This is an optimization exercise on Yosys and OpenROAD, whose aim is small area, not a production implementation.
The RTL was checked by simulation tests, not by an equivalence proof against the original design.
The series may have gaps, and a smaller design here may also do less where the tests do not look.

### M3 wires, run 1

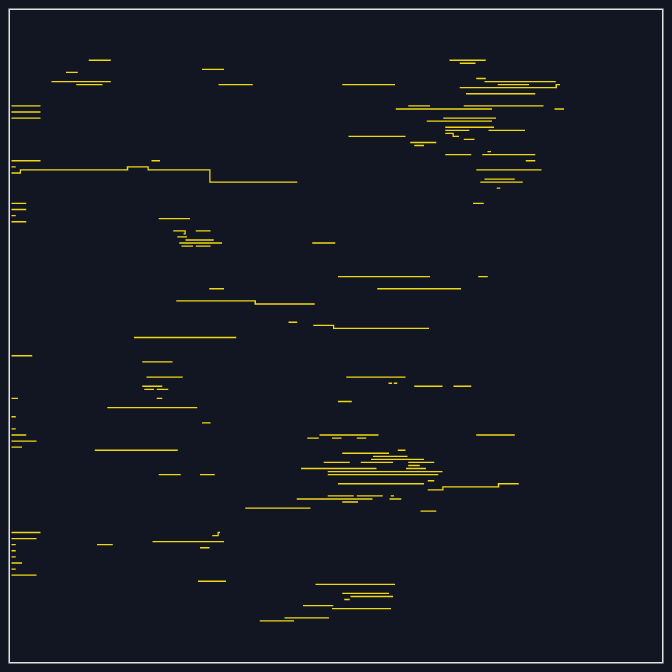
### Wires at chosen ports, followed through buffers, run 1

Scale bar: 50 um.
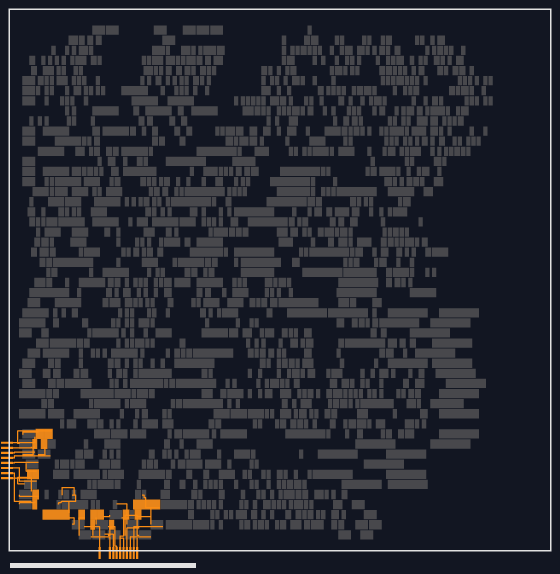
### Placed standard cells, run 1

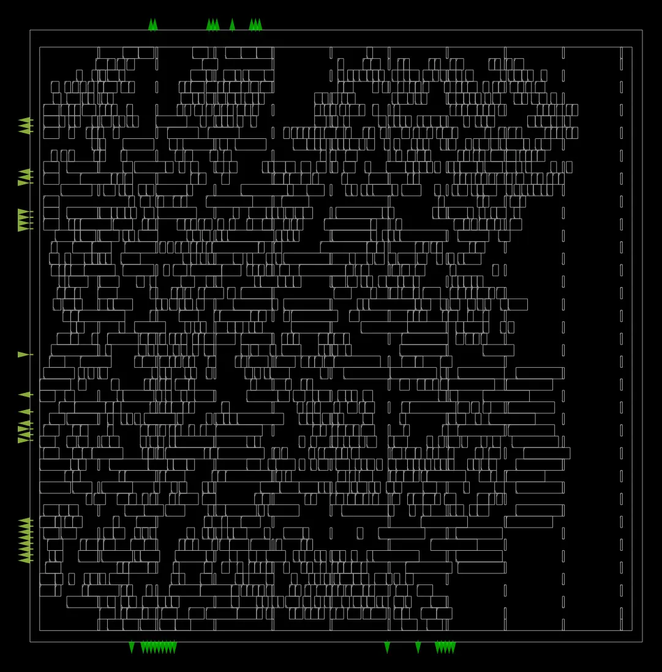
[design/flow/config.mk]
export PLATFORM = sky130hd
export DESIGN_NAME = memGame_Top
export DESIGN_NICKNAME = memGame_Top
export VERILOG_FILES = /design/flow/design.v
export SDC_FILE = /design/flow/constraint.sdc
export NUM_CORES = 4
export LEC_CHECK = 0
export ABC_AREA = 1
export CAP_MARGIN = 20
export CORE_MARGIN = 2
export CORE_UTILIZATION = 40
export SLEW_MARGIN = 20
[design/flow/design.v]
module memGame_Top(Clk, Rst, game_b, p1_b, p1_inputNum, seqDisp, p1Disp, pointDisp, r_LED, g_LED);
  input Clk, Rst, game_b, p1_b;
  input [3:0] p1_inputNum;
  output [17:0] r_LED;
  output [3:0] g_LED;
  output [6:0] seqDisp, p1Disp, pointDisp;
  localparam [3:0] S_Init = 4'd0, S_Init0 = 4'd1, S_GetNum = 4'd2, S_Shift = 4'd3,
                   S_Stage1 = 4'd4, S_Mod = 4'd5, S_Generate = 4'd6, S_Add = 4'd7,
                   S_WaitForPush = 4'd8, S_InputSeq = 4'd9, S_Verify = 4'd10;
  localparam [31:0] C1 = 32'b01110010100111010100101001011110;
  localparam [31:0] C2 = 32'b01101111001100100001100011001011;
  localparam [31:0] C3 = 32'b10101001010010110111000010011110;
  localparam [31:0] C4 = 32'b01100100001100011001001101111011;
  reg gw, gp, pw, pp;
  always @(posedge Clk) begin
    gw <= Rst & ~game_b & ~gp;
    gp <= Rst & gw & game_b;
    pw <= Rst & ~p1_b & ~pp;
    pp <= Rst & pw & p1_b;
  end
  wire gameButton = gp;
  wire pButton = pp;
  reg [3:0] randNum;
  always @(posedge Clk)
    if (!Rst) randNum <= 4'd0;
    else if (!game_b) randNum <= randNum + 4'd1;
  reg [3:0] State;
  reg [4:0] points;
  reg [3:0] inputCt;
  reg [4:0] num2display;
  reg [3:0] p1n;
  reg [3:0] prev;
  reg [3:0] rsv;
  reg [1:0] src;
  reg [5:0] sh;
  reg [3:0] kled;
  reg rA, rB;
  reg [3:0] g;
  reg [27:0] trace;
  reg alive, neg;
  wire inDisp = (State == S_Stage1) | (State == S_Mod) | (State == S_Generate) |
                (State == S_Add) | (State == S_WaitForPush);
  reg [5:0] tcnt;
  always @(posedge Clk)
    if (!inDisp) tcnt <= 6'd0;
    else if (tcnt == 6'd42) tcnt <= 6'd3;
    else tcnt <= tcnt + 6'd1;
  wire pulse = (tcnt == 6'd42);
  wire [3:0] level = (points < 5'd15) ? points[3:0] + 4'd1 : 4'd15;
  wire [8:0] pc = {points, inputCt};
  wire [3:0] prodTerm =
    (pc == 9'd24 || pc == 9'd123 || pc == 9'd216) ? 4'd2 :
    (pc == 9'd17 || pc == 9'd119 || pc == 9'd209) ? 4'd3 :
    (pc == 9'd25 || pc == 9'd35 || pc == 9'd40 || pc == 9'd45 || pc == 9'd52 || pc == 9'd57 || pc == 9'd62 || pc == 9'd100 || pc == 9'd105 || pc == 9'd110 || pc == 9'd115 || pc == 9'd132 || pc == 9'd137 || pc == 9'd142 || pc == 9'd180 || pc == 9'd185 || pc == 9'd190 || pc == 9'd195 || pc == 9'd200 || pc == 9'd205 || pc == 9'd217) ? 4'd4 :
    (pc == 9'd18 || pc == 9'd126 || pc == 9'd210) ? 4'd5 :
    (pc == 9'd26 || pc == 9'd65 || pc == 9'd68 || pc == 9'd71 || pc == 9'd74 || pc == 9'd77 || pc == 9'd122 || pc == 9'd161 || pc == 9'd164 || pc == 9'd167 || pc == 9'd170 || pc == 9'd173 || pc == 9'd218) ? 4'd6 :
    (pc == 9'd19 || pc == 9'd33 || pc == 9'd38 || pc == 9'd43 || pc == 9'd51 || pc == 9'd56 || pc == 9'd61 || pc == 9'd99 || pc == 9'd104 || pc == 9'd109 || pc == 9'd118 || pc == 9'd131 || pc == 9'd136 || pc == 9'd141 || pc == 9'd179 || pc == 9'd184 || pc == 9'd189 || pc == 9'd193 || pc == 9'd198 || pc == 9'd203 || pc == 9'd211) ? 4'd7 :
    (pc == 9'd27 || pc == 9'd114 || pc == 9'd219) ? 4'd8 :
    (pc == 9'd20 || pc == 9'd125 || pc == 9'd212) ? 4'd9 :
    (pc == 9'd28 || pc == 9'd36 || pc == 9'd41 || pc == 9'd46 || pc == 9'd50 || pc == 9'd55 || pc == 9'd60 || pc == 9'd98 || pc == 9'd103 || pc == 9'd108 || pc == 9'd121 || pc == 9'd130 || pc == 9'd135 || pc == 9'd140 || pc == 9'd178 || pc == 9'd183 || pc == 9'd188 || pc == 9'd196 || pc == 9'd201 || pc == 9'd206 || pc == 9'd220) ? 4'd10 :
    (pc == 9'd21 || pc == 9'd66 || pc == 9'd69 || pc == 9'd72 || pc == 9'd75 || pc == 9'd78 || pc == 9'd117 || pc == 9'd162 || pc == 9'd165 || pc == 9'd168 || pc == 9'd171 || pc == 9'd174 || pc == 9'd213) ? 4'd11 :
    (pc == 9'd29 || pc == 9'd113 || pc == 9'd221) ? 4'd12 :
    (pc == 9'd22 || pc == 9'd34 || pc == 9'd39 || pc == 9'd44 || pc == 9'd49 || pc == 9'd54 || pc == 9'd59 || pc == 9'd97 || pc == 9'd102 || pc == 9'd107 || pc == 9'd124 || pc == 9'd129 || pc == 9'd134 || pc == 9'd139 || pc == 9'd177 || pc == 9'd182 || pc == 9'd187 || pc == 9'd194 || pc == 9'd199 || pc == 9'd204 || pc == 9'd214) ? 4'd13 :
    (pc == 9'd30 || pc == 9'd120 || pc == 9'd222) ? 4'd14 :
    (pc == 9'd23 || pc == 9'd116 || pc == 9'd215) ? 4'd15 :
    4'd1;
  wire [31:0] cur = (src == 2'd0) ? C1 : (src == 2'd1) ? C2 : (src == 2'd2) ? C3 : C4;
  wire isZero = sh[5] | (&sh[4:0] & (src != 2'd2));
  reg [1:0] src1;
  reg [5:0] sh1;
  always @* begin
    src1 = src; sh1 = sh;
    if (isZero) begin
      if (src == 2'd0 && !rsv[3]) begin src1 = 2'd1; sh1 = {rsv[2:0], 2'b00}; end
      else if (src == 2'd1 && !rsv[3]) begin src1 = 2'd2; sh1 = {rsv[2:0], 2'b00}; end
      else if (src == 2'd2 && rsv[3:2] == 2'b00) begin src1 = 2'd3; sh1 = {rsv[1:0], 3'b000}; end
    end
  end
  wire [31:0] cur1 = (src1 == 2'd0) ? C1 : (src1 == 2'd1) ? C2 : (src1 == 2'd2) ? C3 : C4;
  wire [34:0] curX = {3'b000, cur1};
  reg [3:0] nib;
  integer j;
  always @* begin
    nib = 4'd0;
    for (j = 0; j < 32; j = j + 1)
      if (sh1 == j) nib = curX[j +: 4];
  end
  wire [4:0] digit = (nib == prev) ? {1'b0, nib} + {1'b0, level} :
                     (nib == 4'd0) ? {1'b0, prodTerm} : {1'b0, nib};
  wire [1:0] cLive = (randNum == 4'd1 || randNum == 4'd4 || randNum == 4'd7 || randNum == 4'd10 || randNum == 4'd13) ? 2'd1 :
                    (randNum == 4'd2 || randNum == 4'd5 || randNum == 4'd8 || randNum == 4'd11 || randNum == 4'd14) ? 2'd2 : 2'd0;
  reg [1:0] cRec;
  always @* begin
    cRec = 2'd0;
    for (j = 0; j < 14; j = j + 1)
      if (inputCt == j + 2) cRec = trace[2*j +: 2];
  end
  wire replay = (State == S_InputSeq);
  wire [1:0] c = replay ? cRec : cLive;
  wire [5:0] shNext = sh1[5] ? sh1 : sh1 + {4'd0, c} + 6'd1;
  function [5:0] shStart(input [3:0] r);
    shStart = (r[3:2] != 2'b00) ? 6'd32 : (r[1:0] == 2'd0) ? 6'd0 : (r[1:0] == 2'd1) ? 6'd10 : (r[1:0] == 2'd2) ? 6'd20 : 6'd30;
  endfunction
  wire [5:0] shInit = shStart(randNum);
  wire [5:0] shInitR = shStart(rsv);
  wire realStep = (inputCt <= kled);
  wire [4:0] n = realStep ? digit : 5'd0;
  wire [6:0] u = {2'b00, n} + (neg ? 7'd0 : 7'd16) - {3'b000, p1_inputNum};
  always @(posedge Clk) begin
    p1n <= p1_inputNum;
    if (!Rst) begin
      State <= S_Init;
      points <= 5'd0;
      num2display <= 5'b10000;
      kled <= 4'd0;
      rA <= 1'b0; rB <= 1'b1;
      g <= 4'b0000;
    end else begin
      case (State)
        S_Init0: begin
          if (gameButton) State <= S_GetNum; else State <= S_Init;
        end
        S_Init: begin
          inputCt <= level;
          if (gameButton) State <= S_GetNum;
        end
        S_GetNum: begin
          if (randNum != 4'd0) State <= S_Shift;
        end
        S_Shift: begin
          rsv <= randNum;
          src <= 2'd0;
          sh <= shInit;
          prev <= 4'd0;
          kled <= 4'd0; rA <= 1'b0; rB <= 1'b0;
          g <= 4'b0000;
          State <= S_Stage1;
        end
        S_Stage1: begin
          if (inputCt == 4'd0) State <= S_WaitForPush;
          else if (pulse) begin
            kled <= kled + 4'd1;
            State <= S_Mod;
          end
        end
        S_Mod: begin
          num2display <= {1'b0, nib};
          State <= S_Generate;
        end
        S_Generate: begin
          num2display <= digit;
          prev <= digit[3:0];
          src <= src1;
          sh <= shNext;
          if (inputCt != 4'd1) trace <= {trace[25:0], cLive};
          inputCt <= inputCt - 4'd1;
          State <= S_Add;
        end
        S_Add: State <= S_Stage1;
        S_WaitForPush: begin
          if (pulse) begin
            num2display <= 5'b10000;
            g <= 4'b0001;
            inputCt <= level;
            src <= 2'd0;
            sh <= shInitR;
            prev <= 4'd0;
            alive <= (kled <= level);
            neg <= 1'b0;
            State <= S_InputSeq;
          end
        end
        S_InputSeq: begin
          if (inputCt == 4'd0) State <= S_Verify;
          else if (pButton) begin
            g <= (g == 4'b1111) ? 4'b0001 : {g[2:0], 1'b1};
            inputCt <= inputCt - 4'd1;
            if (realStep) begin
              prev <= digit[3:0];
              src <= src1;
              sh <= shNext;
            end
            alive <= alive & ((u == 7'd16) | (u == 7'd15));
            neg <= (u == 7'd15);
          end
        end
        S_Verify: begin
          inputCt <= level;
          kled <= 4'd0;
          if (alive & ~neg) begin
            g <= 4'b1111; rA <= 1'b0; rB <= 1'b0;
            points <= points + 5'd1;
          end else begin
            g <= 4'b0000; rA <= 1'b1; rB <= 1'b1;
            points <= points - 5'd1;
          end
          State <= S_Init0;
        end
        default: State <= S_Init;
      endcase
    end
  end
  wire [15:0] thermX = ~(16'hffff << kled);
  wire [14:0] therm = thermX[14:0];
  assign r_LED[14:0] = therm | {rB, rA, rB, rA, rB, rA, rB, rA, rB, rA, rB, rA, rB, rA, rB};
  assign r_LED[15] = rA;
  assign r_LED[16] = rB;
  assign r_LED[17] = rA;
  assign g_LED = g;
  wire showP = (State == S_InputSeq) | (State == S_Verify);
  sevenSegDecoder disp_Sequence(num2display, seqDisp);
  sevenSegDecoder disp_p1({~showP, showP ? p1n : 4'd0}, p1Disp);
  sevenSegDecoder disp_points(points, pointDisp);
endmodule
module sevenSegDecoder(decoder_in, decoder_out);
  input [4:0] decoder_in;
  output [6:0] decoder_out;
  assign decoder_out =
    (decoder_in == 5'd0) ? 7'b1000000 :
    (decoder_in == 5'd1) ? 7'b1111001 :
    (decoder_in == 5'd2) ? 7'b0100100 :
    (decoder_in == 5'd3) ? 7'b0110000 :
    (decoder_in == 5'd4) ? 7'b0011001 :
    (decoder_in == 5'd5) ? 7'b0010010 :
    (decoder_in == 5'd6) ? 7'b0000010 :
    (decoder_in == 5'd7) ? 7'b1111000 :
    (decoder_in == 5'd8) ? 7'b0000000 :
    (decoder_in == 5'd9) ? 7'b0011000 :
    (decoder_in == 5'd10) ? 7'b0100000 :
    (decoder_in == 5'd11) ? 7'b0000011 :
    (decoder_in == 5'd12) ? 7'b0100111 :
    (decoder_in == 5'd13) ? 7'b0100001 :
    (decoder_in == 5'd14) ? 7'b0000110 :
    (decoder_in == 5'd15) ? 7'b0001110 :
    7'b1111111;
endmodule
[design/flow/constraint.sdc]
create_clock -name core_clock -period 20.0 [get_ports {Clk}]
set_input_delay 4.0000 -clock core_clock [delete_from_list [all_inputs] [get_ports {Clk}]]
set_output_delay 4.0000 -clock core_clock [all_outputs]
set_load 0.01 [all_outputs]
[design/flow/run.sh]
#!/bin/bash
# synth_recipe.tcl (not shown) runs the flow's synth.tcl, then flattens the netlist and writes it again
# the make line also repeats each setting of config.mk as NAME=value (left out here)
make -C /OpenROAD-flow-scripts/flow DESIGN_CONFIG=/design/flow/config.mk WORK_HOME=/design/flow/orfs CLKGATE_MAP_FILE= SYNTH_SCRIPT=/design/flow/synth_recipe.tcl finish
==> impl_metrics.csv, run 1 <==
group,metric,value,unit
flow_run,cap_violations,0,
drt,drt_iter0_markers,665,
logic_synthesis,yosysUniqueCellTypes,52,
clock_network,numCtsBuffers,9,
drt,num_vias,8047,
drt,drc,0,
finish,post-route-util,0.464,
timing,slew_headroom,0.384,
clock_network,clk_latency,0.35,ns
finish,syn_to_final_growth,13.0,%
logic_synthesis,async_flop_share,0,
global_routing,grt_max_degree,29,
worst_setup_path,reg2reg_slack,13.37,ns
finish,largest_registers,"trace: 28 flops, sh: 6 flops, tcnt: 6 flops",
global_routing,grt_pass1_vias,7443,
finish,biggestCellCategory,"multi-input gates",
clock_network,clkTransAtPathRegs,0.07,ns
finish,largest_register_ff_count,28,
timing,fin_crit,7.35,ns
timing,maxSlewViolCount,0,
worst_setup_path,cp.depth,15,
worst_setup_path,slowest_stage,"clkdlybuf4s50_1",
logic_synthesis,synth_warnings,1,
clock_network,h-tree-depth,3,
finish,multi_input_cells,896,
global_routing,grt_remaining_overflow,0,
logic_synthesis,synth.avg_cell_area,6.53,sq um
timing,hold_viol_final,0,
timing,timing.final.ws_setup,12.65,ns
logic_synthesis,yosys.area.top_type_share,0.187,
worst_setup_path,crit_fanout,7,
floorplan,start_util,0.410,
finish,buffer_area_frac,0.0561,
clock_network,clk_path_buf_depth,2,
worst_hold_path,hp-start,"gw",
worst_setup_path,path_cells,"inv_1, nor2_1, inv_1, nor2_1, inv_1, nand2_1, inv_1, nor2_1, nor2_1, inv_1, nor2_1, inv_1, nor2_1, a2111oi_0, clkdlybuf4s50_1",
placement,placedCellCount,1525,
global_routing,track_usage,0.199,
drt,routed.top_layer,"met4",
floorplan,die_y,146,um
finish,drive_above_1_share,0.0478,
logic_synthesis,synth_flop_cell,"edfxtp_1",
logic_synthesis,yosysTopAreaCell,"edfxtp_1",
worst_setup_path,rr_endpoint,"alive",
logic_synthesis,synth-xor-area-share,0.00765,
logic_synthesis,synth-seq-area-share,0.292,
worst_setup_path,endpoint,"p1Disp[4]",
timing,final-setup-viol-count,0,
finish,nClkBuffers,11,
logic_synthesis,synth_area_leaders,"edfxtp_1, nand2_1, dfxtp_1, inv_1, nor2_1",
finish,multi_input_area,4740,sq um
worst_hold_path,hold_end,"gp",
global_routing,antenna_found_initial,0,
finish,stdcell_count,1541,
run_status,status,"finished clean",
drt,viasPerCell,5.22,
floorplan,coreArea,19500,sq um
worst_setup_path,cp_top_family,"buffers and inverters",
clock_network,cts_resized,0,
logic_synthesis,synth_compound_area_frac,0.168,
logic_synthesis,synth-edff-count,50,
drt,m1WireLength,10500,um
timing,hold_slack,0.421,ns
logic_synthesis,ys_ff_latch,92,
finish,regMostFlops,"trace",
timing,worstMarginPinSlew,0.920,ns
worst_setup_path,critPathMaxStageDelay,0.62,ns
placement,place.gp.congestion,0.956,
placement,dp_hpwl,16500,um
logic_synthesis,yosysMostFrequentCell,"nand2_1",
timing,fin_crit_sh,0.367,
global_routing,busiest_layer,"met2",
floorplan,die-area,21200,sq um
timing,fmax,136,MHz
finish,inv_count,221,
clock_network,postCtsHoldBufs,0,
finish,diodes,0,
worst_hold_path,holdPathStages,2,
drt,wl_met2,9220,um
worst_setup_path,end_kind,"output pin",
global_routing,grtUsageMet2,0.319,
worst_setup_path,crit_buf_inv,7,
placement,place_ws,13.08,ns
drt,ant_nets,0,
clock_network,cts_num_sinks,92,
## Picture notes: 'M3 wires'
wire length on this layer: 1,040 um
nets with wire on the layer: 119
share of all routed wire: 4.9%
main direction: horizontal

## Picture notes: 'Wires at chosen ports, followed through buffers'
| port | color | direction | edge | end cells | buffers | wire |
|---|---|---|---|---|---|---|
| `r_LED` | orange | output | 10 bottom, 8 left | 17 | 18 | 275 um |
IO Port Bufs: 50
io pins: 51

## Picture notes: 'Placed standard cells'
row count: 51
# fillers: 2,084
FFs & Latches: 92

## run 1: placed cells by master, fill, tap and decap left out, types with 3 or more instances in the layout
cell / synthesis / final
nor3b_1: 4 / 4
nand2_4: 4 / 4
nor3_1: 24 / 24
ha_1: 47 / 47
a21oi_1: 71 / 71
fa_1: 3 / 3
o2111ai_1: 6 / 6
a221oi_1: 4 / 4
o221ai_1: 3 / 3
nand3b_1: 4 / 4
edfxtp_1: 50 / 50
xor2_1: 6 / 6
nor2_4: 5 / 5
nor2_1: 199 / 198
nand4_1: 26 / 26
o21ai_0: 77 / 77
nand2_2: 14 / 14
o22ai_1: 11 / 11
a31oi_1: 13 / 13
or2_2: 3 / 3
nor2_2: 5 / 6
o31ai_1: 3 / 3
nor4_1: 8 / 7
inv_1: 211 / 211
o211ai_1: 17 / 17
dfxtp_1: 42 / 42
inv_2: 7 / 7
o21bai_1: 3 / 3
nand3_1: 61 / 61
a2111oi_0: 3 / 3
clkdlybuf4s50_1: 0 / 50
clkbuf_16: 0 / 10
nand2_1: 246 / 246
a211oi_1: 11 / 11
### Selected gate families, run 1

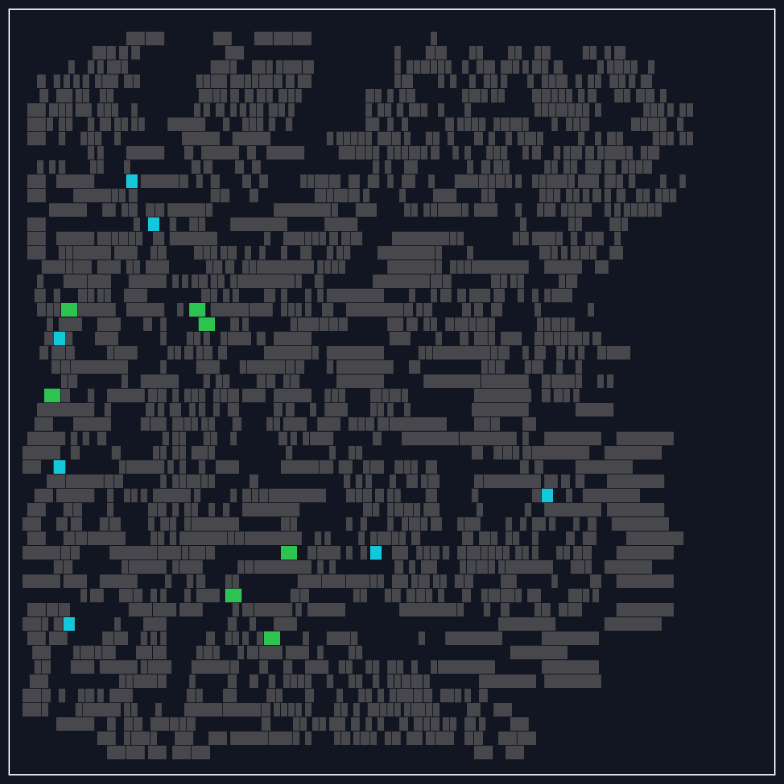

==> run 2, diff against run 1 <==
==> design/flow/flow/run.sh (new file) <==
#!/bin/bash
# Own layout flow: the standard synthesis, then its combinational logic re-mapped with a
# stronger, area-oriented ABC script (flip-flops are left exactly as synthesis made them), then
# the standard layout steps, with the port buffers made with the smallest buffer cell.
set -euo pipefail
W=$(pwd)
R=$W/orfs/results/$FLOW_PLATFORM/memGame_Top/base
F=$W/flow
YOSYS=$(command -v yosys || echo "$FLOW_HOME/../tools/install/yosys/bin/yosys")
PDK=$FLOW_HOME/platforms/$FLOW_PLATFORM

# 1. standard synthesis
bash standard.sh synth > "$W/run_synth.log" 2>&1

# 2. re-map the combinational logic
cp "$R/1_2_yosys.v" "$W/1_2_yosys_standard.v"
export REOPT_LIB=$PDK/lib/sky130_fd_sc_hd__tt_025C_1v80.lib
export REOPT_DONT_USE="$(sed -n '/^export DONT_USE_CELLS/,/^$/p' "$PDK/config.mk" | grep -o 'sky130_fd_sc_hd__[a-z0-9_]*' | tr '\n' ' ')"
export REOPT_IN=$W/1_2_yosys_standard.v
export REOPT_OUT=$W/1_2_yosys_reopt.v
export REOPT_ABC=$F/area.abc
"$YOSYS" -c "$F/reopt.tcl" > "$W/run_reopt.log" 2>&1
cp "$REOPT_OUT" "$R/1_2_yosys.v"
rm -f "$R/1_synth.odb" "$R/1_synth.sdc"

# 3. standard layout from the re-mapped netlist
export BUFFER_PORTS_ARGS="-buffer_cell sky130_fd_sc_hd__buf_1"
bash standard.sh > "$W/run_layout.log" 2>&1
==> design/flow/flow/area.abc (new file) <==
strash
&get -n
&deepsyn -T 30
&put
dch -f
amap
topo
==> design/flow/flow/reopt.tcl (new file) <==
# Re-map the combinational logic of the standard synthesis netlist with a stronger ABC script.
# Flip-flops stay as they are: same instances, names and cell types.
yosys -import
set lib $::env(REOPT_LIB)
set dont_use {}
foreach c $::env(REOPT_DONT_USE) { lappend dont_use -dont_use $c }
read_liberty -overwrite -setattr liberty_cell -ignore_miss_func $lib
read_verilog $::env(REOPT_IN)
hierarchy -top memGame_Top
blackbox sky130_fd_sc_hd__*df* sky130_fd_sc_hd__*dl* sky130_fd_sc_hd__conb_*
flatten
opt_clean -purge
tee -o $::env(REOPT_OUT).before.txt stat
abc -script $::env(REOPT_ABC) -liberty $lib {*}$dont_use
read_liberty -lib -overwrite $lib
opt_clean -purge
setundef -zero
splitnets
opt_clean -purge
hilomap -singleton -hicell sky130_fd_sc_hd__conb_1 HI -locell sky130_fd_sc_hd__conb_1 LO
insbuf -buf sky130_fd_sc_hd__buf_1 A X
tee -o $::env(REOPT_OUT).stat.txt stat -liberty $lib
check -assert -mapped
write_verilog -noattr -nohex -nodec $::env(REOPT_OUT)
==> design/flow/standard.sh (new file) <==
#!/bin/bash
# synth_recipe.tcl (not shown) runs the flow's synth.tcl, then flattens the netlist and writes it again
# the make line also repeats each setting of config.mk as NAME=value (left out here)
make -C /OpenROAD-flow-scripts/flow DESIGN_CONFIG=/design/flow/config.mk WORK_HOME=/design/flow/orfs CLKGATE_MAP_FILE= SYNTH_SCRIPT=/design/flow/synth_recipe.tcl "${@:-finish}"
removed: design/flow/run.sh
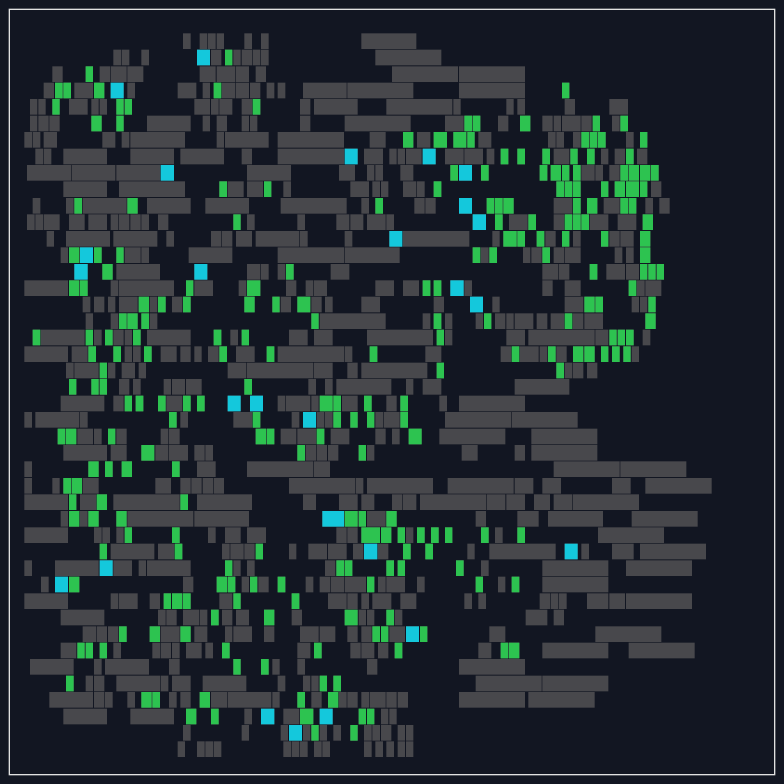
*Selected gate families, run 2*
| family | color | cells |
|---|---|---|
| and/or cells | cyan | 26 |
| nor cells | green | 251 |
non-filler cells, final: 1,032
commonest non-fill, non-tap cell in the layout: nor2_1
multi-input combinational area share: 0.464

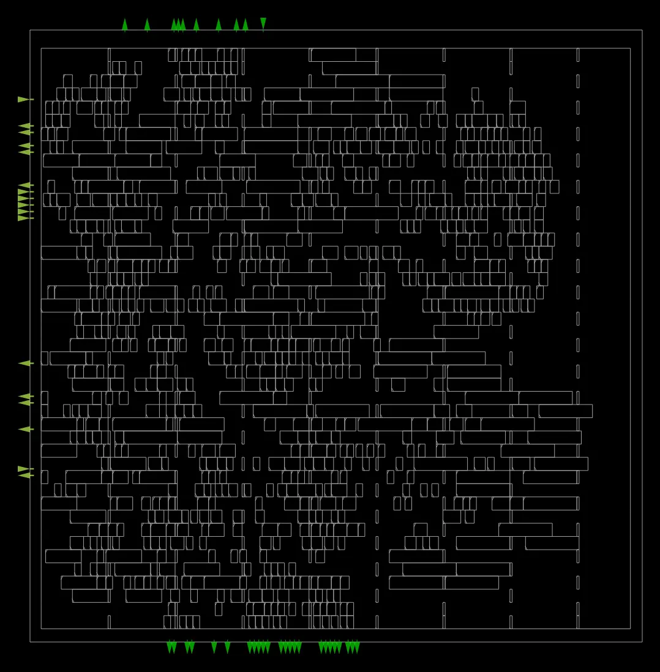
*Placed standard cells, run 2*
# fillers: 1,508
register fraction of the total cell area: 0.357

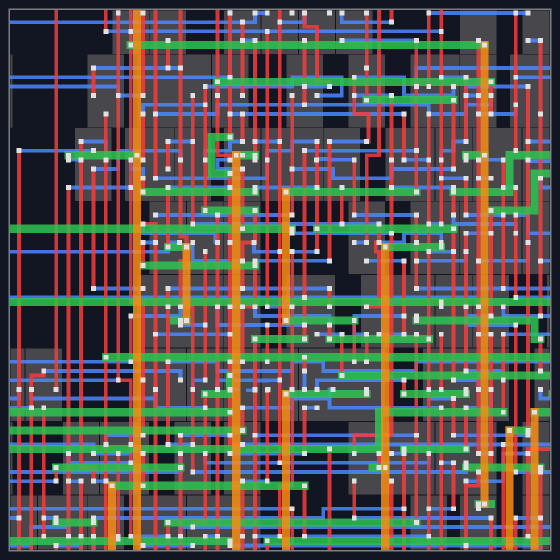
*Zoomed window, run 2*
Window x 85 to 105, y 85 to 105 um. Cells in gray, sequential cells in the stronger gray; small squares are vias.
| layer | color |
|---|---|
| M2 | red |
| M3 | green |
| M4 | orange |
| M1 | blue |
cells with their middle in the window: 62
sequential cells in the window: 0
most frequent: nor2_1 (28), clkinv_1 (8), nor3_1 (7)

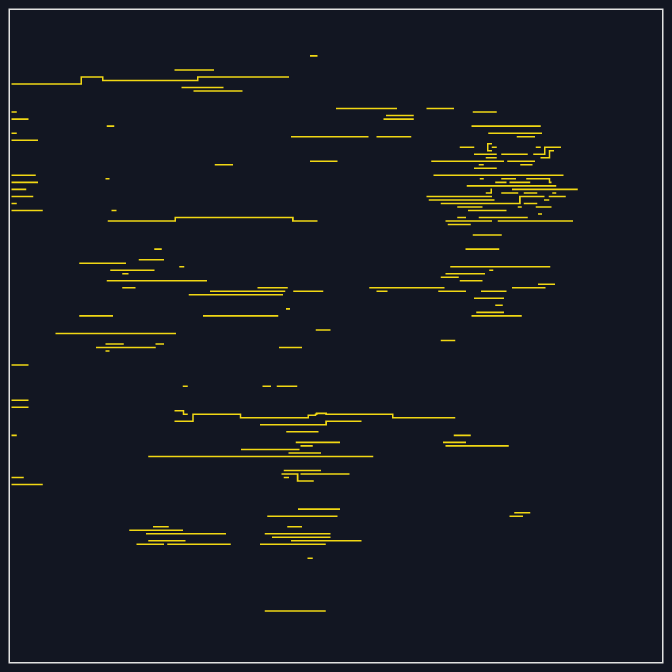
*M3 wires, run 2*
nets with wire on the layer: 117
longest straight run: 43.2 um
main direction: horizontal
share of all routed wire: 6.5%
Vias: 6,069
GRT met3 Usage: 0.0378
Post-Route WL: 17,000 um

==> run 2 against run 1 <==
Net effect:
- worst setup slack lost 0.34 ns
- clock skew shrank 0.0041 ns
- highest routed layer unchanged
- wire length shrank 20%
- still clean
- maximum frequency shrank 4.4%
- critical path depth grew 13
- cell area shrank 28%
- non-clock buffer count grew 1
- critical endpoint is now alive
- global-route usage grew 1.4 points
==> impl_metrics.csv, run 2 <==
group,metric,value,unit
global_routing,grt_max_degree,27,
floorplan,rows,44,
logic_synthesis,syn_inst,824,
placement,place.gp.congestion,0.992,
run_status,status,"finished clean",
finish,diodes,0,
worst_setup_path,start_kind,"flip-flop",
drt,m1WireLength,7730,um
timing,worstMarginPinSlew,0.831,ns
placement,place_ws,12.58,ns
worst_setup_path,slowest_stage,"o32ai_1",
finish,layout.nets,851,
drt,wl_met2,7710,um
floorplan,start_util,0.411,
floorplan,die_y,126,um
drt,viasPerCell,5.88,
clock_network,numCtsBuffers,9,
logic_synthesis,syn_nets,832,
worst_setup_path,critPathKind,"flip-flop to flip-flop",
timing,fmax,130,MHz
floorplan,die_w,126,um
global_routing,grt_pass1_vias,5531,
drt,ant_nets,0,
drt,drc,0,
global_routing,grt_remaining_overflow,0,
floorplan,coreArea,14500,sq um
drt,routed.top_layer,"met4",
clock_network,root_buffer,"clkbuf_16",
finish,largest_register_ff_count,28,
placement,dp_hpwl,13100,um
floorplan,io_pins,51,
drt,drt_first_pass_iters,5,
logic_synthesis,synth.cell_area,5970,sq um
global_routing,grtUsageMet2,0.336,
timing,timing.final.ws_setup,12.31,ns
clock_network,h-tree-depth,3,
finish,largest_registers,"trace: 28 flops, sh: 6 flops, tcnt: 6 flops",
flow_run,cap_violations,0,
finish,final_cell_mix,"nor2_1, clkinv_1, o21ai_0",
finish,final_cell_area,6560,sq um
drt,drt_iter0_markers,844,
clock_network,postCtsSetupRepairBufs,0,
global_routing,grt_pass1_wl,27800,um
clock_network,clk_path_buf_depth,2,
global_routing,grt.met1_usage,0.294,
clock_network,postCtsHoldBufs,0,
clock_network,cts_num_sinks,92,
worst_setup_path,critPathArrivalTime,7.86,ns
floorplan,die-area,15900,sq um
drt,wl_met3,1100,um
clock_network,cts_resized,0,
global_routing,busiest_layer,"met2",
worst_setup_path,end_kind,"flip-flop",
timing,maxSlewViolCount,0,
timing,setup_tns,0,ns
worst_setup_path,crit_fanout,11,
worst_setup_path,critPathMaxStageDelay,0.64,ns
global_routing,track_usage,0.213,
timing,fin_skew,0.00750,ns
finish,syn_to_final_growth,9.83,%
timing,fin_crit_sh,0.384,
finish,drive_above_1_share,0.0224,
placement,place_area,6240,sq um
worst_setup_path,required,20.18,ns
timing,final-setup-viol-count,0,
clock_network,clkTransAtPathRegs,0.07,ns
global_routing,antenna_found_initial,0,
placement,port_buffers,50,
timing,hold_viol_final,0,
clock_network,tritoncts,"built",
worst_hold_path,hp-class,"flip-flop to flip-flop",
timing,fin_crit,7.69,ns
clock_network,clk_latency,0.35,ns
timing,rsz0062_at_grt,"false",
drt,wire_per_inst,16.4,um
timing,slew_headroom,0.440,
finish,regMostFlops,"trace",
logic_synthesis,synth_warnings,1,
logic_synthesis,synth.avg_cell_area,7.25,sq um
[run 2: final timing paths]
path,from,endpoint,slack (ns),cells after the start
min,pp,pw,0.43,1
min reg2reg,pp,pw,0.43,1
max reg2reg,src[0],alive,12.31,28
max,src[0],alive,12.31,28
[run 2: stage by stage]
stage,hold WS [ns],instances,utilization
final,0.432,1032,0.451
after CTS,0.435,1032,0.451
after floorplan,0.391,824,-
after global routing,0.454,1032,0.451
after detailed placement,0.424,1016,0.429
after global placement,0.419,1016,0.429
[run 2: cell type report]
type / count / area (sq um)
fill: 1508 / 7980
multi-input combinational: 576 / 3040
sequential: 92 / 2340
inverter: 112 / 420
tap: 184 / 230
clock buffer: 9 / 225
timing repair buffer: 52 / 203
clock inverter: 7 / 96.3
[run 2: critical path, delay by kind of cell, from the launching register on]
kind                   cells  cell delay [ns]
AOI/OAI and AO/OA         16             3.87
and+or+nand+nor            8             2.28
buffers and inverters      4             0.80
DFF                        1             0.56
### Wires at chosen ports, followed through buffers, run 2

Scale bar: 50 um.
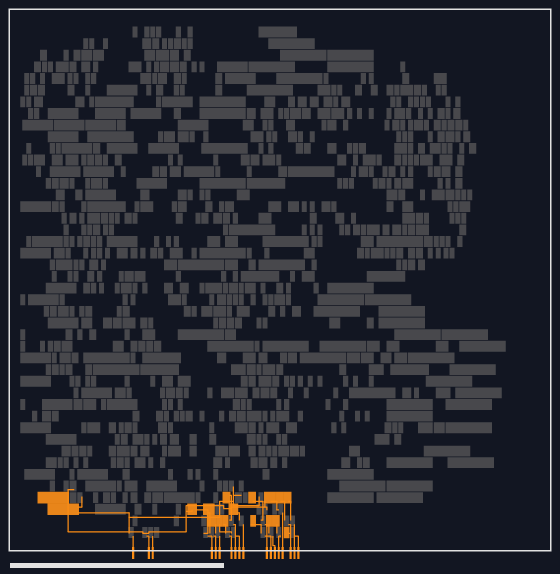

==> run 3, diff against run 2 <==
--- a/design/flow/design.v
+++ b/design/flow/design.v
@@ -28,5 +28,5 @@
   reg [4:0] points;
   reg [3:0] inputCt;
-  reg [4:0] num2display;
+  reg d4;             
   reg [3:0] p1n;
   reg [3:0] prev;
@@ -36,5 +36,5 @@
   reg [3:0] kled;
   reg rA, rB;
-  reg [3:0] g;
+  reg ga, gb, gx;     
   reg [27:0] trace;
   reg alive, neg;
@@ -90,10 +90,5 @@
   wire [1:0] cLive = (randNum == 4'd1 || randNum == 4'd4 || randNum == 4'd7 || randNum == 4'd10 || randNum == 4'd13) ? 2'd1 :
                     (randNum == 4'd2 || randNum == 4'd5 || randNum == 4'd8 || randNum == 4'd11 || randNum == 4'd14) ? 2'd2 : 2'd0;
-  reg [1:0] cRec;
-  always @* begin
-    cRec = 2'd0;
-    for (j = 0; j < 14; j = j + 1)
-      if (inputCt == j + 2) cRec = trace[2*j +: 2];
-  end
+  wire [1:0] cRec = trace[27:26];
   wire replay = (State == S_InputSeq);
   wire [1:0] c = replay ? cRec : cLive;
@@ -112,8 +107,7 @@
       State <= S_Init;
       points <= 5'd0;
-      num2display <= 5'b10000;
       kled <= 4'd0;
       rA <= 1'b0; rB <= 1'b1;
-      g <= 4'b0000;
+      ga <= 1'b0; gb <= 1'b0; gx <= 1'b0;
     end else begin
       case (State)
@@ -134,9 +128,12 @@
           prev <= 4'd0;
           kled <= 4'd0; rA <= 1'b0; rB <= 1'b0;
-          g <= 4'b0000;
+          ga <= 1'b0; gb <= 1'b0; gx <= 1'b0;
           State <= S_Stage1;
         end
         S_Stage1: begin
-          if (inputCt == 4'd0) State <= S_WaitForPush;
+          if (inputCt == 4'd0) begin
+            inputCt <= ~kled;    
+            State <= S_WaitForPush;
+          end
           else if (pulse) begin
             kled <= kled + 4'd1;
@@ -145,9 +142,8 @@
         end
         S_Mod: begin
-          num2display <= {1'b0, nib};
           State <= S_Generate;
         end
         S_Generate: begin
-          num2display <= digit;
+          d4 <= digit[4];
           prev <= digit[3:0];
           src <= src1;
@@ -159,7 +155,10 @@
         S_Add: State <= S_Stage1;
         S_WaitForPush: begin
+          if (!pulse && inputCt != 4'd0) begin
+            trace <= {trace[25:0], cLive};
+            inputCt <= inputCt - 4'd1;
+          end
           if (pulse) begin
-            num2display <= 5'b10000;
-            g <= 4'b0001;
+            ga <= 1'b1; gb <= 1'b0; gx <= 1'b0;
             inputCt <= level;
             src <= 2'd0;
@@ -174,7 +173,8 @@
           if (inputCt == 4'd0) State <= S_Verify;
           else if (pButton) begin
-            g <= (g == 4'b1111) ? 4'b0001 : {g[2:0], 1'b1};
+            {gb, gx} <= {gb, gx} + 2'd1;
             inputCt <= inputCt - 4'd1;
             if (realStep) begin
+              trace <= {trace[25:0], cLive};
               prev <= digit[3:0];
               src <= src1;
@@ -189,8 +189,8 @@
           kled <= 4'd0;
           if (alive & ~neg) begin
-            g <= 4'b1111; rA <= 1'b0; rB <= 1'b0;
+            ga <= 1'b1; gb <= 1'b1; gx <= 1'b1; rA <= 1'b0; rB <= 1'b0;
             points <= points + 5'd1;
           end else begin
-            g <= 4'b0000; rA <= 1'b1; rB <= 1'b1;
+            ga <= 1'b0; gb <= 1'b0; gx <= 1'b0; rA <= 1'b1; rB <= 1'b1;
             points <= points - 5'd1;
           end
@@ -207,6 +207,9 @@
   assign r_LED[16] = rB;
   assign r_LED[17] = rA;
-  assign g_LED = g;
+  assign g_LED = {gb & gx, gb, gb | gx, ga};
   wire showP = (State == S_InputSeq) | (State == S_Verify);
+  wire showDig = ((State == S_Stage1) | (State == S_Add) | (State == S_WaitForPush)) & (kled != 4'd0) |
+                 (State == S_Mod) & (kled[3:1] != 3'd0);
+  wire [4:0] num2display = (State == S_Generate) ? {1'b0, nib} : showDig ? {d4, prev} : 5'b10000;
   sevenSegDecoder disp_Sequence(num2display, seqDisp);
   sevenSegDecoder disp_p1({~showP, showP ? p1n : 4'd0}, p1Disp);
--- a/design/flow/flow/reopt.tcl
+++ b/design/flow/flow/reopt.tcl
@@ -10,4 +10,6 @@
 blackbox sky130_fd_sc_hd__*df* sky130_fd_sc_hd__*dl* sky130_fd_sc_hd__conb_*
 flatten
+# wires that flattening the library cells created are internal
+yosys rename -hide w:_*_.*
 opt_clean -purge
 tee -o $::env(REOPT_OUT).before.txt stat
--- a/design/flow/config.mk
+++ b/design/flow/config.mk
@@ -10,3 +10,4 @@
 export CORE_MARGIN = 2
 export CORE_UTILIZATION = 40
+export CTS_BUF_LIST = sky130_fd_sc_hd__clkbuf_4 sky130_fd_sc_hd__clkbuf_8
 export SLEW_MARGIN = 20
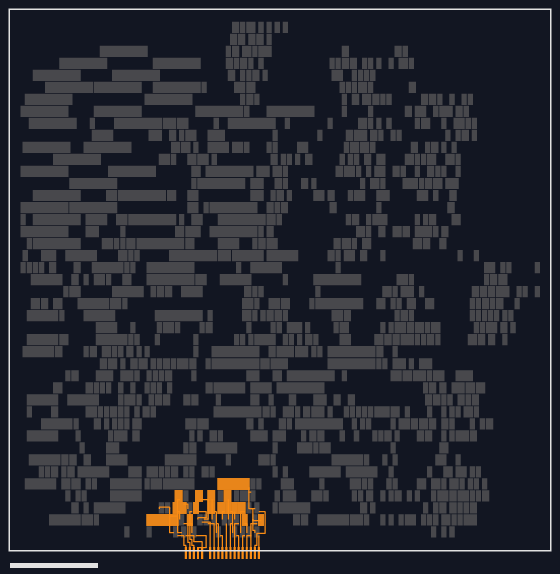
*Wires at chosen ports, followed through buffers, run 3*
Scale bar: 20 um.
| port | color | direction | edge | end cells | buffers | wire |
|---|---|---|---|---|---|---|
| `r_LED` | orange | output | bottom | 17 | 18 | 196 um |

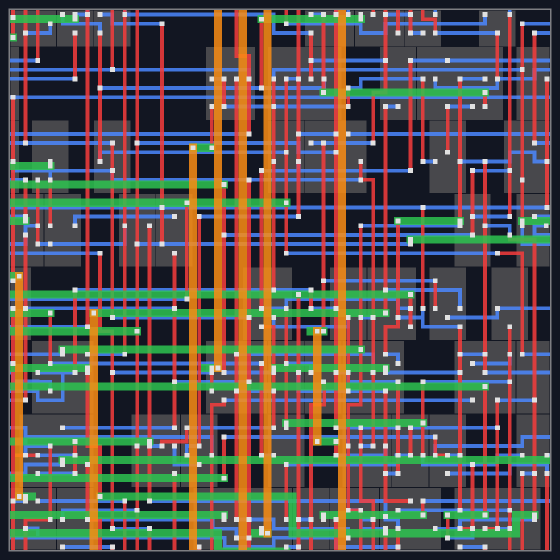
*Zoomed window, run 3*
Window x 82 to 102, y 82 to 102 um. Cells in gray, sequential cells in the stronger gray; small squares are vias.
| layer | color |
|---|---|
| M1 | blue |
| M3 | green |
| M2 | red |
| M4 | orange |
cells with their middle in the window: 45
most frequent: nor2_1 (12), clkinv_1 (8)
sequential cells in the window: 0

==> run 3 against run 2 <==
Net effect:
- critical path depth fell by 1
- cell area fell by 5.1%
- non-clock buffer count rose by 3
- flip-flop and latch count shrank 5
- via count is 2.4% lower
- sequential share of layout area is 0.48 points higher
- worst hold slack got worse by 0.011 ns
- count of clock-buffer cells in the layout unchanged
==> impl_metrics.csv, run 3 <==
group,metric,value,unit
worst_setup_path,critPathMaxStageDelay,0.54,ns
clock_network,clkTransAtPathRegs,0.10,ns
logic_synthesis,syn_nets,776,
finish,regMostFlops,"trace",
finish,syn_to_final_growth,11.3,%
logic_synthesis,syn_inst,768,
floorplan,coreArea,13800,sq um
worst_setup_path,end_kind,"output pin",
floorplan,rows,43,
drt,drt_first_pass_iters,5,
finish,multi_input_area,2930,sq um
global_routing,grt_remaining_overflow,0,
worst_setup_path,cp_top_family,"compound AO/OA/AOI/OAI gates",
placement,dp_hpwl,13400,um
global_routing,grt_pass1_vias,5423,
global_routing,grt_max_degree,29,
finish,largest_register_ff_count,28,
global_routing,grt.met1_usage,0.334,
worst_setup_path,start_kind,"flip-flop",
drt,wl_met3,1280,um
timing,fmax,94.9,MHz
finish,final_common_cell,"nor2_1",
timing,worstMarginPinSlew,1.02,ns
finish,diodes,0,
global_routing,grt_pass1_wl,27400,um
clock_network,cts_resized,0,
logic_synthesis,synth.cell_area,5590,sq um
timing,slew_headroom,0.319,
timing,fin_skew,0.0125,ns
global_routing,busiest_layer,"met2",
floorplan,io_pins,51,
drt,drc,0,
clock_network,h-tree-depth,3,
worst_setup_path,crit_buf_inv,6,
timing,final-setup-viol-count,0,
global_routing,track_usage,0.234,
finish,largest_registers,"trace: 28 flops, sh: 6 flops, tcnt: 6 flops",
run_status,status,"finished clean",
timing,hold_viol_final,0,
worst_hold_path,hp-class,"flip-flop to flip-flop",
logic_synthesis,synth.avg_cell_area,7.28,sq um
drt,ant_nets,0,
worst_setup_path,slowest_stage,"o22ai_1",
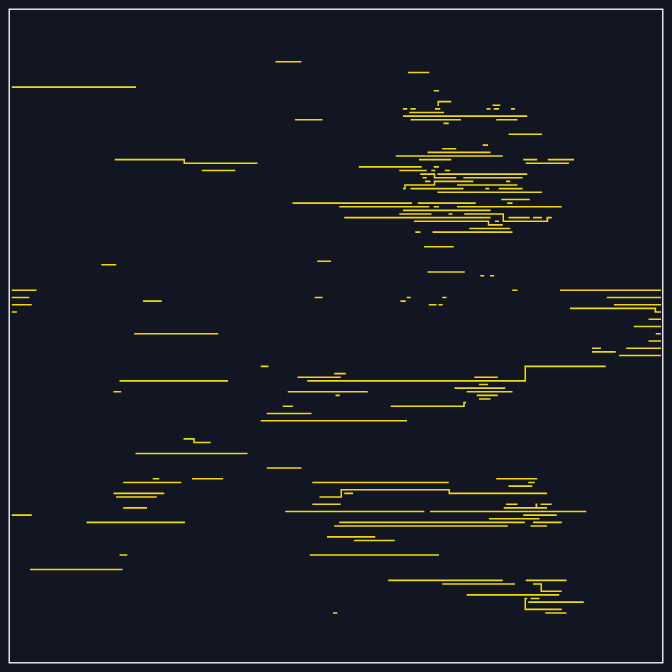
*M3 wires, run 3*
longest straight run: 40.7 um
nets with wire on the layer: 116
wire length on this layer: 1,290 um
main direction: horizontal
Vias: 5,921
Post-Route WL: 17,300 um
GRT met3 Usage: 0.0376

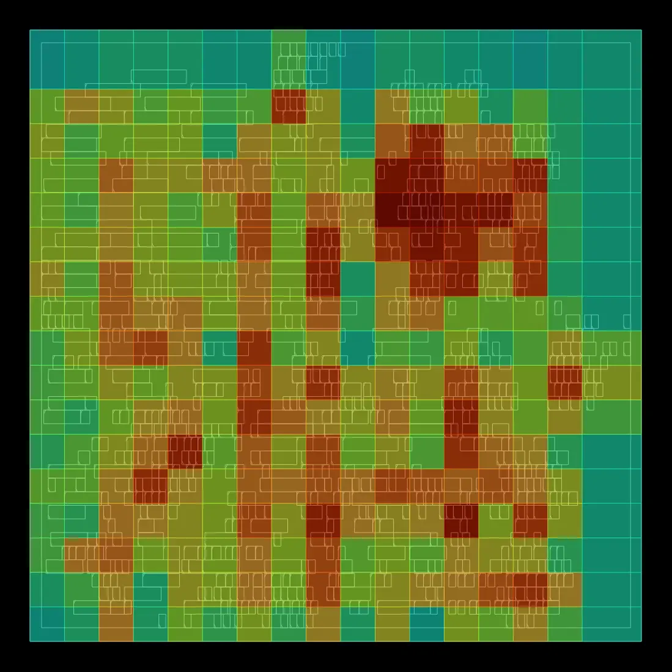
*Routing congestion, run 3*
final core occ: 0.452
WL/cell: 17.0 um

[run 3: layout make-up]
| cell class | count | share of cell area |
|---|---|---|
| Timing Repair Buffer | 55 | 0.0362 |
| Tap cell | 180 | 0.0362 |
| Sequential cell | 87 | 0.362 |
| Clock buffer | 9 | 0.0199 |
| Multi-Input combinational cell | 570 | 0.470 |
| Inverter | 106 | 0.0640 |
| Clock inverter | 7 | 0.0115 |
[run 3: through the flow]
| step | instance area [sq um] | hold slack, ns | setup slack [ns] | std cells | util |
|---|---|---|---|---|---|
| global placement | 6030 | 0.400 | 10.49 | 998 | 0.438 |
| finish | 6220 | 0.421 | 9.46 | 1014 | 0.452 |
| detailed placement | 6030 | 0.406 | 10.15 | 998 | 0.438 |
| global route | 6220 | 0.435 | 8.95 | 1014 | 0.452 |
| floorplan | 5590 | 0.391 | 11.16 | 768 | - |
| CTS | 6220 | 0.425 | 9.72 | 1014 | 0.452 |
[run 3: path summary, 6_finish.rpt]
kind                            startpoint          to  cells past startpoint
worst min register to register          gp          gw                      1
worst max register to register       sh[1]       alive                     31
worst min-delay path                    gp          gw                      1
worst max-delay path                 sh[1]  seqDisp[0]                     27
### Selected gate families, run 3

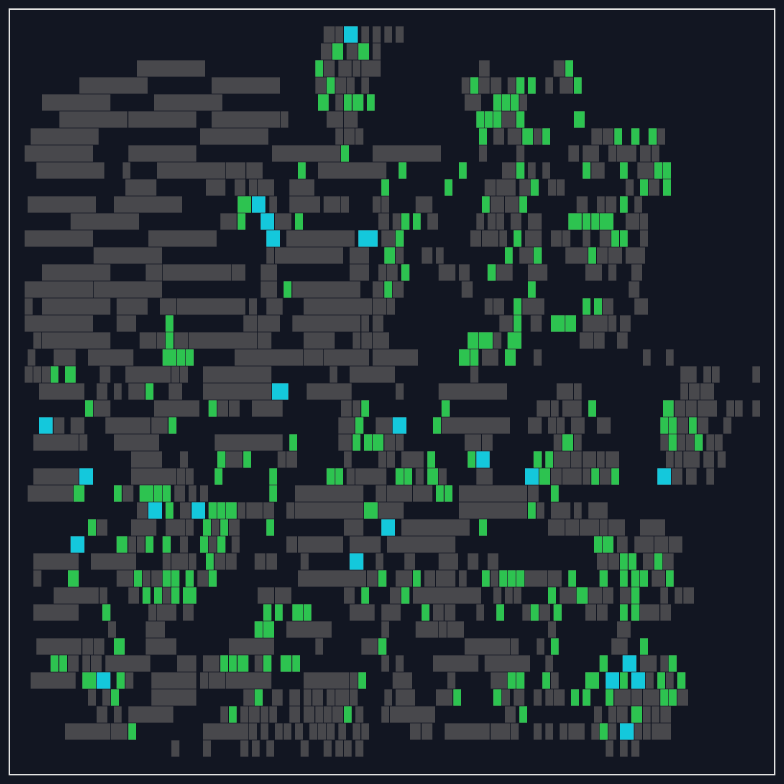

==> run 4, diff against run 3 <==
--- a/design/flow/config.mk
+++ b/design/flow/config.mk
@@ -10,4 +10,3 @@
 export CORE_MARGIN = 2
 export CORE_UTILIZATION = 40
-export CTS_BUF_LIST = sky130_fd_sc_hd__clkbuf_4 sky130_fd_sc_hd__clkbuf_8
 export SLEW_MARGIN = 20
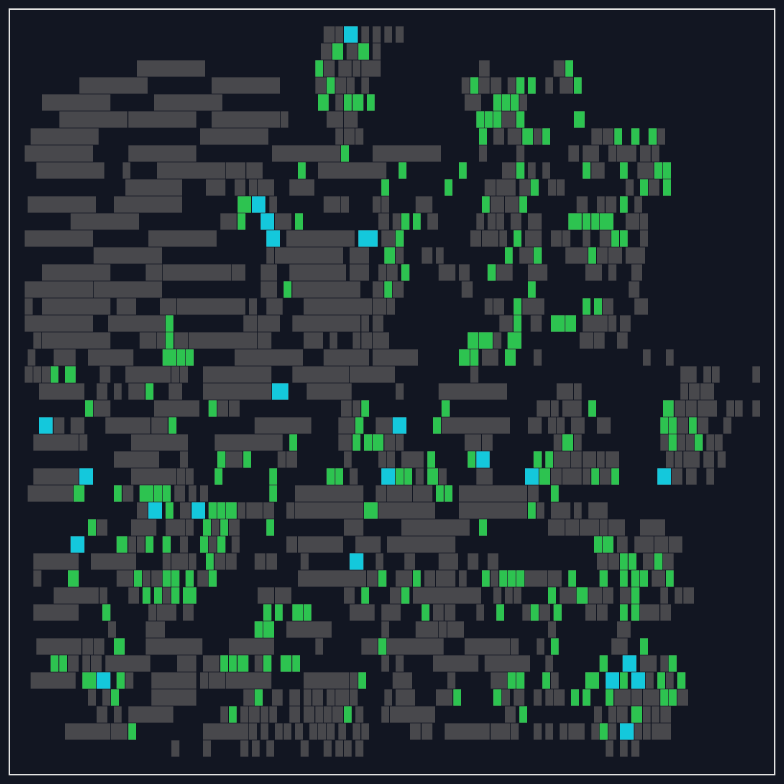
*Selected gate families, run 4*
| family | color | cells |
|---|---|---|
| nor cells | green | 231 |
| and/or cells | cyan | 22 |

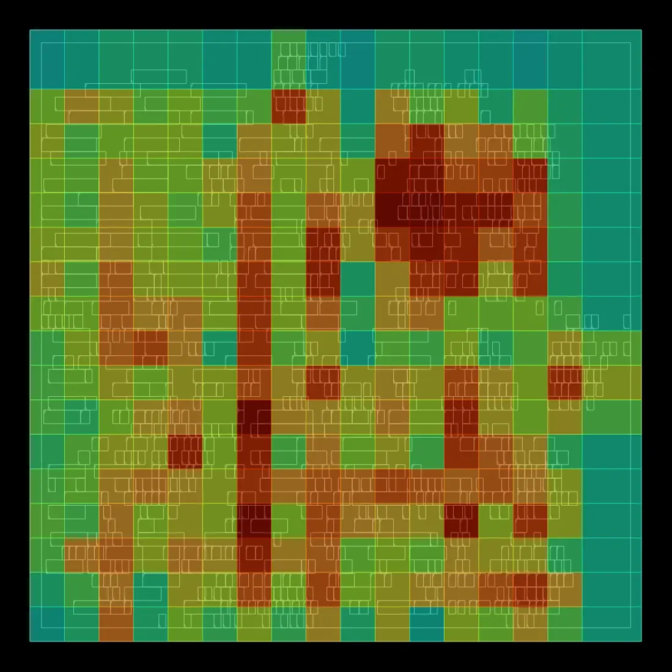
*Routing congestion, run 4*
gr busiest metal: met2
GRT met3 Usage: 0.0390
met2 usage: 0.344

==> run 4 against run 3 <==
Net effect:
- final cell count unchanged
- flip-flop and latch count stayed put
==> impl_metrics.csv, run 4 <==
group,metric,value,unit
drt,wire_per_inst,17.0,um
finish,diodes,0,
logic_synthesis,syn_inst,768,
worst_setup_path,crit_fanout,12,
run_status,status,"finished clean",
finish,regMostFlops,"trace",
finish,ff_latch_area,2250,sq um
finish,final_cell_area,6320,sq um
logic_synthesis,synth.cell_area,5590,sq um
placement,place_area,6030,sq um
global_routing,track_usage,0.234,
clock_network,numCtsBuffers,9,
timing,hold_viol_final,0,
finish,multi_input_area,2930,sq um
floorplan,die_w,122,um
worst_setup_path,start_kind,"flip-flop",
finish,fill_cells,1413,
drt,drc,0,
finish,syn_to_final_growth,13.1,%
logic_synthesis,synth.avg_cell_area,7.28,sq um
global_routing,grt_pass1_vias,5395,
clock_network,postCtsSetupRepairBufs,0,
worst_setup_path,cp_top_family,"compound AO/OA/AOI/OAI gates",
clock_network,root_buffer,"clkbuf_16",
clock_network,clkTransAtPathRegs,0.07,ns
timing,final-setup-viol-count,0,
finish,largest_register_ff_count,28,
global_routing,grt_remaining_overflow,0,
clock_network,cts_resized,0,
worst_setup_path,slowest_stage,"o22ai_1",
timing,slew_headroom,0.330,
timing,worstMarginPinSlew,0.994,ns
drt,num_vias,5927,
placement,dp_hpwl,13400,um
floorplan,coreArea,13800,sq um
worst_setup_path,cpMostUsedCell,"clkinv_1",
placement,port_buffers,50,
clock_network,h-tree-depth,3,
worst_setup_path,end_kind,"output pin",
finish,final_common_cell,"nor2_1",
drt,drt_first_pass_iters,5,
floorplan,io_pins,51,
timing,fin_crit,10.44,ns
worst_setup_path,critPathMaxStageDelay,0.53,ns
global_routing,grt_max_degree,29,
worst_setup_path,crit_buf_inv,6,
clock_network,clk_path_buf_depth,2,
timing,hold_slack,0.416,ns
timing,fmax,95.8,MHz
worst_hold_path,hp-class,"flip-flop to flip-flop",
timing,fin_skew,0.0116,ns
finish,largest_registers,"trace: 28 flops, sh: 6 flops, tcnt: 6 flops",
logic_synthesis,syn_nets,776,
floorplan,die_y,122,um
drt,ant_nets,0,
floorplan,rows,43,
global_routing,grt_pass1_wl,27400,um
logic_synthesis,synth_warnings,1,
floorplan,start_util,0.406,
drt,wl,17200,um
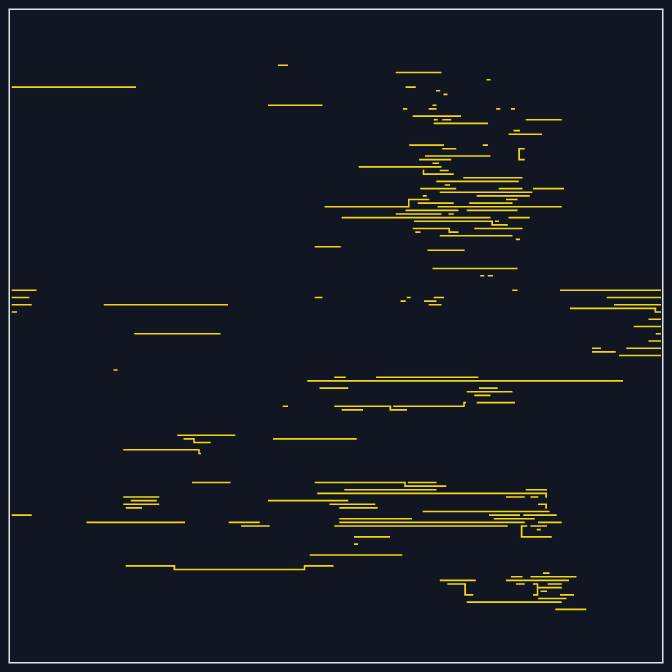
*M3 wires, run 4*
share of all routed wire: 7.0%
main direction: horizontal
nets with wire on the layer: 116
longest straight run: 58.9 um

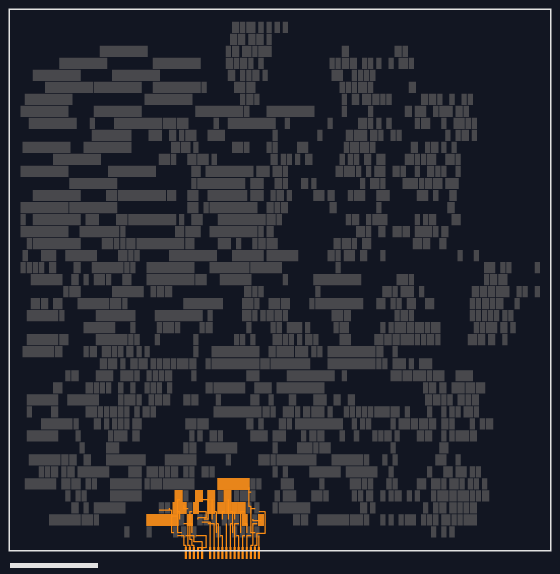
*Wires at chosen ports, followed through buffers, run 4*
Scale bar: 20 um.
| port | color | direction | edge | end cells | buffers | wire |
|---|---|---|---|---|---|---|
| `r_LED` | orange | output | bottom | 17 | 18 | 194 um |

[run 4: worst paths after layout]
path	startpoint	to	slack, ns	cells past startpoint
worst max register to register	sh[1]	alive	12.48	31
worst min register to register	trace[16]	trace[18]	0.42	0
worst max-delay path	sh[1]	seqDisp[0]	9.56	27
worst min-delay path	trace[16]	trace[18]	0.42	0
[run 4: through the flow]
step | setup WS (ns) | cells | utilization
after floorplan | 11.16 | 768 | -
after global placement | 10.49 | 998 | 0.438
after detailed placement | 10.15 | 998 | 0.438
after CTS | 9.76 | 1014 | 0.459
after global routing | 8.99 | 1014 | 0.459
final | 9.56 | 1014 | 0.459
[run 4: area by class of cell]
| cell class | count | share of cell area |
|---|---|---|
| repair buffers | 55 | 0.0356 |
| clock buffers | 9 | 0.0356 |
| well taps | 180 | 0.0356 |
| flip-flops and latches | 87 | 0.356 |
| multi-input cells | 570 | 0.463 |
| clock inverters | 7 | 0.0113 |
| inverters | 106 | 0.0629 |
[run 4: metal layers]
metal  up-vias  wire length [um]  global-route usage
met2       268              7500               0.344
met5         -                 0                   0
met4         0               579               0.116
li1       2887                 -                   -
met3        48              1200              0.0390
met1      2724              7930               0.333
### Placed standard cells, run 4

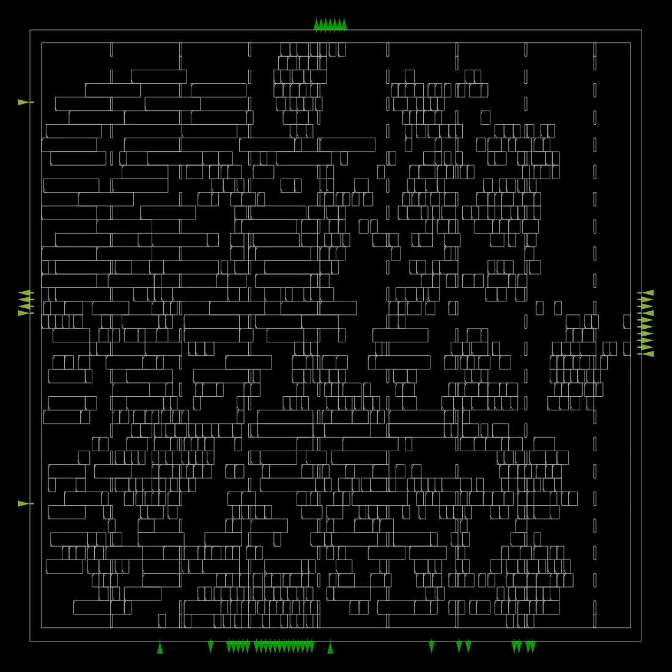

==> run 5, diff against run 4 <==
--- a/design/flow/design.v
+++ b/design/flow/design.v
@@ -42,27 +42,22 @@
                 (State == S_Add) | (State == S_WaitForPush);
   reg [5:0] tcnt;
+  wire pulse = (tcnt == 6'd41);
   always @(posedge Clk)
     if (!inDisp) tcnt <= 6'd0;
-    else if (tcnt == 6'd42) tcnt <= 6'd3;
-    else tcnt <= tcnt + 6'd1;
-  wire pulse = (tcnt == 6'd42);
+    else if (pulse) tcnt <= 6'd7;
+    else tcnt <= {tcnt[4:0], ~(tcnt[5] ^ tcnt[4])};
   wire [3:0] level = (points < 5'd15) ? points[3:0] + 4'd1 : 4'd15;
-  wire [8:0] pc = {points, inputCt};
-  wire [3:0] prodTerm =
-    (pc == 9'd24 || pc == 9'd123 || pc == 9'd216) ? 4'd2 :
-    (pc == 9'd17 || pc == 9'd119 || pc == 9'd209) ? 4'd3 :
-    (pc == 9'd25 || pc == 9'd35 || pc == 9'd40 || pc == 9'd45 || pc == 9'd52 || pc == 9'd57 || pc == 9'd62 || pc == 9'd100 || pc == 9'd105 || pc == 9'd110 || pc == 9'd115 || pc == 9'd132 || pc == 9'd137 || pc == 9'd142 || pc == 9'd180 || pc == 9'd185 || pc == 9'd190 || pc == 9'd195 || pc == 9'd200 || pc == 9'd205 || pc == 9'd217) ? 4'd4 :
-    (pc == 9'd18 || pc == 9'd126 || pc == 9'd210) ? 4'd5 :
-    (pc == 9'd26 || pc == 9'd65 || pc == 9'd68 || pc == 9'd71 || pc == 9'd74 || pc == 9'd77 || pc == 9'd122 || pc == 9'd161 || pc == 9'd164 || pc == 9'd167 || pc == 9'd170 || pc == 9'd173 || pc == 9'd218) ? 4'd6 :
-    (pc == 9'd19 || pc == 9'd33 || pc == 9'd38 || pc == 9'd43 || pc == 9'd51 || pc == 9'd56 || pc == 9'd61 || pc == 9'd99 || pc == 9'd104 || pc == 9'd109 || pc == 9'd118 || pc == 9'd131 || pc == 9'd136 || pc == 9'd141 || pc == 9'd179 || pc == 9'd184 || pc == 9'd189 || pc == 9'd193 || pc == 9'd198 || pc == 9'd203 || pc == 9'd211) ? 4'd7 :
-    (pc == 9'd27 || pc == 9'd114 || pc == 9'd219) ? 4'd8 :
-    (pc == 9'd20 || pc == 9'd125 || pc == 9'd212) ? 4'd9 :
-    (pc == 9'd28 || pc == 9'd36 || pc == 9'd41 || pc == 9'd46 || pc == 9'd50 || pc == 9'd55 || pc == 9'd60 || pc == 9'd98 || pc == 9'd103 || pc == 9'd108 || pc == 9'd121 || pc == 9'd130 || pc == 9'd135 || pc == 9'd140 || pc == 9'd178 || pc == 9'd183 || pc == 9'd188 || pc == 9'd196 || pc == 9'd201 || pc == 9'd206 || pc == 9'd220) ? 4'd10 :
-    (pc == 9'd21 || pc == 9'd66 || pc == 9'd69 || pc == 9'd72 || pc == 9'd75 || pc == 9'd78 || pc == 9'd117 || pc == 9'd162 || pc == 9'd165 || pc == 9'd168 || pc == 9'd171 || pc == 9'd174 || pc == 9'd213) ? 4'd11 :
-    (pc == 9'd29 || pc == 9'd113 || pc == 9'd221) ? 4'd12 :
-    (pc == 9'd22 || pc == 9'd34 || pc == 9'd39 || pc == 9'd44 || pc == 9'd49 || pc == 9'd54 || pc == 9'd59 || pc == 9'd97 || pc == 9'd102 || pc == 9'd107 || pc == 9'd124 || pc == 9'd129 || pc == 9'd134 || pc == 9'd139 || pc == 9'd177 || pc == 9'd182 || pc == 9'd187 || pc == 9'd194 || pc == 9'd199 || pc == 9'd204 || pc == 9'd214) ? 4'd13 :
-    (pc == 9'd30 || pc == 9'd120 || pc == 9'd222) ? 4'd14 :
-    (pc == 9'd23 || pc == 9'd116 || pc == 9'd215) ? 4'd15 :
-    4'd1;
+  wire big = points[4] | (&points[3:0]);
+  wire [3:0] ptl = points[3:0];
+  wire p1m3 = (ptl == 4'd1) | (ptl == 4'd4) | (ptl == 4'd7) | (ptl == 4'd10) | (ptl == 4'd13);
+  wire [1:0] k5 = ((ptl == 4'd1) | (ptl == 4'd3) | (ptl == 4'd6) | (ptl == 4'd8) | (ptl == 4'd11) | (ptl == 4'd13)) ? 2'd2 :
+                  ((ptl == 4'd2) | (ptl == 4'd7) | (ptl == 4'd12)) ? 2'd1 : 2'd0;
+  wire [1:0] c3 = inputCt % 3;
+  wire [2:0] c5 = inputCt % 5;
+  wire [1:0] x3 = (!p1m3 || big) ? 2'd0 : (c3 == 2'd1) ? 2'd2 : (c3 == 2'd2) ? 2'd1 : 2'd0;
+  wire [3:0] m5 = (k5 == 2'd2) ? {c5, 1'b0} : (k5 == 2'd1) ? {1'b0, c5} : 4'd0;
+  wire [2:0] x5 = big ? 3'd0 : (m5 >= 4'd5) ? m5 - 4'd5 : m5[2:0];
+  wire [4:0] x15 = (10 * x3 + 6 * x5) % 15;
+  wire [3:0] prodTerm = x15[3:0] + 4'd1;
   wire [31:0] cur = (src == 2'd0) ? C1 : (src == 2'd1) ? C2 : (src == 2'd2) ? C3 : C4;
   wire isZero = sh[5] | (&sh[4:0] & (src != 2'd2));
@@ -77,13 +72,12 @@
     end
   end
-  wire [31:0] cur1 = (src1 == 2'd0) ? C1 : (src1 == 2'd1) ? C2 : (src1 == 2'd2) ? C3 : C4;
-  wire [34:0] curX = {3'b000, cur1};
-  reg [3:0] nib;
-  integer j;
-  always @* begin
-    nib = 4'd0;
-    for (j = 0; j < 32; j = j + 1)
-      if (sh1 == j) nib = curX[j +: 4];
-  end
+  localparam [127:0] CALL = {C4, C3, C2, C1};
+  wire [2:0] q = sh1[4:2];
+  wire [3:0] nA = CALL >> {src1, q, 2'b00};
+  wire [127:0] nBx = (q == 3'd7) ? 128'd0 : (CALL >> {src1, q + 3'd1, 2'b00});
+  wire [6:0] nW = {nBx[2:0], nA};
+  wire [3:0] nibS = (sh1[1:0] == 2'd0) ? nW[3:0] : (sh1[1:0] == 2'd1) ? nW[4:1] :
+                    (sh1[1:0] == 2'd2) ? nW[5:2] : nW[6:3];
+  wire [3:0] nib = sh1[5] ? 4'd0 : nibS;
   wire [4:0] digit = (nib == prev) ? {1'b0, nib} + {1'b0, level} :
                      (nib == 4'd0) ? {1'b0, prodTerm} : {1'b0, nib};
--- a/design/flow/flow/run.sh
+++ b/design/flow/flow/run.sh
@@ -26,3 +26,4 @@
 # 3. standard layout from the re-mapped netlist
 export BUFFER_PORTS_ARGS="-buffer_cell sky130_fd_sc_hd__buf_1"
+export CTS_ARGS="-sink_clustering_enable -repair_clock_nets -buf_list {sky130_fd_sc_hd__clkbuf_4 sky130_fd_sc_hd__clkbuf_8} -dont_use_dummy_load"
 bash standard.sh > "$W/run_layout.log" 2>&1
==> design/flow/flow/area.abc (replaced) <==
strash
&get -n
&deepsyn -T 60
&put
dch -f
amap
topo
--- a/design/flow/config.mk
+++ b/design/flow/config.mk
@@ -10,3 +10,4 @@
 export CORE_MARGIN = 2
 export CORE_UTILIZATION = 40
+export CTS_BUF_LIST = sky130_fd_sc_hd__clkbuf_4 sky130_fd_sc_hd__clkbuf_8
 export SLEW_MARGIN = 20
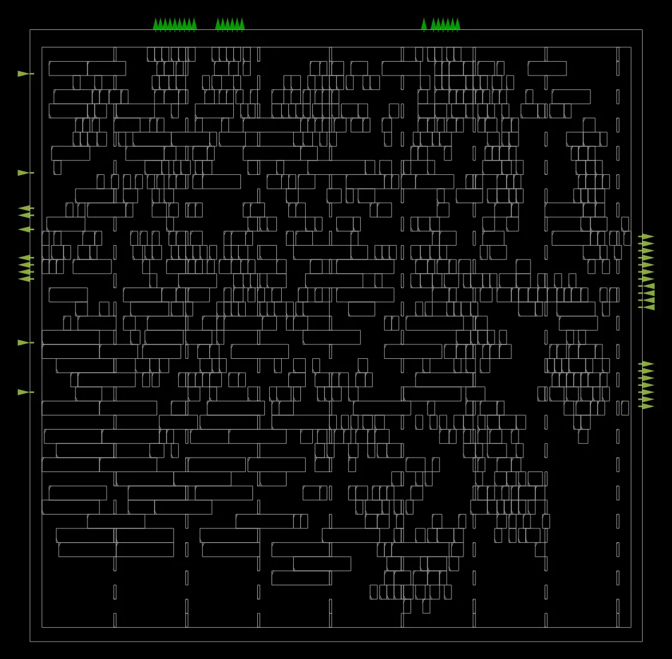
*Placed standard cells, run 5*
row count: 41
FFs & Latches: 87
CORE AREA: 12,600 sq um
non-filler cells, final: 911
Tapcells: 172

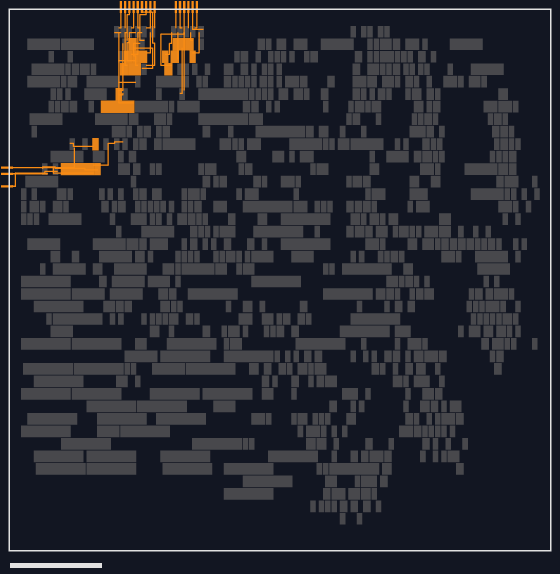
*Wires at chosen ports, followed through buffers, run 5*
Scale bar: 20 um.
| port | color | direction | edge | end cells | buffers | wire |
|---|---|---|---|---|---|---|
| `r_LED` | orange | output | 15 top, 3 left | 17 | 18 | 303 um |

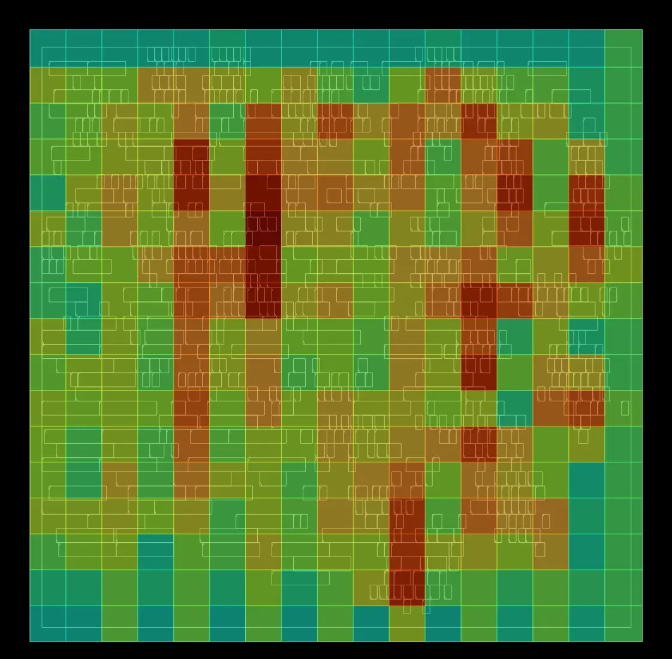
*Routing congestion, run 5*
met2 usage: 0.313
Global Route Usage Sum: 0.204
WL/cell: 15.6 um
GRT met3 Usage: 0.0484
final core occ: 0.452

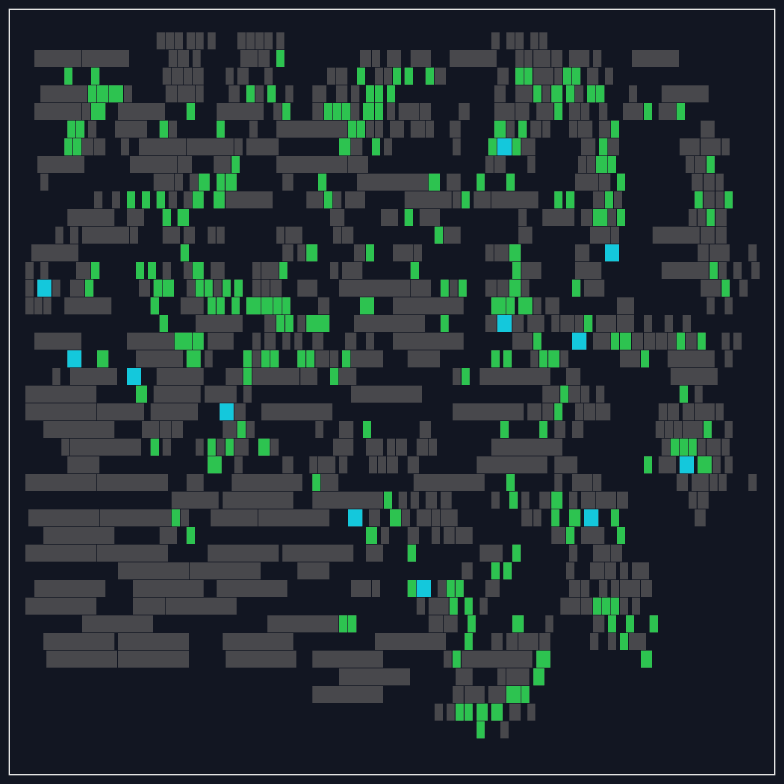
*Selected gate families, run 5*
| family | color | cells |
|---|---|---|
| nor cells | green | 212 |
| and/or cells | cyan | 12 |

==> run 5 against run 4 <==
Net effect:
- utilization fell by 0.73 points
- critical path type unchanged
- worst hold slack got worse by 0.015 ns
- register-to-register slack improved by 0.03 ns
- still clean
==> impl_metrics.csv, run 5 <==
group,metric,value,unit
finish,syn_to_final_growth,10.4,%
placement,dp_hpwl,10900,um
timing,fin_skew,0.0374,ns
global_routing,antenna_found_initial,0,
clock_network,clkTransAtPathRegs,0.10,ns
worst_setup_path,cp.depth,26,
worst_hold_path,hp-class,"flip-flop to flip-flop",
floorplan,die_w,118,um
floorplan,die_y,118,um
worst_setup_path,required,16.00,ns
clock_network,numCtsBuffers,9,
worst_setup_path,slowest_stage,"o22ai_1",
clock_network,h-tree-depth,3,
worst_setup_path,critPathArrivalTime,6.64,ns
timing,fmax,94.0,MHz
clock_network,cts_resized,0,
clock_network,tritoncts,"built",
flow_run,cap_violations,0,
timing,maxSlewViolCount,0,
finish,diodes,0,
floorplan,start_util,0.409,
worst_setup_path,rr_endpoint,"alive",
finish,final_cell_mix,"nor2_1, clkinv_1, edfxtp_1",
clock_network,root_buffer,"clkbuf_8",
timing,rsz0062_at_grt,"false",
logic_synthesis,synth.cell_area,5160,sq um
global_routing,grt_max_degree,29,
timing,hold_slack,0.401,ns
drt,num_vias,5232,
finish,regMostFlops,"trace",
finish,drive_above_1_share,0.0176,
clock_network,postCtsSetupRepairBufs,0,
finish,largest_register_ff_count,28,
global_routing,grt_remaining_overflow,0,
clock_network,clk_path_buf_depth,2,
placement,port_buffers,50,
logic_synthesis,syn_inst,682,
worst_setup_path,end_kind,"output pin",
drt,viasPerCell,5.74,
finish,largest_registers,"trace: 28 flops, sh: 6 flops, tcnt: 6 flops",
worst_setup_path,critPathMaxStageDelay,0.61,ns
drt,ant_nets,0,
worst_setup_path,r2r_start,"sh[4]",
timing,setup_tns,0,ns
clock_network,postCtsHoldBufs,0,
clock_network,clk_latency,0.38,ns
finish,layout.nets,749,
worst_setup_path,reg2reg_slack,12.51,ns
clock_network,cts_num_sinks,87,
drt,drt_iter0_markers,480,
timing,fin_crit,10.64,ns
worst_setup_path,critPathKind,"flip-flop to output pin",
worst_setup_path,cp_top_family,"compound AO/OA/AOI/OAI gates",
drt,wl,14200,um
global_routing,grt_pass1_wl,23100,um
worst_setup_path,cp-startpoint,"sh[4]",
worst_setup_path,crit_buf_inv,7,
timing,final-setup-viol-count,0,
timing,hold_viol_final,0,
worst_setup_path,start_kind,"flip-flop",
timing,worstMarginPinSlew,0.977,ns
logic_synthesis,syn_nets,690,
floorplan,io_pins,51,
worst_setup_path,crit_fanout,9,
run_status,status,"finished clean",
floorplan,die-area,13800,sq um
timing,slew_headroom,0.340,
drt,drt_first_pass_iters,5,
logic_synthesis,synth.avg_cell_area,7.57,sq um
finish,final_common_cell,"nor2_1",
placement,place.gp.congestion,0.978,
worst_setup_path,reg2regPathDepth,33,
global_routing,grt_pass1_vias,4779,
timing,fin_crit_sh,0.532,
worst_setup_path,endpoint,"seqDisp[6]",
worst_setup_path,cpMostUsedCell,"clkinv_1",
logic_synthesis,synth_warnings,1,
drt,drc,0,
run 5: how the worst min path moves through the flow:
stage	startpoint	to	cells past startpoint	slack, ns
2_1_floorplan	gp	gw	1	0.39
3_3_place_gp	trace[21]	trace[23]	0	0.41
3_5_place_dp	trace[8]	trace[10]	0	0.41
4_1_cts	trace[13]	trace[15]	0	0.40
5_1_grt	trace[13]	trace[15]	0	0.41
6_report	trace[13]	trace[15]	0	0.40
run 5: through the flow:
| step | worst slack (ns) | cells | util | instance area (sq um) |
|---|---|---|---|---|
| after global placement | 10.30 | 902 | 0.442 | 5580 |
| after CTS | 9.47 | 911 | 0.452 | 5700 |
| after floorplan | 11.12 | 682 | - | 5160 |
| after global routing | 8.69 | 911 | 0.452 | 5700 |
| final | 9.36 | 911 | 0.452 | 5700 |
| after detailed placement | 9.93 | 902 | 0.442 | 5580 |
run 5: cell type report:
class	count	area [sq um]
sequential	87	2250
timing repair buffer	53	210
tap	172	215
multi-input combinational	485	2500
fill	1351	6920
clock buffer	9	124
inverter	105	394
run 5: metal layers:
metal,part of all wire,vias up,track usage
met5,0,-,0
met1,0.48,2459,0.286
met4,0.012,0,0.0602
met2,0.44,186,0.313
met3,0.064,17,0.0484
li1,-,2570,-
### Zoomed window, run 5

Window x 78 to 98, y 78 to 98 um. Cells in gray, sequential cells in the stronger gray; small squares are vias.
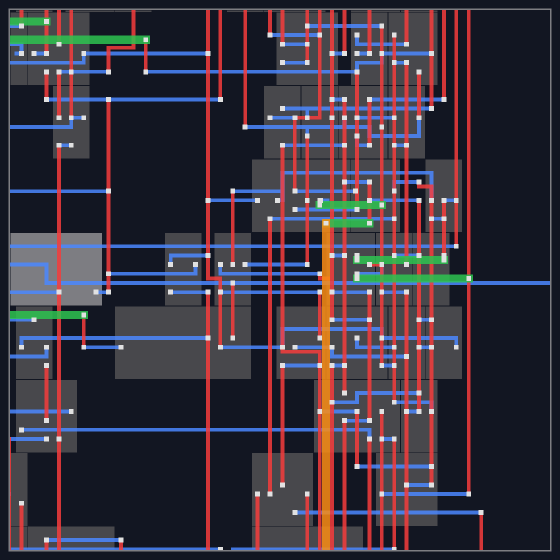

==> run 6, diff against run 5 <==
--- a/design/flow/flow/run.sh
+++ b/design/flow/flow/run.sh
@@ -26,4 +26,3 @@
 # 3. standard layout from the re-mapped netlist
 export BUFFER_PORTS_ARGS="-buffer_cell sky130_fd_sc_hd__buf_1"
-export CTS_ARGS="-sink_clustering_enable -repair_clock_nets -buf_list {sky130_fd_sc_hd__clkbuf_4 sky130_fd_sc_hd__clkbuf_8} -dont_use_dummy_load"
 bash standard.sh > "$W/run_layout.log" 2>&1
==> design/flow/flow/area.abc (replaced) <==
strash
&get -n
&deepsyn -T 30
&put
dch -f
amap
topo
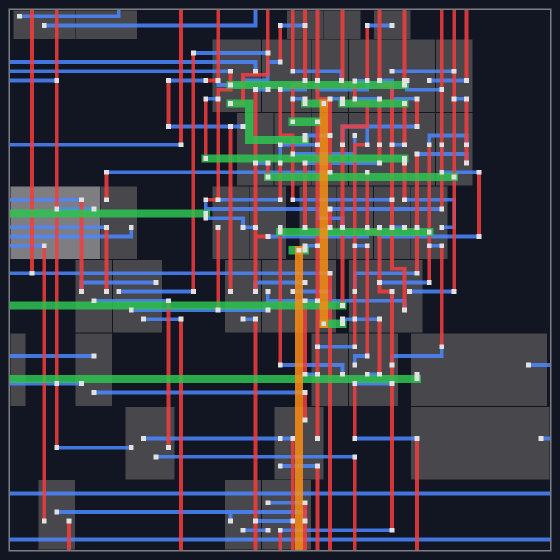
*Zoomed window, run 6*
Window x 79 to 99, y 79 to 99 um. Cells in gray, sequential cells in the stronger gray; small squares are vias.
| layer | color |
|---|---|
| M3 | green |
| M4 | orange |
| M1 | blue |
| M2 | red |
sequential cells in the window: 0
most frequent: nor2_1 (12), clkinv_1 (6)
cells with their middle in the window: 33

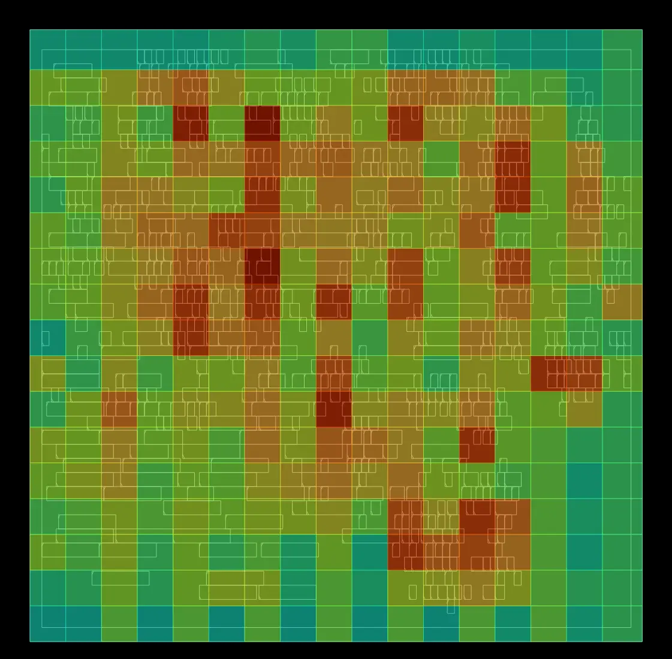
*Routing congestion, run 6*
met2 usage: 0.319
Global Route Usage Sum: 0.205
GRT met3 Usage: 0.0446

==> run 6 against run 5 <==
Net effect:
- largest cell class unchanged
- count of clock-buffer cells in the layout is the same
- wire length grew 0.30%
- final cell count grew 2.2%
- still clean
- flip-flop and latch count is the same
==> impl_metrics.csv, run 6 <==
group,metric,value,unit
floorplan,tap_cells,172,
finish,largest_registers,"trace: 28 flops, sh: 6 flops, tcnt: 6 flops",
placement,place.gp.congestion,0.891,
logic_synthesis,synth.cell_area,5210,sq um
finish,final_common_cell,"nor2_1",
timing,fin_crit,10.40,ns
floorplan,rows,41,
timing,fmax,96.1,MHz
clock_network,clkTransAtPathRegs,0.10,ns
worst_setup_path,crit_fanout,8,
finish,layout.nets,762,
floorplan,start_util,0.411,
placement,place_area,5610,sq um
drt,ant_nets,0,
clock_network,postCtsHoldBufs,0,
timing,hold_viol_final,0,
drt,drc,0,
finish,multi_input_area,2520,sq um
timing,fin_crit_sh,0.520,
timing,rsz0062_at_grt,"false",
worst_setup_path,cp_top_family,"compound AO/OA/AOI/OAI gates",
drt,drt_first_pass_iters,5,
finish,buffers_excl_clock,53,
clock_network,postCtsSetupRepairBufs,0,
finish,seq_share,0.386,
worst_setup_path,critPathMaxStageDelay,0.87,ns
run_status,status,"finished clean",
logic_synthesis,syn_nets,703,
finish,nClkBuffers,9,
finish,final_cell_mix,"nor2_1, clkinv_1, o21ai_0",
finish,drive_above_1_share,0.0264,
floorplan,io_pins,51,
global_routing,grt_pass1_wl,23300,um
finish,multi_input_cells,491,
finish,diodes,0,
finish,clock_area_frac,0.0369,
logic_synthesis,syn_inst,695,
global_routing,grt_pass1_vias,4720,
finish,final_cell_area,5830,sq um
worst_setup_path,critPathKind,"flip-flop to output pin",
finish,regMostFlops,"trace",
worst_setup_path,end_kind,"output pin",
worst_setup_path,crit_buf_inv,3,
worst_hold_path,hp-class,"flip-flop to flip-flop",
placement,dp_hpwl,10900,um
worst_setup_path,critPathArrivalTime,6.40,ns
worst_setup_path,reg2regPathDepth,24,
timing,fin_skew,0.0205,ns
timing,final-setup-viol-count,0,
worst_setup_path,cpMostUsedCell,"nor2_1",
clock_network,cts_resized,0,
finish,biggestCellCategory,"multi-input gates",
worst_hold_path,holdPathStages,0,
worst_setup_path,cp.depth,21,
finish,multi_input_area_share,0.432,
clock_network,cts_num_sinks,87,
timing,maxSlewViolCount,0,
clock_network,tritoncts,"built",
logic_synthesis,synth_warnings,1,
timing,worstMarginPinSlew,0.958,ns
logic_synthesis,synth.avg_cell_area,7.49,sq um
clock_network,h-tree-depth,3,
floorplan,die-area,13900,sq um
clock_network,numCtsBuffers,9,
global_routing,antenna_found_initial,0,
finish,inv_count,112,
worst_setup_path,start_kind,"flip-flop",
finish,buffer_area_frac,0.0356,
clock_network,clk_latency,0.39,ns
worst_setup_path,slowest_stage,"a2111oi_0",
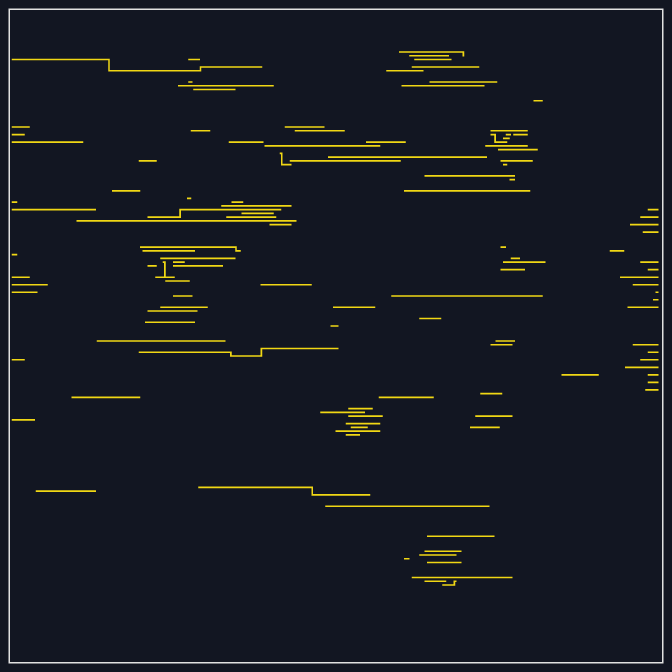
*M3 wires, run 6*
wire length on this layer: 970 um
longest straight run: 39.6 um
share of all routed wire: 6.8%
Vias: 5,232
Post-Route WL: 14,300 um

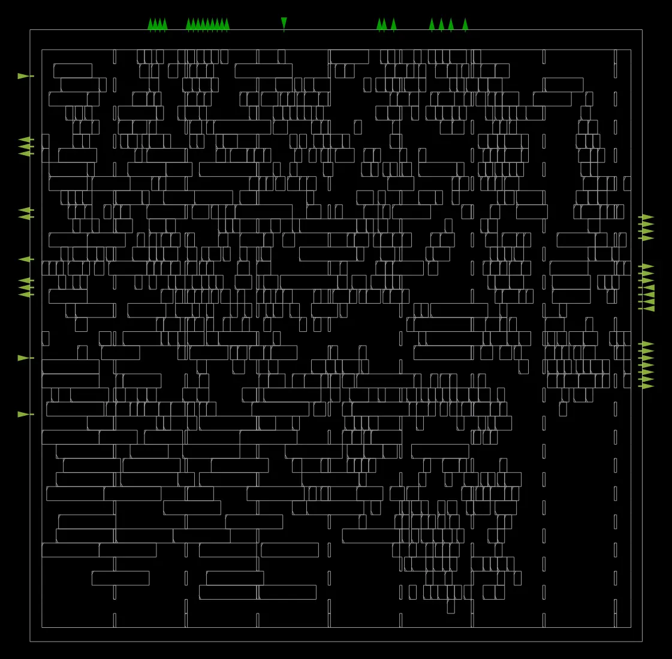
*Placed standard cells, run 6*
CORE AREA: 12,700 sq um
non-filler cells, final: 931
# fillers: 1,284

-- run 6: metal layers --
layer	GRT usage	up-vias	part of all wire
met5	0	-	0
met4	0.0550	0	0.012
met3	0.0446	17	0.068
met2	0.319	209	0.45
met1	0.288	2416	0.47
li1	-	2590	-
-- run 6: worst paths after layout --
kind	slack, ns	end	start
max	9.60	seqDisp[0]	sh[0]
min reg2reg	0.43	trace[24]	trace[22]
max reg2reg	12.41	alive	sh[0]
min	0.43	trace[24]	trace[22]
-- run 6: stage by stage --
stage	worst slack [ns]	instances	hold WS, ns
after floorplan	11.30	695	0.391
after CTS	9.71	930	0.429
after global placement	10.50	914	0.407
final	9.60	931	0.427
after global routing	8.98	931	0.438
after detailed placement	10.19	914	0.405
==> run 7, diff against run 6 <==
--- a/design/flow/flow/run.sh
+++ b/design/flow/flow/run.sh
@@ -26,3 +26,4 @@
 # 3. standard layout from the re-mapped netlist
 export BUFFER_PORTS_ARGS="-buffer_cell sky130_fd_sc_hd__buf_1"
+export CTS_ARGS="-sink_clustering_enable -repair_clock_nets -buf_list {sky130_fd_sc_hd__clkbuf_4 sky130_fd_sc_hd__clkbuf_8} -sink_clustering_size 12 -sink_clustering_max_diameter 100 -dont_use_dummy_load"
 bash standard.sh > "$W/run_layout.log" 2>&1
==> design/flow/flow/area.abc (replaced) <==
strash
&get -n
&deepsyn -T 60
&put
dch -f
amap
topo
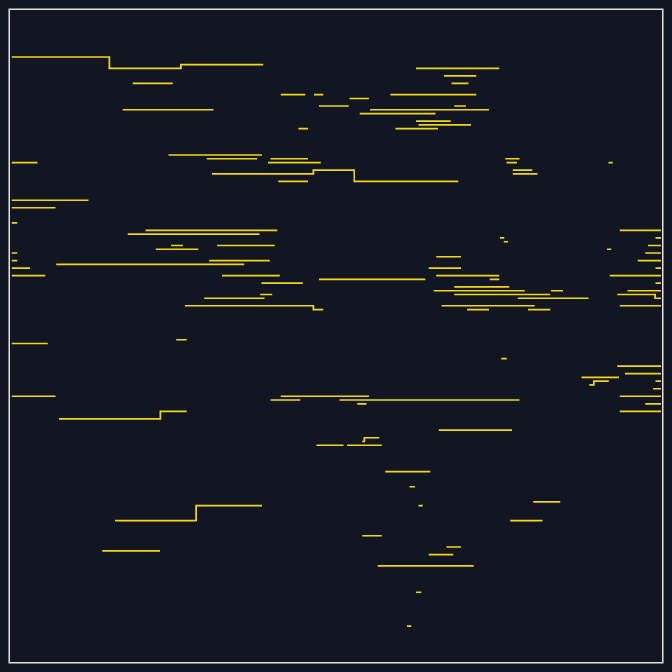
*M3 wires, run 7*
main direction: horizontal
nets with wire on the layer: 98
wire length on this layer: 909 um
share of all routed wire: 6.4%
longest straight run: 33.6 um
Post-Route WL: 14,200 um
GRT met3 Usage: 0.0484

==> run 7 against run 6 <==
Net effect:
- cell area down 2.3%
- count of clock-buffer cells in the layout unchanged
- clock skew grew 0.017 ns
- critical path type unchanged
- highest routed layer unchanged
==> impl_metrics.csv, run 7 <==
group,metric,value,unit
global_routing,busiest_layer,"met2",
clock_network,postCtsSetupRepairBufs,0,
clock_network,postCtsHoldBufs,0,
finish,diodes,0,
finish,final_common_cell,"nor2_1",
worst_setup_path,cp.depth,26,
worst_setup_path,slowest_stage,"o22ai_1",
logic_synthesis,synth.cell_area,5160,sq um
logic_synthesis,synth_warnings,1,
drt,drc,0,
worst_setup_path,crit_fanout,9,
finish,regMostFlops,"trace",
clock_network,cts_resized,0,
finish,largest_registers,"trace: 28 flops, sh: 6 flops, tcnt: 6 flops",
global_routing,grt_max_degree,29,
timing,fin_crit_sh,0.532,
global_routing,track_usage,0.204,
placement,place.gp.congestion,0.978,
finish,stdcell_count,911,
worst_setup_path,cp_top_family,"compound AO/OA/AOI/OAI gates",
drt,num_vias,5232,
global_routing,antenna_found_initial,0,
floorplan,rows,41,
clock_network,tritoncts,"built",
placement,placedCellCount,902,
finish,final_cell_mix,"nor2_1, clkinv_1, edfxtp_1",
placement,dp_hpwl,10900,um
global_routing,grt_pass1_vias,4779,
global_routing,grt.met1_usage,0.286,
drt,drt_first_pass_iters,5,
drt,ant_nets,0,
worst_setup_path,critPathArrivalTime,6.64,ns
worst_setup_path,cp-startpoint,"sh[4]",
clock_network,root_buffer,"clkbuf_8",
drt,drt_iter0_markers,480,
timing,final-setup-viol-count,0,
floorplan,io_pins,51,
worst_setup_path,reg2regPathDepth,33,
finish,layout.nets,749,
timing,maxSlewViolCount,0,
worst_setup_path,crit_buf_inv,7,
timing,rsz0062_at_grt,"false",
worst_setup_path,cpMostUsedCell,"clkinv_1",
flow_run,cap_violations,0,
timing,fin_crit,10.64,ns
worst_setup_path,critPathKind,"flip-flop to output pin",
floorplan,die-area,13800,sq um
timing,fmax,94.0,MHz
logic_synthesis,synth.avg_cell_area,7.57,sq um
run_status,status,"finished clean",
clock_network,cts_num_sinks,87,
timing,fin_skew,0.0374,ns
floorplan,start_util,0.409,
floorplan,coreArea,12600,sq um
worst_setup_path,r2r_start,"sh[4]",
clock_network,h-tree-depth,3,
worst_setup_path,reg2reg_slack,12.51,ns
worst_hold_path,hp-class,"flip-flop to flip-flop",
timing,hold_viol_final,0,
clock_network,clkTransAtPathRegs,0.10,ns
logic_synthesis,syn_nets,690,
worst_hold_path,hp-start,"trace[13]",
finish,drive_above_1_share,0.0176,
timing,worstMarginPinSlew,0.977,ns
global_routing,grt_pass1_wl,23100,um
worst_hold_path,holdPathStages,0,
clock_network,clk_latency,0.38,ns
logic_synthesis,syn_inst,682,
worst_setup_path,end_kind,"output pin",
clock_network,numCtsBuffers,9,
global_routing,grtUsageMet2,0.313,
worst_setup_path,start_kind,"flip-flop",
worst_setup_path,critPathMaxStageDelay,0.61,ns
==> run 7: cell type report <==
cell class                      instances  area (sq um)
Sequential cell                        87          2250
Tap cell                              172           215
Inverter                              105           394
Multi-Input combinational cell        485          2500
Fill cell                            1351          6920
Clock buffer                            9           124
Timing Repair Buffer                   53           210
==> run 7: worst paths after layout <==
path | to
max | seqDisp[6]
min | trace[15]
max reg2reg | alive
min reg2reg | trace[15]
==> run 7: through the flow <==
step	util	worst slack (ns)	hold slack (ns)	cell area, sq um
2_1_floorplan	-	11.12	0.392	5160
3_3_place_gp	0.442	10.30	0.406	5580
3_5_place_dp	0.442	9.93	0.405	5580
4_1_cts	0.452	9.47	0.404	5700
5_1_grt	0.452	8.69	0.415	5700
6_report	0.452	9.36	0.401	5700
==> run 7: worst register-to-register path: cells and delay by family, from the launching register on <==
family,cells,cell delay (ns)
buf+inv,6,1.16
flops,1,0.44
compound gates,17,3.71
simple gates,10,1.89
==> run 7: routing by layer <==
metal	share of wire	up-vias
met2	0.44	186
met1	0.48	2459
met5	0	-
met4	0.012	0
met3	0.064	17
li1	-	2570
==> run 8, diff against run 7 <==
--- a/design/flow/flow/run.sh
+++ b/design/flow/flow/run.sh
@@ -26,4 +26,4 @@
 # 3. standard layout from the re-mapped netlist
 export BUFFER_PORTS_ARGS="-buffer_cell sky130_fd_sc_hd__buf_1"
-export CTS_ARGS="-sink_clustering_enable -repair_clock_nets -buf_list {sky130_fd_sc_hd__clkbuf_4 sky130_fd_sc_hd__clkbuf_8} -sink_clustering_size 12 -sink_clustering_max_diameter 100 -dont_use_dummy_load"
+export CTS_ARGS="-sink_clustering_enable -repair_clock_nets -buf_list {sky130_fd_sc_hd__clkbuf_8} -sink_clustering_size 25 -sink_clustering_max_diameter 300 -dont_use_dummy_load"
 bash standard.sh > "$W/run_layout.log" 2>&1
==> run 8 against run 7 <==
Net effect:
- critical path type unchanged
- global-route usage stayed put
- via count unchanged
- wire length unchanged
- flip-flop and latch count stayed put
- synthesized area unchanged
- first-iteration DRC count is the same
- cell area stayed put
- die area unchanged
- critical endpoint unchanged
- register-to-register slack about the same
- utilization stayed put
==> impl_metrics.csv, run 8 <==
group,metric,value,unit
timing,setup_tns,0,ns
floorplan,die-area,13800,sq um
floorplan,coreArea,12600,sq um
global_routing,track_usage,0.204,
timing,maxSlewViolCount,0,
finish,diodes,0,
timing,rsz0062_at_grt,"false",
clock_network,cts_resized,0,
run_status,status,"finished clean",
worst_setup_path,slowest_stage,"o22ai_1",
finish,regMostFlops,"trace",
worst_hold_path,hp-start,"trace[13]",
clock_network,h-tree-depth,3,
placement,place.gp.congestion,0.978,
finish,post-route-util,0.452,
worst_setup_path,crit_buf_inv,7,
timing,hold_slack,0.401,ns
drt,wire_per_inst,15.6,um
finish,multi_input_area,2500,sq um
floorplan,io_pins,51,
global_routing,busiest_layer,"met2",
worst_setup_path,reg2regPathDepth,33,
placement,dp_hpwl,10900,um
drt,ant_nets,0,
finish,final_cell_mix,"nor2_1, clkinv_1, edfxtp_1",
timing,fin_crit,10.64,ns
logic_synthesis,synth_warnings,1,
floorplan,rows,41,
global_routing,grt_remaining_overflow,0,
logic_synthesis,syn_inst,682,
drt,wl,14200,um
timing,fin_skew,0.0374,ns
clock_network,cts_num_sinks,87,
timing,worstMarginPinSlew,0.977,ns
worst_setup_path,reg2reg_slack,12.51,ns
timing,fin_crit_sh,0.532,
global_routing,grt.met1_usage,0.286,
timing,timing.final.ws_setup,9.36,ns
drt,viasPerCell,5.74,
floorplan,start_util,0.409,
global_routing,grt_util_met3,0.0484,
finish,stdcell_count,911,
global_routing,grt_max_degree,29,
worst_setup_path,rr_endpoint,"alive",
drt,drt_first_pass_iters,5,
drt,drt_iter0_markers,480,
placement,placedCellCount,902,
timing,fmax,94.0,MHz
finish,largest_register_ff_count,28,
drt,drc,0,
clock_network,clk_path_buf_depth,2,
logic_synthesis,synth.cell_area,5160,sq um
worst_setup_path,critPathMaxStageDelay,0.61,ns
worst_setup_path,cp_top_family,"compound AO/OA/AOI/OAI gates",
clock_network,clk_latency,0.38,ns
worst_hold_path,holdPathStages,0,
worst_setup_path,crit_fanout,9,
timing,slew_headroom,0.340,
flow_run,cap_violations,0,
clock_network,clkTransAtPathRegs,0.10,ns
worst_setup_path,start_kind,"flip-flop",
logic_synthesis,syn_nets,690,
finish,ff_latch_area,2250,sq um
timing,hold_viol_final,0,
floorplan,die_y,118,um
global_routing,antenna_found_initial,0,
placement,place_ws,9.93,ns
worst_setup_path,critPathKind,"flip-flop to output pin",
clock_network,postCtsHoldBufs,0,
placement,port_buffers,50,
placement,place_area,5580,sq um
drt,num_vias,5232,
global_routing,grt_pass1_vias,4779,
worst_setup_path,required,16.00,ns
finish,syn_to_final_growth,10.4,%
clock_network,root_buffer,"clkbuf_8",
worst_setup_path,critPathArrivalTime,6.64,ns
clock_network,postCtsSetupRepairBufs,0,
finish,layout.nets,749,
finish,drive_above_1_share,0.0176,
global_routing,grtUsageMet2,0.313,
finish,final_cell_area,5700,sq um
worst_hold_path,hold_end,"trace[15]",
finish,final_common_cell,"nor2_1",
worst_setup_path,r2r_start,"sh[4]",
finish,largest_registers,"trace: 28 flops, sh: 6 flops, tcnt: 6 flops",
logic_synthesis,synth.avg_cell_area,7.57,sq um
worst_hold_path,hp-class,"flip-flop to flip-flop",
worst_setup_path,end_kind,"output pin",
timing,final-setup-viol-count,0,
global_routing,grt_pass1_wl,23100,um
floorplan,die_w,118,um
finish,fill_cells,1351,
worst_setup_path,cpMostUsedCell,"clkinv_1",
clock_network,tritoncts,"built",
clock_network,numCtsBuffers,9,
[run 8: metal layers]
metal | vias up | wire length [um]
li1 | 2570 | -
met1 | 2459 | 6820
met2 | 186 | 6300
met3 | 17 | 909
met4 | 0 | 174
met5 | - | 0
[run 8: final cells by class]
type,count,share of cell area
clock buffers,9,0.0217
multi-input cells,485,0.439
well taps,172,0.0378
repair buffers,53,0.0369
inverters,105,0.0691
flip-flops and latches,87,0.395
[run 8: worst max-delay path by stage]
stage                     start         end  slack (ns)  cells past startpoint
after floorplan           sh[4]  seqDisp[6]       11.12                     25
after global placement    sh[4]  seqDisp[6]       10.30                     26
after detailed placement  sh[4]  seqDisp[6]        9.93                     26
after CTS                 sh[4]  seqDisp[6]        9.47                     26
after global routing      sh[4]  seqDisp[6]        8.69                     26
final                     sh[4]  seqDisp[6]        9.36                     26
==> run 9, diff against run 8 <==
--- a/design/flow/design.v
+++ b/design/flow/design.v
@@ -33,5 +33,5 @@
   reg [3:0] rsv;
   reg [1:0] src;
-  reg [5:0] sh;
+  reg [4:0] sh;       
   reg [3:0] kled;
   reg rA, rB;
@@ -41,10 +41,9 @@
   wire inDisp = (State == S_Stage1) | (State == S_Mod) | (State == S_Generate) |
                 (State == S_Add) | (State == S_WaitForPush);
-  reg [5:0] tcnt;
+  reg [1:0] tcntH;
+  wire [5:0] tcnt = {tcntH, p1n};
   wire pulse = (tcnt == 6'd41);
-  always @(posedge Clk)
-    if (!inDisp) tcnt <= 6'd0;
-    else if (pulse) tcnt <= 6'd7;
-    else tcnt <= {tcnt[4:0], ~(tcnt[5] ^ tcnt[4])};
+  wire [5:0] tcntNext = !inDisp ? 6'd0 : pulse ? 6'd7 : {tcnt[4:0], ~(tcnt[5] ^ tcnt[4])};
+  always @(posedge Clk) tcntH <= tcntNext[5:4];
   wire [3:0] level = (points < 5'd15) ? points[3:0] + 4'd1 : 4'd15;
   wire big = points[4] | (&points[3:0]);
@@ -61,7 +60,7 @@
   wire [3:0] prodTerm = x15[3:0] + 4'd1;
   wire [31:0] cur = (src == 2'd0) ? C1 : (src == 2'd1) ? C2 : (src == 2'd2) ? C3 : C4;
-  wire isZero = sh[5] | (&sh[4:0] & (src != 2'd2));
+  wire isZero = (&sh) & (src != 2'd2);
   reg [1:0] src1;
-  reg [5:0] sh1;
+  reg [4:0] sh1;
   always @* begin
     src1 = src; sh1 = sh;
@@ -79,5 +78,5 @@
   wire [3:0] nibS = (sh1[1:0] == 2'd0) ? nW[3:0] : (sh1[1:0] == 2'd1) ? nW[4:1] :
                     (sh1[1:0] == 2'd2) ? nW[5:2] : nW[6:3];
-  wire [3:0] nib = sh1[5] ? 4'd0 : nibS;
+  wire [3:0] nib = nibS;
   wire [4:0] digit = (nib == prev) ? {1'b0, nib} + {1'b0, level} :
                      (nib == 4'd0) ? {1'b0, prodTerm} : {1'b0, nib};
@@ -87,15 +86,20 @@
   wire replay = (State == S_InputSeq);
   wire [1:0] c = replay ? cRec : cLive;
-  wire [5:0] shNext = sh1[5] ? sh1 : sh1 + {4'd0, c} + 6'd1;
-  function [5:0] shStart(input [3:0] r);
-    shStart = (r[3:2] != 2'b00) ? 6'd32 : (r[1:0] == 2'd0) ? 6'd0 : (r[1:0] == 2'd1) ? 6'd10 : (r[1:0] == 2'd2) ? 6'd20 : 6'd30;
+  wire [5:0] shAdd = {1'b0, sh1} + {4'd0, c} + 6'd1;
+  wire c3Out = (src1 == 2'd2) & shAdd[5];
+  wire [1:0] srcNext = c3Out ? 2'd3 : src1;
+  wire [4:0] shNext = c3Out ? ((rsv[3:2] == 2'b00) ? {rsv[1:0], 3'b000} : 5'd31) :
+                      ((src1 != 2'd2) & (shAdd[5] | (&shAdd[4:0]))) ? 5'd31 : shAdd[4:0];
+  function [4:0] shStart(input [3:0] r);
+    shStart = (r[3:2] != 2'b00) ? 5'd31 : (r[1:0] == 2'd0) ? 5'd0 : (r[1:0] == 2'd1) ? 5'd10 : (r[1:0] == 2'd2) ? 5'd20 : 5'd30;
   endfunction
-  wire [5:0] shInit = shStart(randNum);
-  wire [5:0] shInitR = shStart(rsv);
+  wire [4:0] shInit = shStart(randNum);
+  wire [4:0] shInitR = shStart(rsv);
   wire realStep = (inputCt <= kled);
   wire [4:0] n = realStep ? digit : 5'd0;
   wire [6:0] u = {2'b00, n} + (neg ? 7'd0 : 7'd16) - {3'b000, p1_inputNum};
   always @(posedge Clk) begin
-    p1n <= p1_inputNum;
+    if ((State == S_InputSeq) | (State == S_WaitForPush) & pulse) p1n <= p1_inputNum;
+    else p1n <= tcntNext[3:0];
     if (!Rst) begin
       State <= S_Init;
@@ -141,5 +145,5 @@
           d4 <= digit[4];
           prev <= digit[3:0];
-          src <= src1;
+          src <= srcNext;
           sh <= shNext;
           if (inputCt != 4'd1) trace <= {trace[25:0], cLive};
@@ -172,5 +176,5 @@
               trace <= {trace[25:0], cLive};
               prev <= digit[3:0];
-              src <= src1;
+              src <= srcNext;
               sh <= shNext;
             end
--- a/design/flow/flow/run.sh
+++ b/design/flow/flow/run.sh
@@ -26,4 +26,4 @@
 # 3. standard layout from the re-mapped netlist
 export BUFFER_PORTS_ARGS="-buffer_cell sky130_fd_sc_hd__buf_1"
-export CTS_ARGS="-sink_clustering_enable -repair_clock_nets -buf_list {sky130_fd_sc_hd__clkbuf_8} -sink_clustering_size 25 -sink_clustering_max_diameter 300 -dont_use_dummy_load"
+export CTS_ARGS="-sink_clustering_enable -repair_clock_nets -buf_list {sky130_fd_sc_hd__clkbuf_16} -dont_use_dummy_load"
 bash standard.sh > "$W/run_layout.log" 2>&1
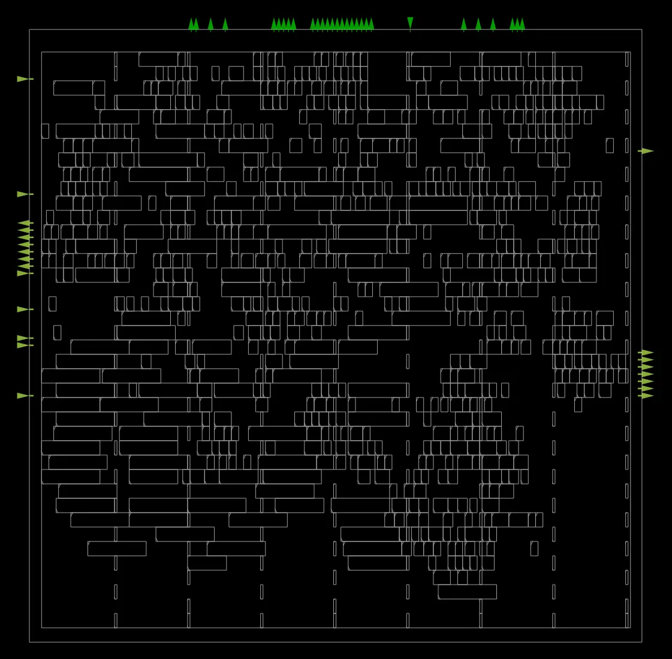
*Placed standard cells, run 9*
non-filler cells, final: 888
register fraction of the total cell area: 0.380

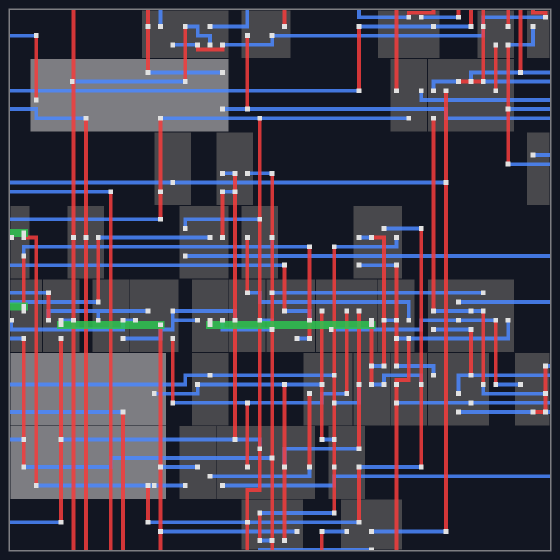
*Zoomed window, run 9*
Window x 77 to 97, y 77 to 97 um. Cells in gray, sequential cells in the stronger gray; small squares are vias.
| layer | color |
|---|---|
| M1 | blue |
| M2 | red |
| M3 | green |
cells with their middle in the window: 38
sequential cells in the window: 3
most frequent: nor2_1 (11), clkinv_1 (5), o22ai_1 (5)
netlist names of flops here include: `inputCt` (2), `points` (1)

==> run 9 against run 8 <==
Net effect:
- still clean
- worst setup slack better by 1.2 ns
- count of clock-buffer cells in the layout is the same
- first-iteration DRC count is 3.8% higher
- critical endpoint unchanged
==> impl_metrics.csv, run 9 <==
group,metric,value,unit
placement,place_area,5410,sq um
logic_synthesis,synth.cell_area,5000,sq um
timing,rsz0062_at_grt,"false",
logic_synthesis,synth.avg_cell_area,7.55,sq um
worst_setup_path,critPathKind,"flip-flop to output pin",
timing,hold_viol_final,0,
timing,hold_slack,0.417,ns
floorplan,io_pins,51,
timing,slew_headroom,0.457,
placement,placedCellCount,878,
timing,fmax,106,MHz
logic_synthesis,syn_inst,662,
timing,final-setup-viol-count,0,
finish,fill_cells,1220,
worst_hold_path,holdPathStages,0,
drt,drt_first_pass_iters,5,
worst_setup_path,cp-startpoint,"sh[1]",
floorplan,die_w,116,um
finish,final_common_cell,"nor2_1",
finish,largest_register_ff_count,28,
floorplan,coreArea,12100,sq um
worst_setup_path,critPathArrivalTime,5.45,ns
drt,m1WireLength,6570,um
clock_network,clk_path_buf_depth,2,
finish,regMostFlops,"trace",
worst_setup_path,reg2reg_slack,12.91,ns
worst_setup_path,reg2regPathDepth,29,
worst_hold_path,hp-start,"trace[16]",
placement,dp_hpwl,10600,um
logic_synthesis,syn_nets,670,
drt,routed.top_layer,"met4",
global_routing,grt_pass1_wl,22300,um
finish,multi_input_area,2480,sq um
floorplan,die_y,116,um
floorplan,rows,40,
clock_network,cts_resized,0,
floorplan,start_util,0.413,
clock_network,clk_latency,0.34,ns
run_status,status,"finished clean",
finish,largest_registers,"trace: 28 flops, points: 5 flops, sh: 5 flops",
worst_setup_path,r2r_start,"sh[1]",
finish,final_cell_area,5640,sq um
timing,fin_crit,9.45,ns
clock_network,h-tree-depth,3,
placement,place_ws,10.64,ns
global_routing,grt_max_degree,29,
worst_hold_path,hold_end,"trace[18]",
clock_network,postCtsSetupRepairBufs,0,
clock_network,postCtsHoldBufs,0,
logic_synthesis,synth_warnings,1,
timing,maxSlewViolCount,0,
clock_network,clkTransAtPathRegs,0.05,ns
timing,setup_tns,0,ns
worst_setup_path,endpoint,"seqDisp[6]",
flow_run,cap_violations,0,
worst_setup_path,crit_fanout,8,
worst_setup_path,rr_endpoint,"alive",
worst_hold_path,hp-class,"flip-flop to flip-flop",
global_routing,grt_remaining_overflow,0,
floorplan,die-area,13400,sq um
finish,syn_to_final_growth,12.8,%
clock_network,numCtsBuffers,9,
worst_setup_path,required,16.00,ns
timing,fin_skew,0.0190,ns
placement,port_buffers,50,
finish,diodes,0,
worst_setup_path,end_kind,"output pin",
clock_network,tritoncts,"built",
drt,wl_met3,721,um
timing,worstMarginPinSlew,0.806,ns
drt,drt_iter0_markers,498,
worst_setup_path,start_kind,"flip-flop",
finish,drive_above_1_share,0.0194,
timing,fin_crit_sh,0.473,
finish,layout.nets,730,
finish,ff_latch_area,2140,sq um
drt,viasPerCell,5.76,
drt,wl_met2,6010,um
global_routing,grt_pass1_vias,4524,
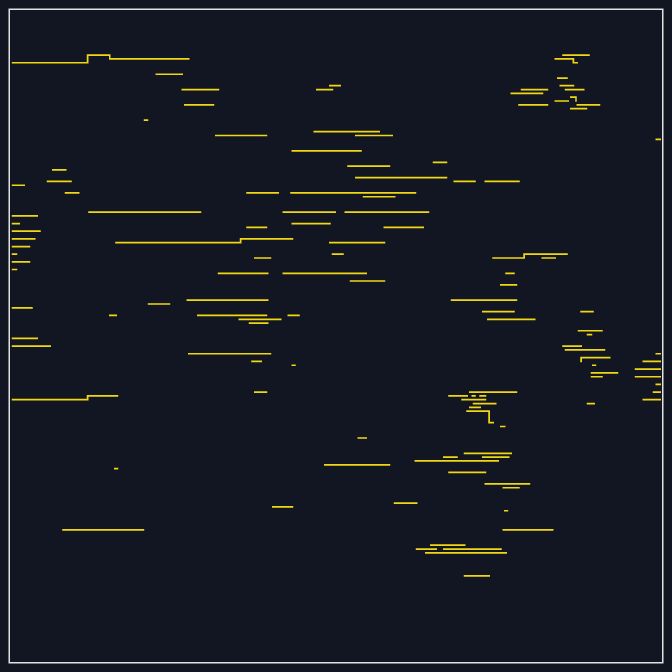
*M3 wires, run 9*
share of all routed wire: 5.3%
wire length on this layer: 721 um
nets with wire on the layer: 94
Vias: 5,116
Post-Route WL: 13,600 um

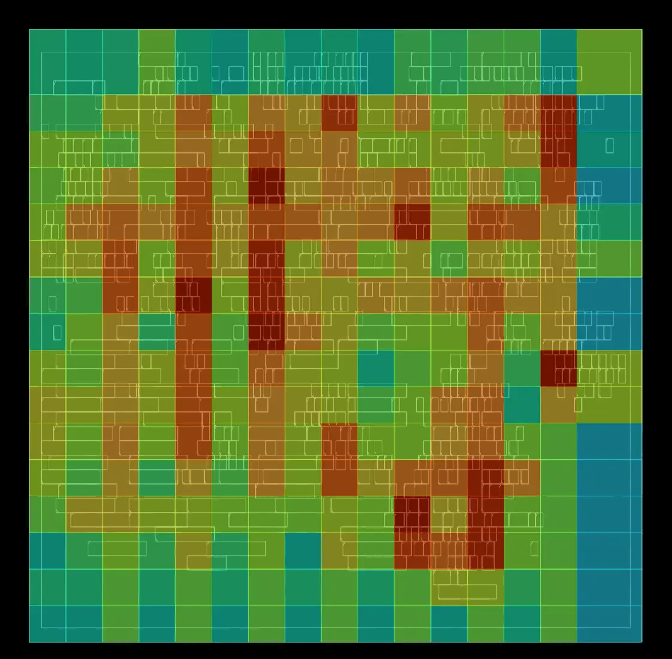
*Routing congestion, run 9*
WL/cell: 15.4 um
met1 GRT Util: 0.304
GRT met3 Usage: 0.0303
Global Route Usage Sum: 0.210
met2 usage: 0.314

## run 9: critical path, stage by stage, from the launching register on
cell and delay, ns:
edfxtp_1 0.42, clkinv_1 0.16, nor3_1 0.19, nand4_1 0.20
o21ai_0 0.52, clkinv_1 0.37, a21oi_1 0.29, nor2_1 0.06
a211oi_1 0.40, clkinv_1 0.20, a21oi_1 0.20, o21ai_0 0.18
o31a_1 0.36, o21ai_0 0.54, clkinv_1 0.24, nor2_1 0.19
nor2_1 0.07, o21ai_0 0.22, a21o_1 0.16, buf_1 0.14
## run 9: layout make-up
| type | count | area share |
|---|---|---|
| sequential | 82 | 0.380 |
| multi-input combinational | 478 | 0.440 |
| tap | 168 | 0.0373 |
| clock buffer | 9 | 0.0400 |
| inverter | 97 | 0.0646 |
| timing repair buffer | 54 | 0.0382 |

## re-timing with driven ports
The results above use ideal ports. As a check the final layouts listed here were re-extracted and re-timed, cells and wires unchanged.
Step 1 sets driving cells, clkbuf_16 on the clock port and buf_2 on the other inputs (assumed; they add their load-dependent delay and slew).
Step 2 adds t to the input delays and takes it off the output delays; t is the mean of the earliest and latest rising clock arrival at the registers after step 1. Input paths then give back, and output paths get back, about the clock's delay inside the block.
Slacks: ideal ports / drivers / drivers and shift; pairs: ideal ports / drivers.
run	t (ns)	slack for setup (ns)	worst setup path at the end	latest minus earliest clock arrival (ns)	worst data-port slew with drivers (ns)
run 1	0.387	12.654 / 12.614 / 13.001	register to output	0.012 / 0.011	0.03
run 2	0.387	12.315 / 12.315 / 12.315	register to register	0.008 / 0.008	0.03
run 3	0.397	9.462 / 9.430 / 9.827	register to output	0.013 / 0.012	0.04
run 4	0.376	9.558 / 9.521 / 9.897	register to output	0.011 / 0.012	0.04
run 5	0.400	9.357 / 9.321 / 9.722	register to output	0.038 / 0.037	0.03
run 6	0.413	9.597 / 9.560 / 9.974	register to output	0.021 / 0.021	0.03
run 7	0.400	9.357 / 9.321 / 9.722	register to output	0.038 / 0.037	0.03
run 8	0.400	9.357 / 9.321 / 9.722	register to output	0.038 / 0.037	0.03
run 9	0.370	10.548 / 10.507 / 10.877	register to output	0.019 / 0.019	0.04
After both steps setup and hold are still met in every run listed.
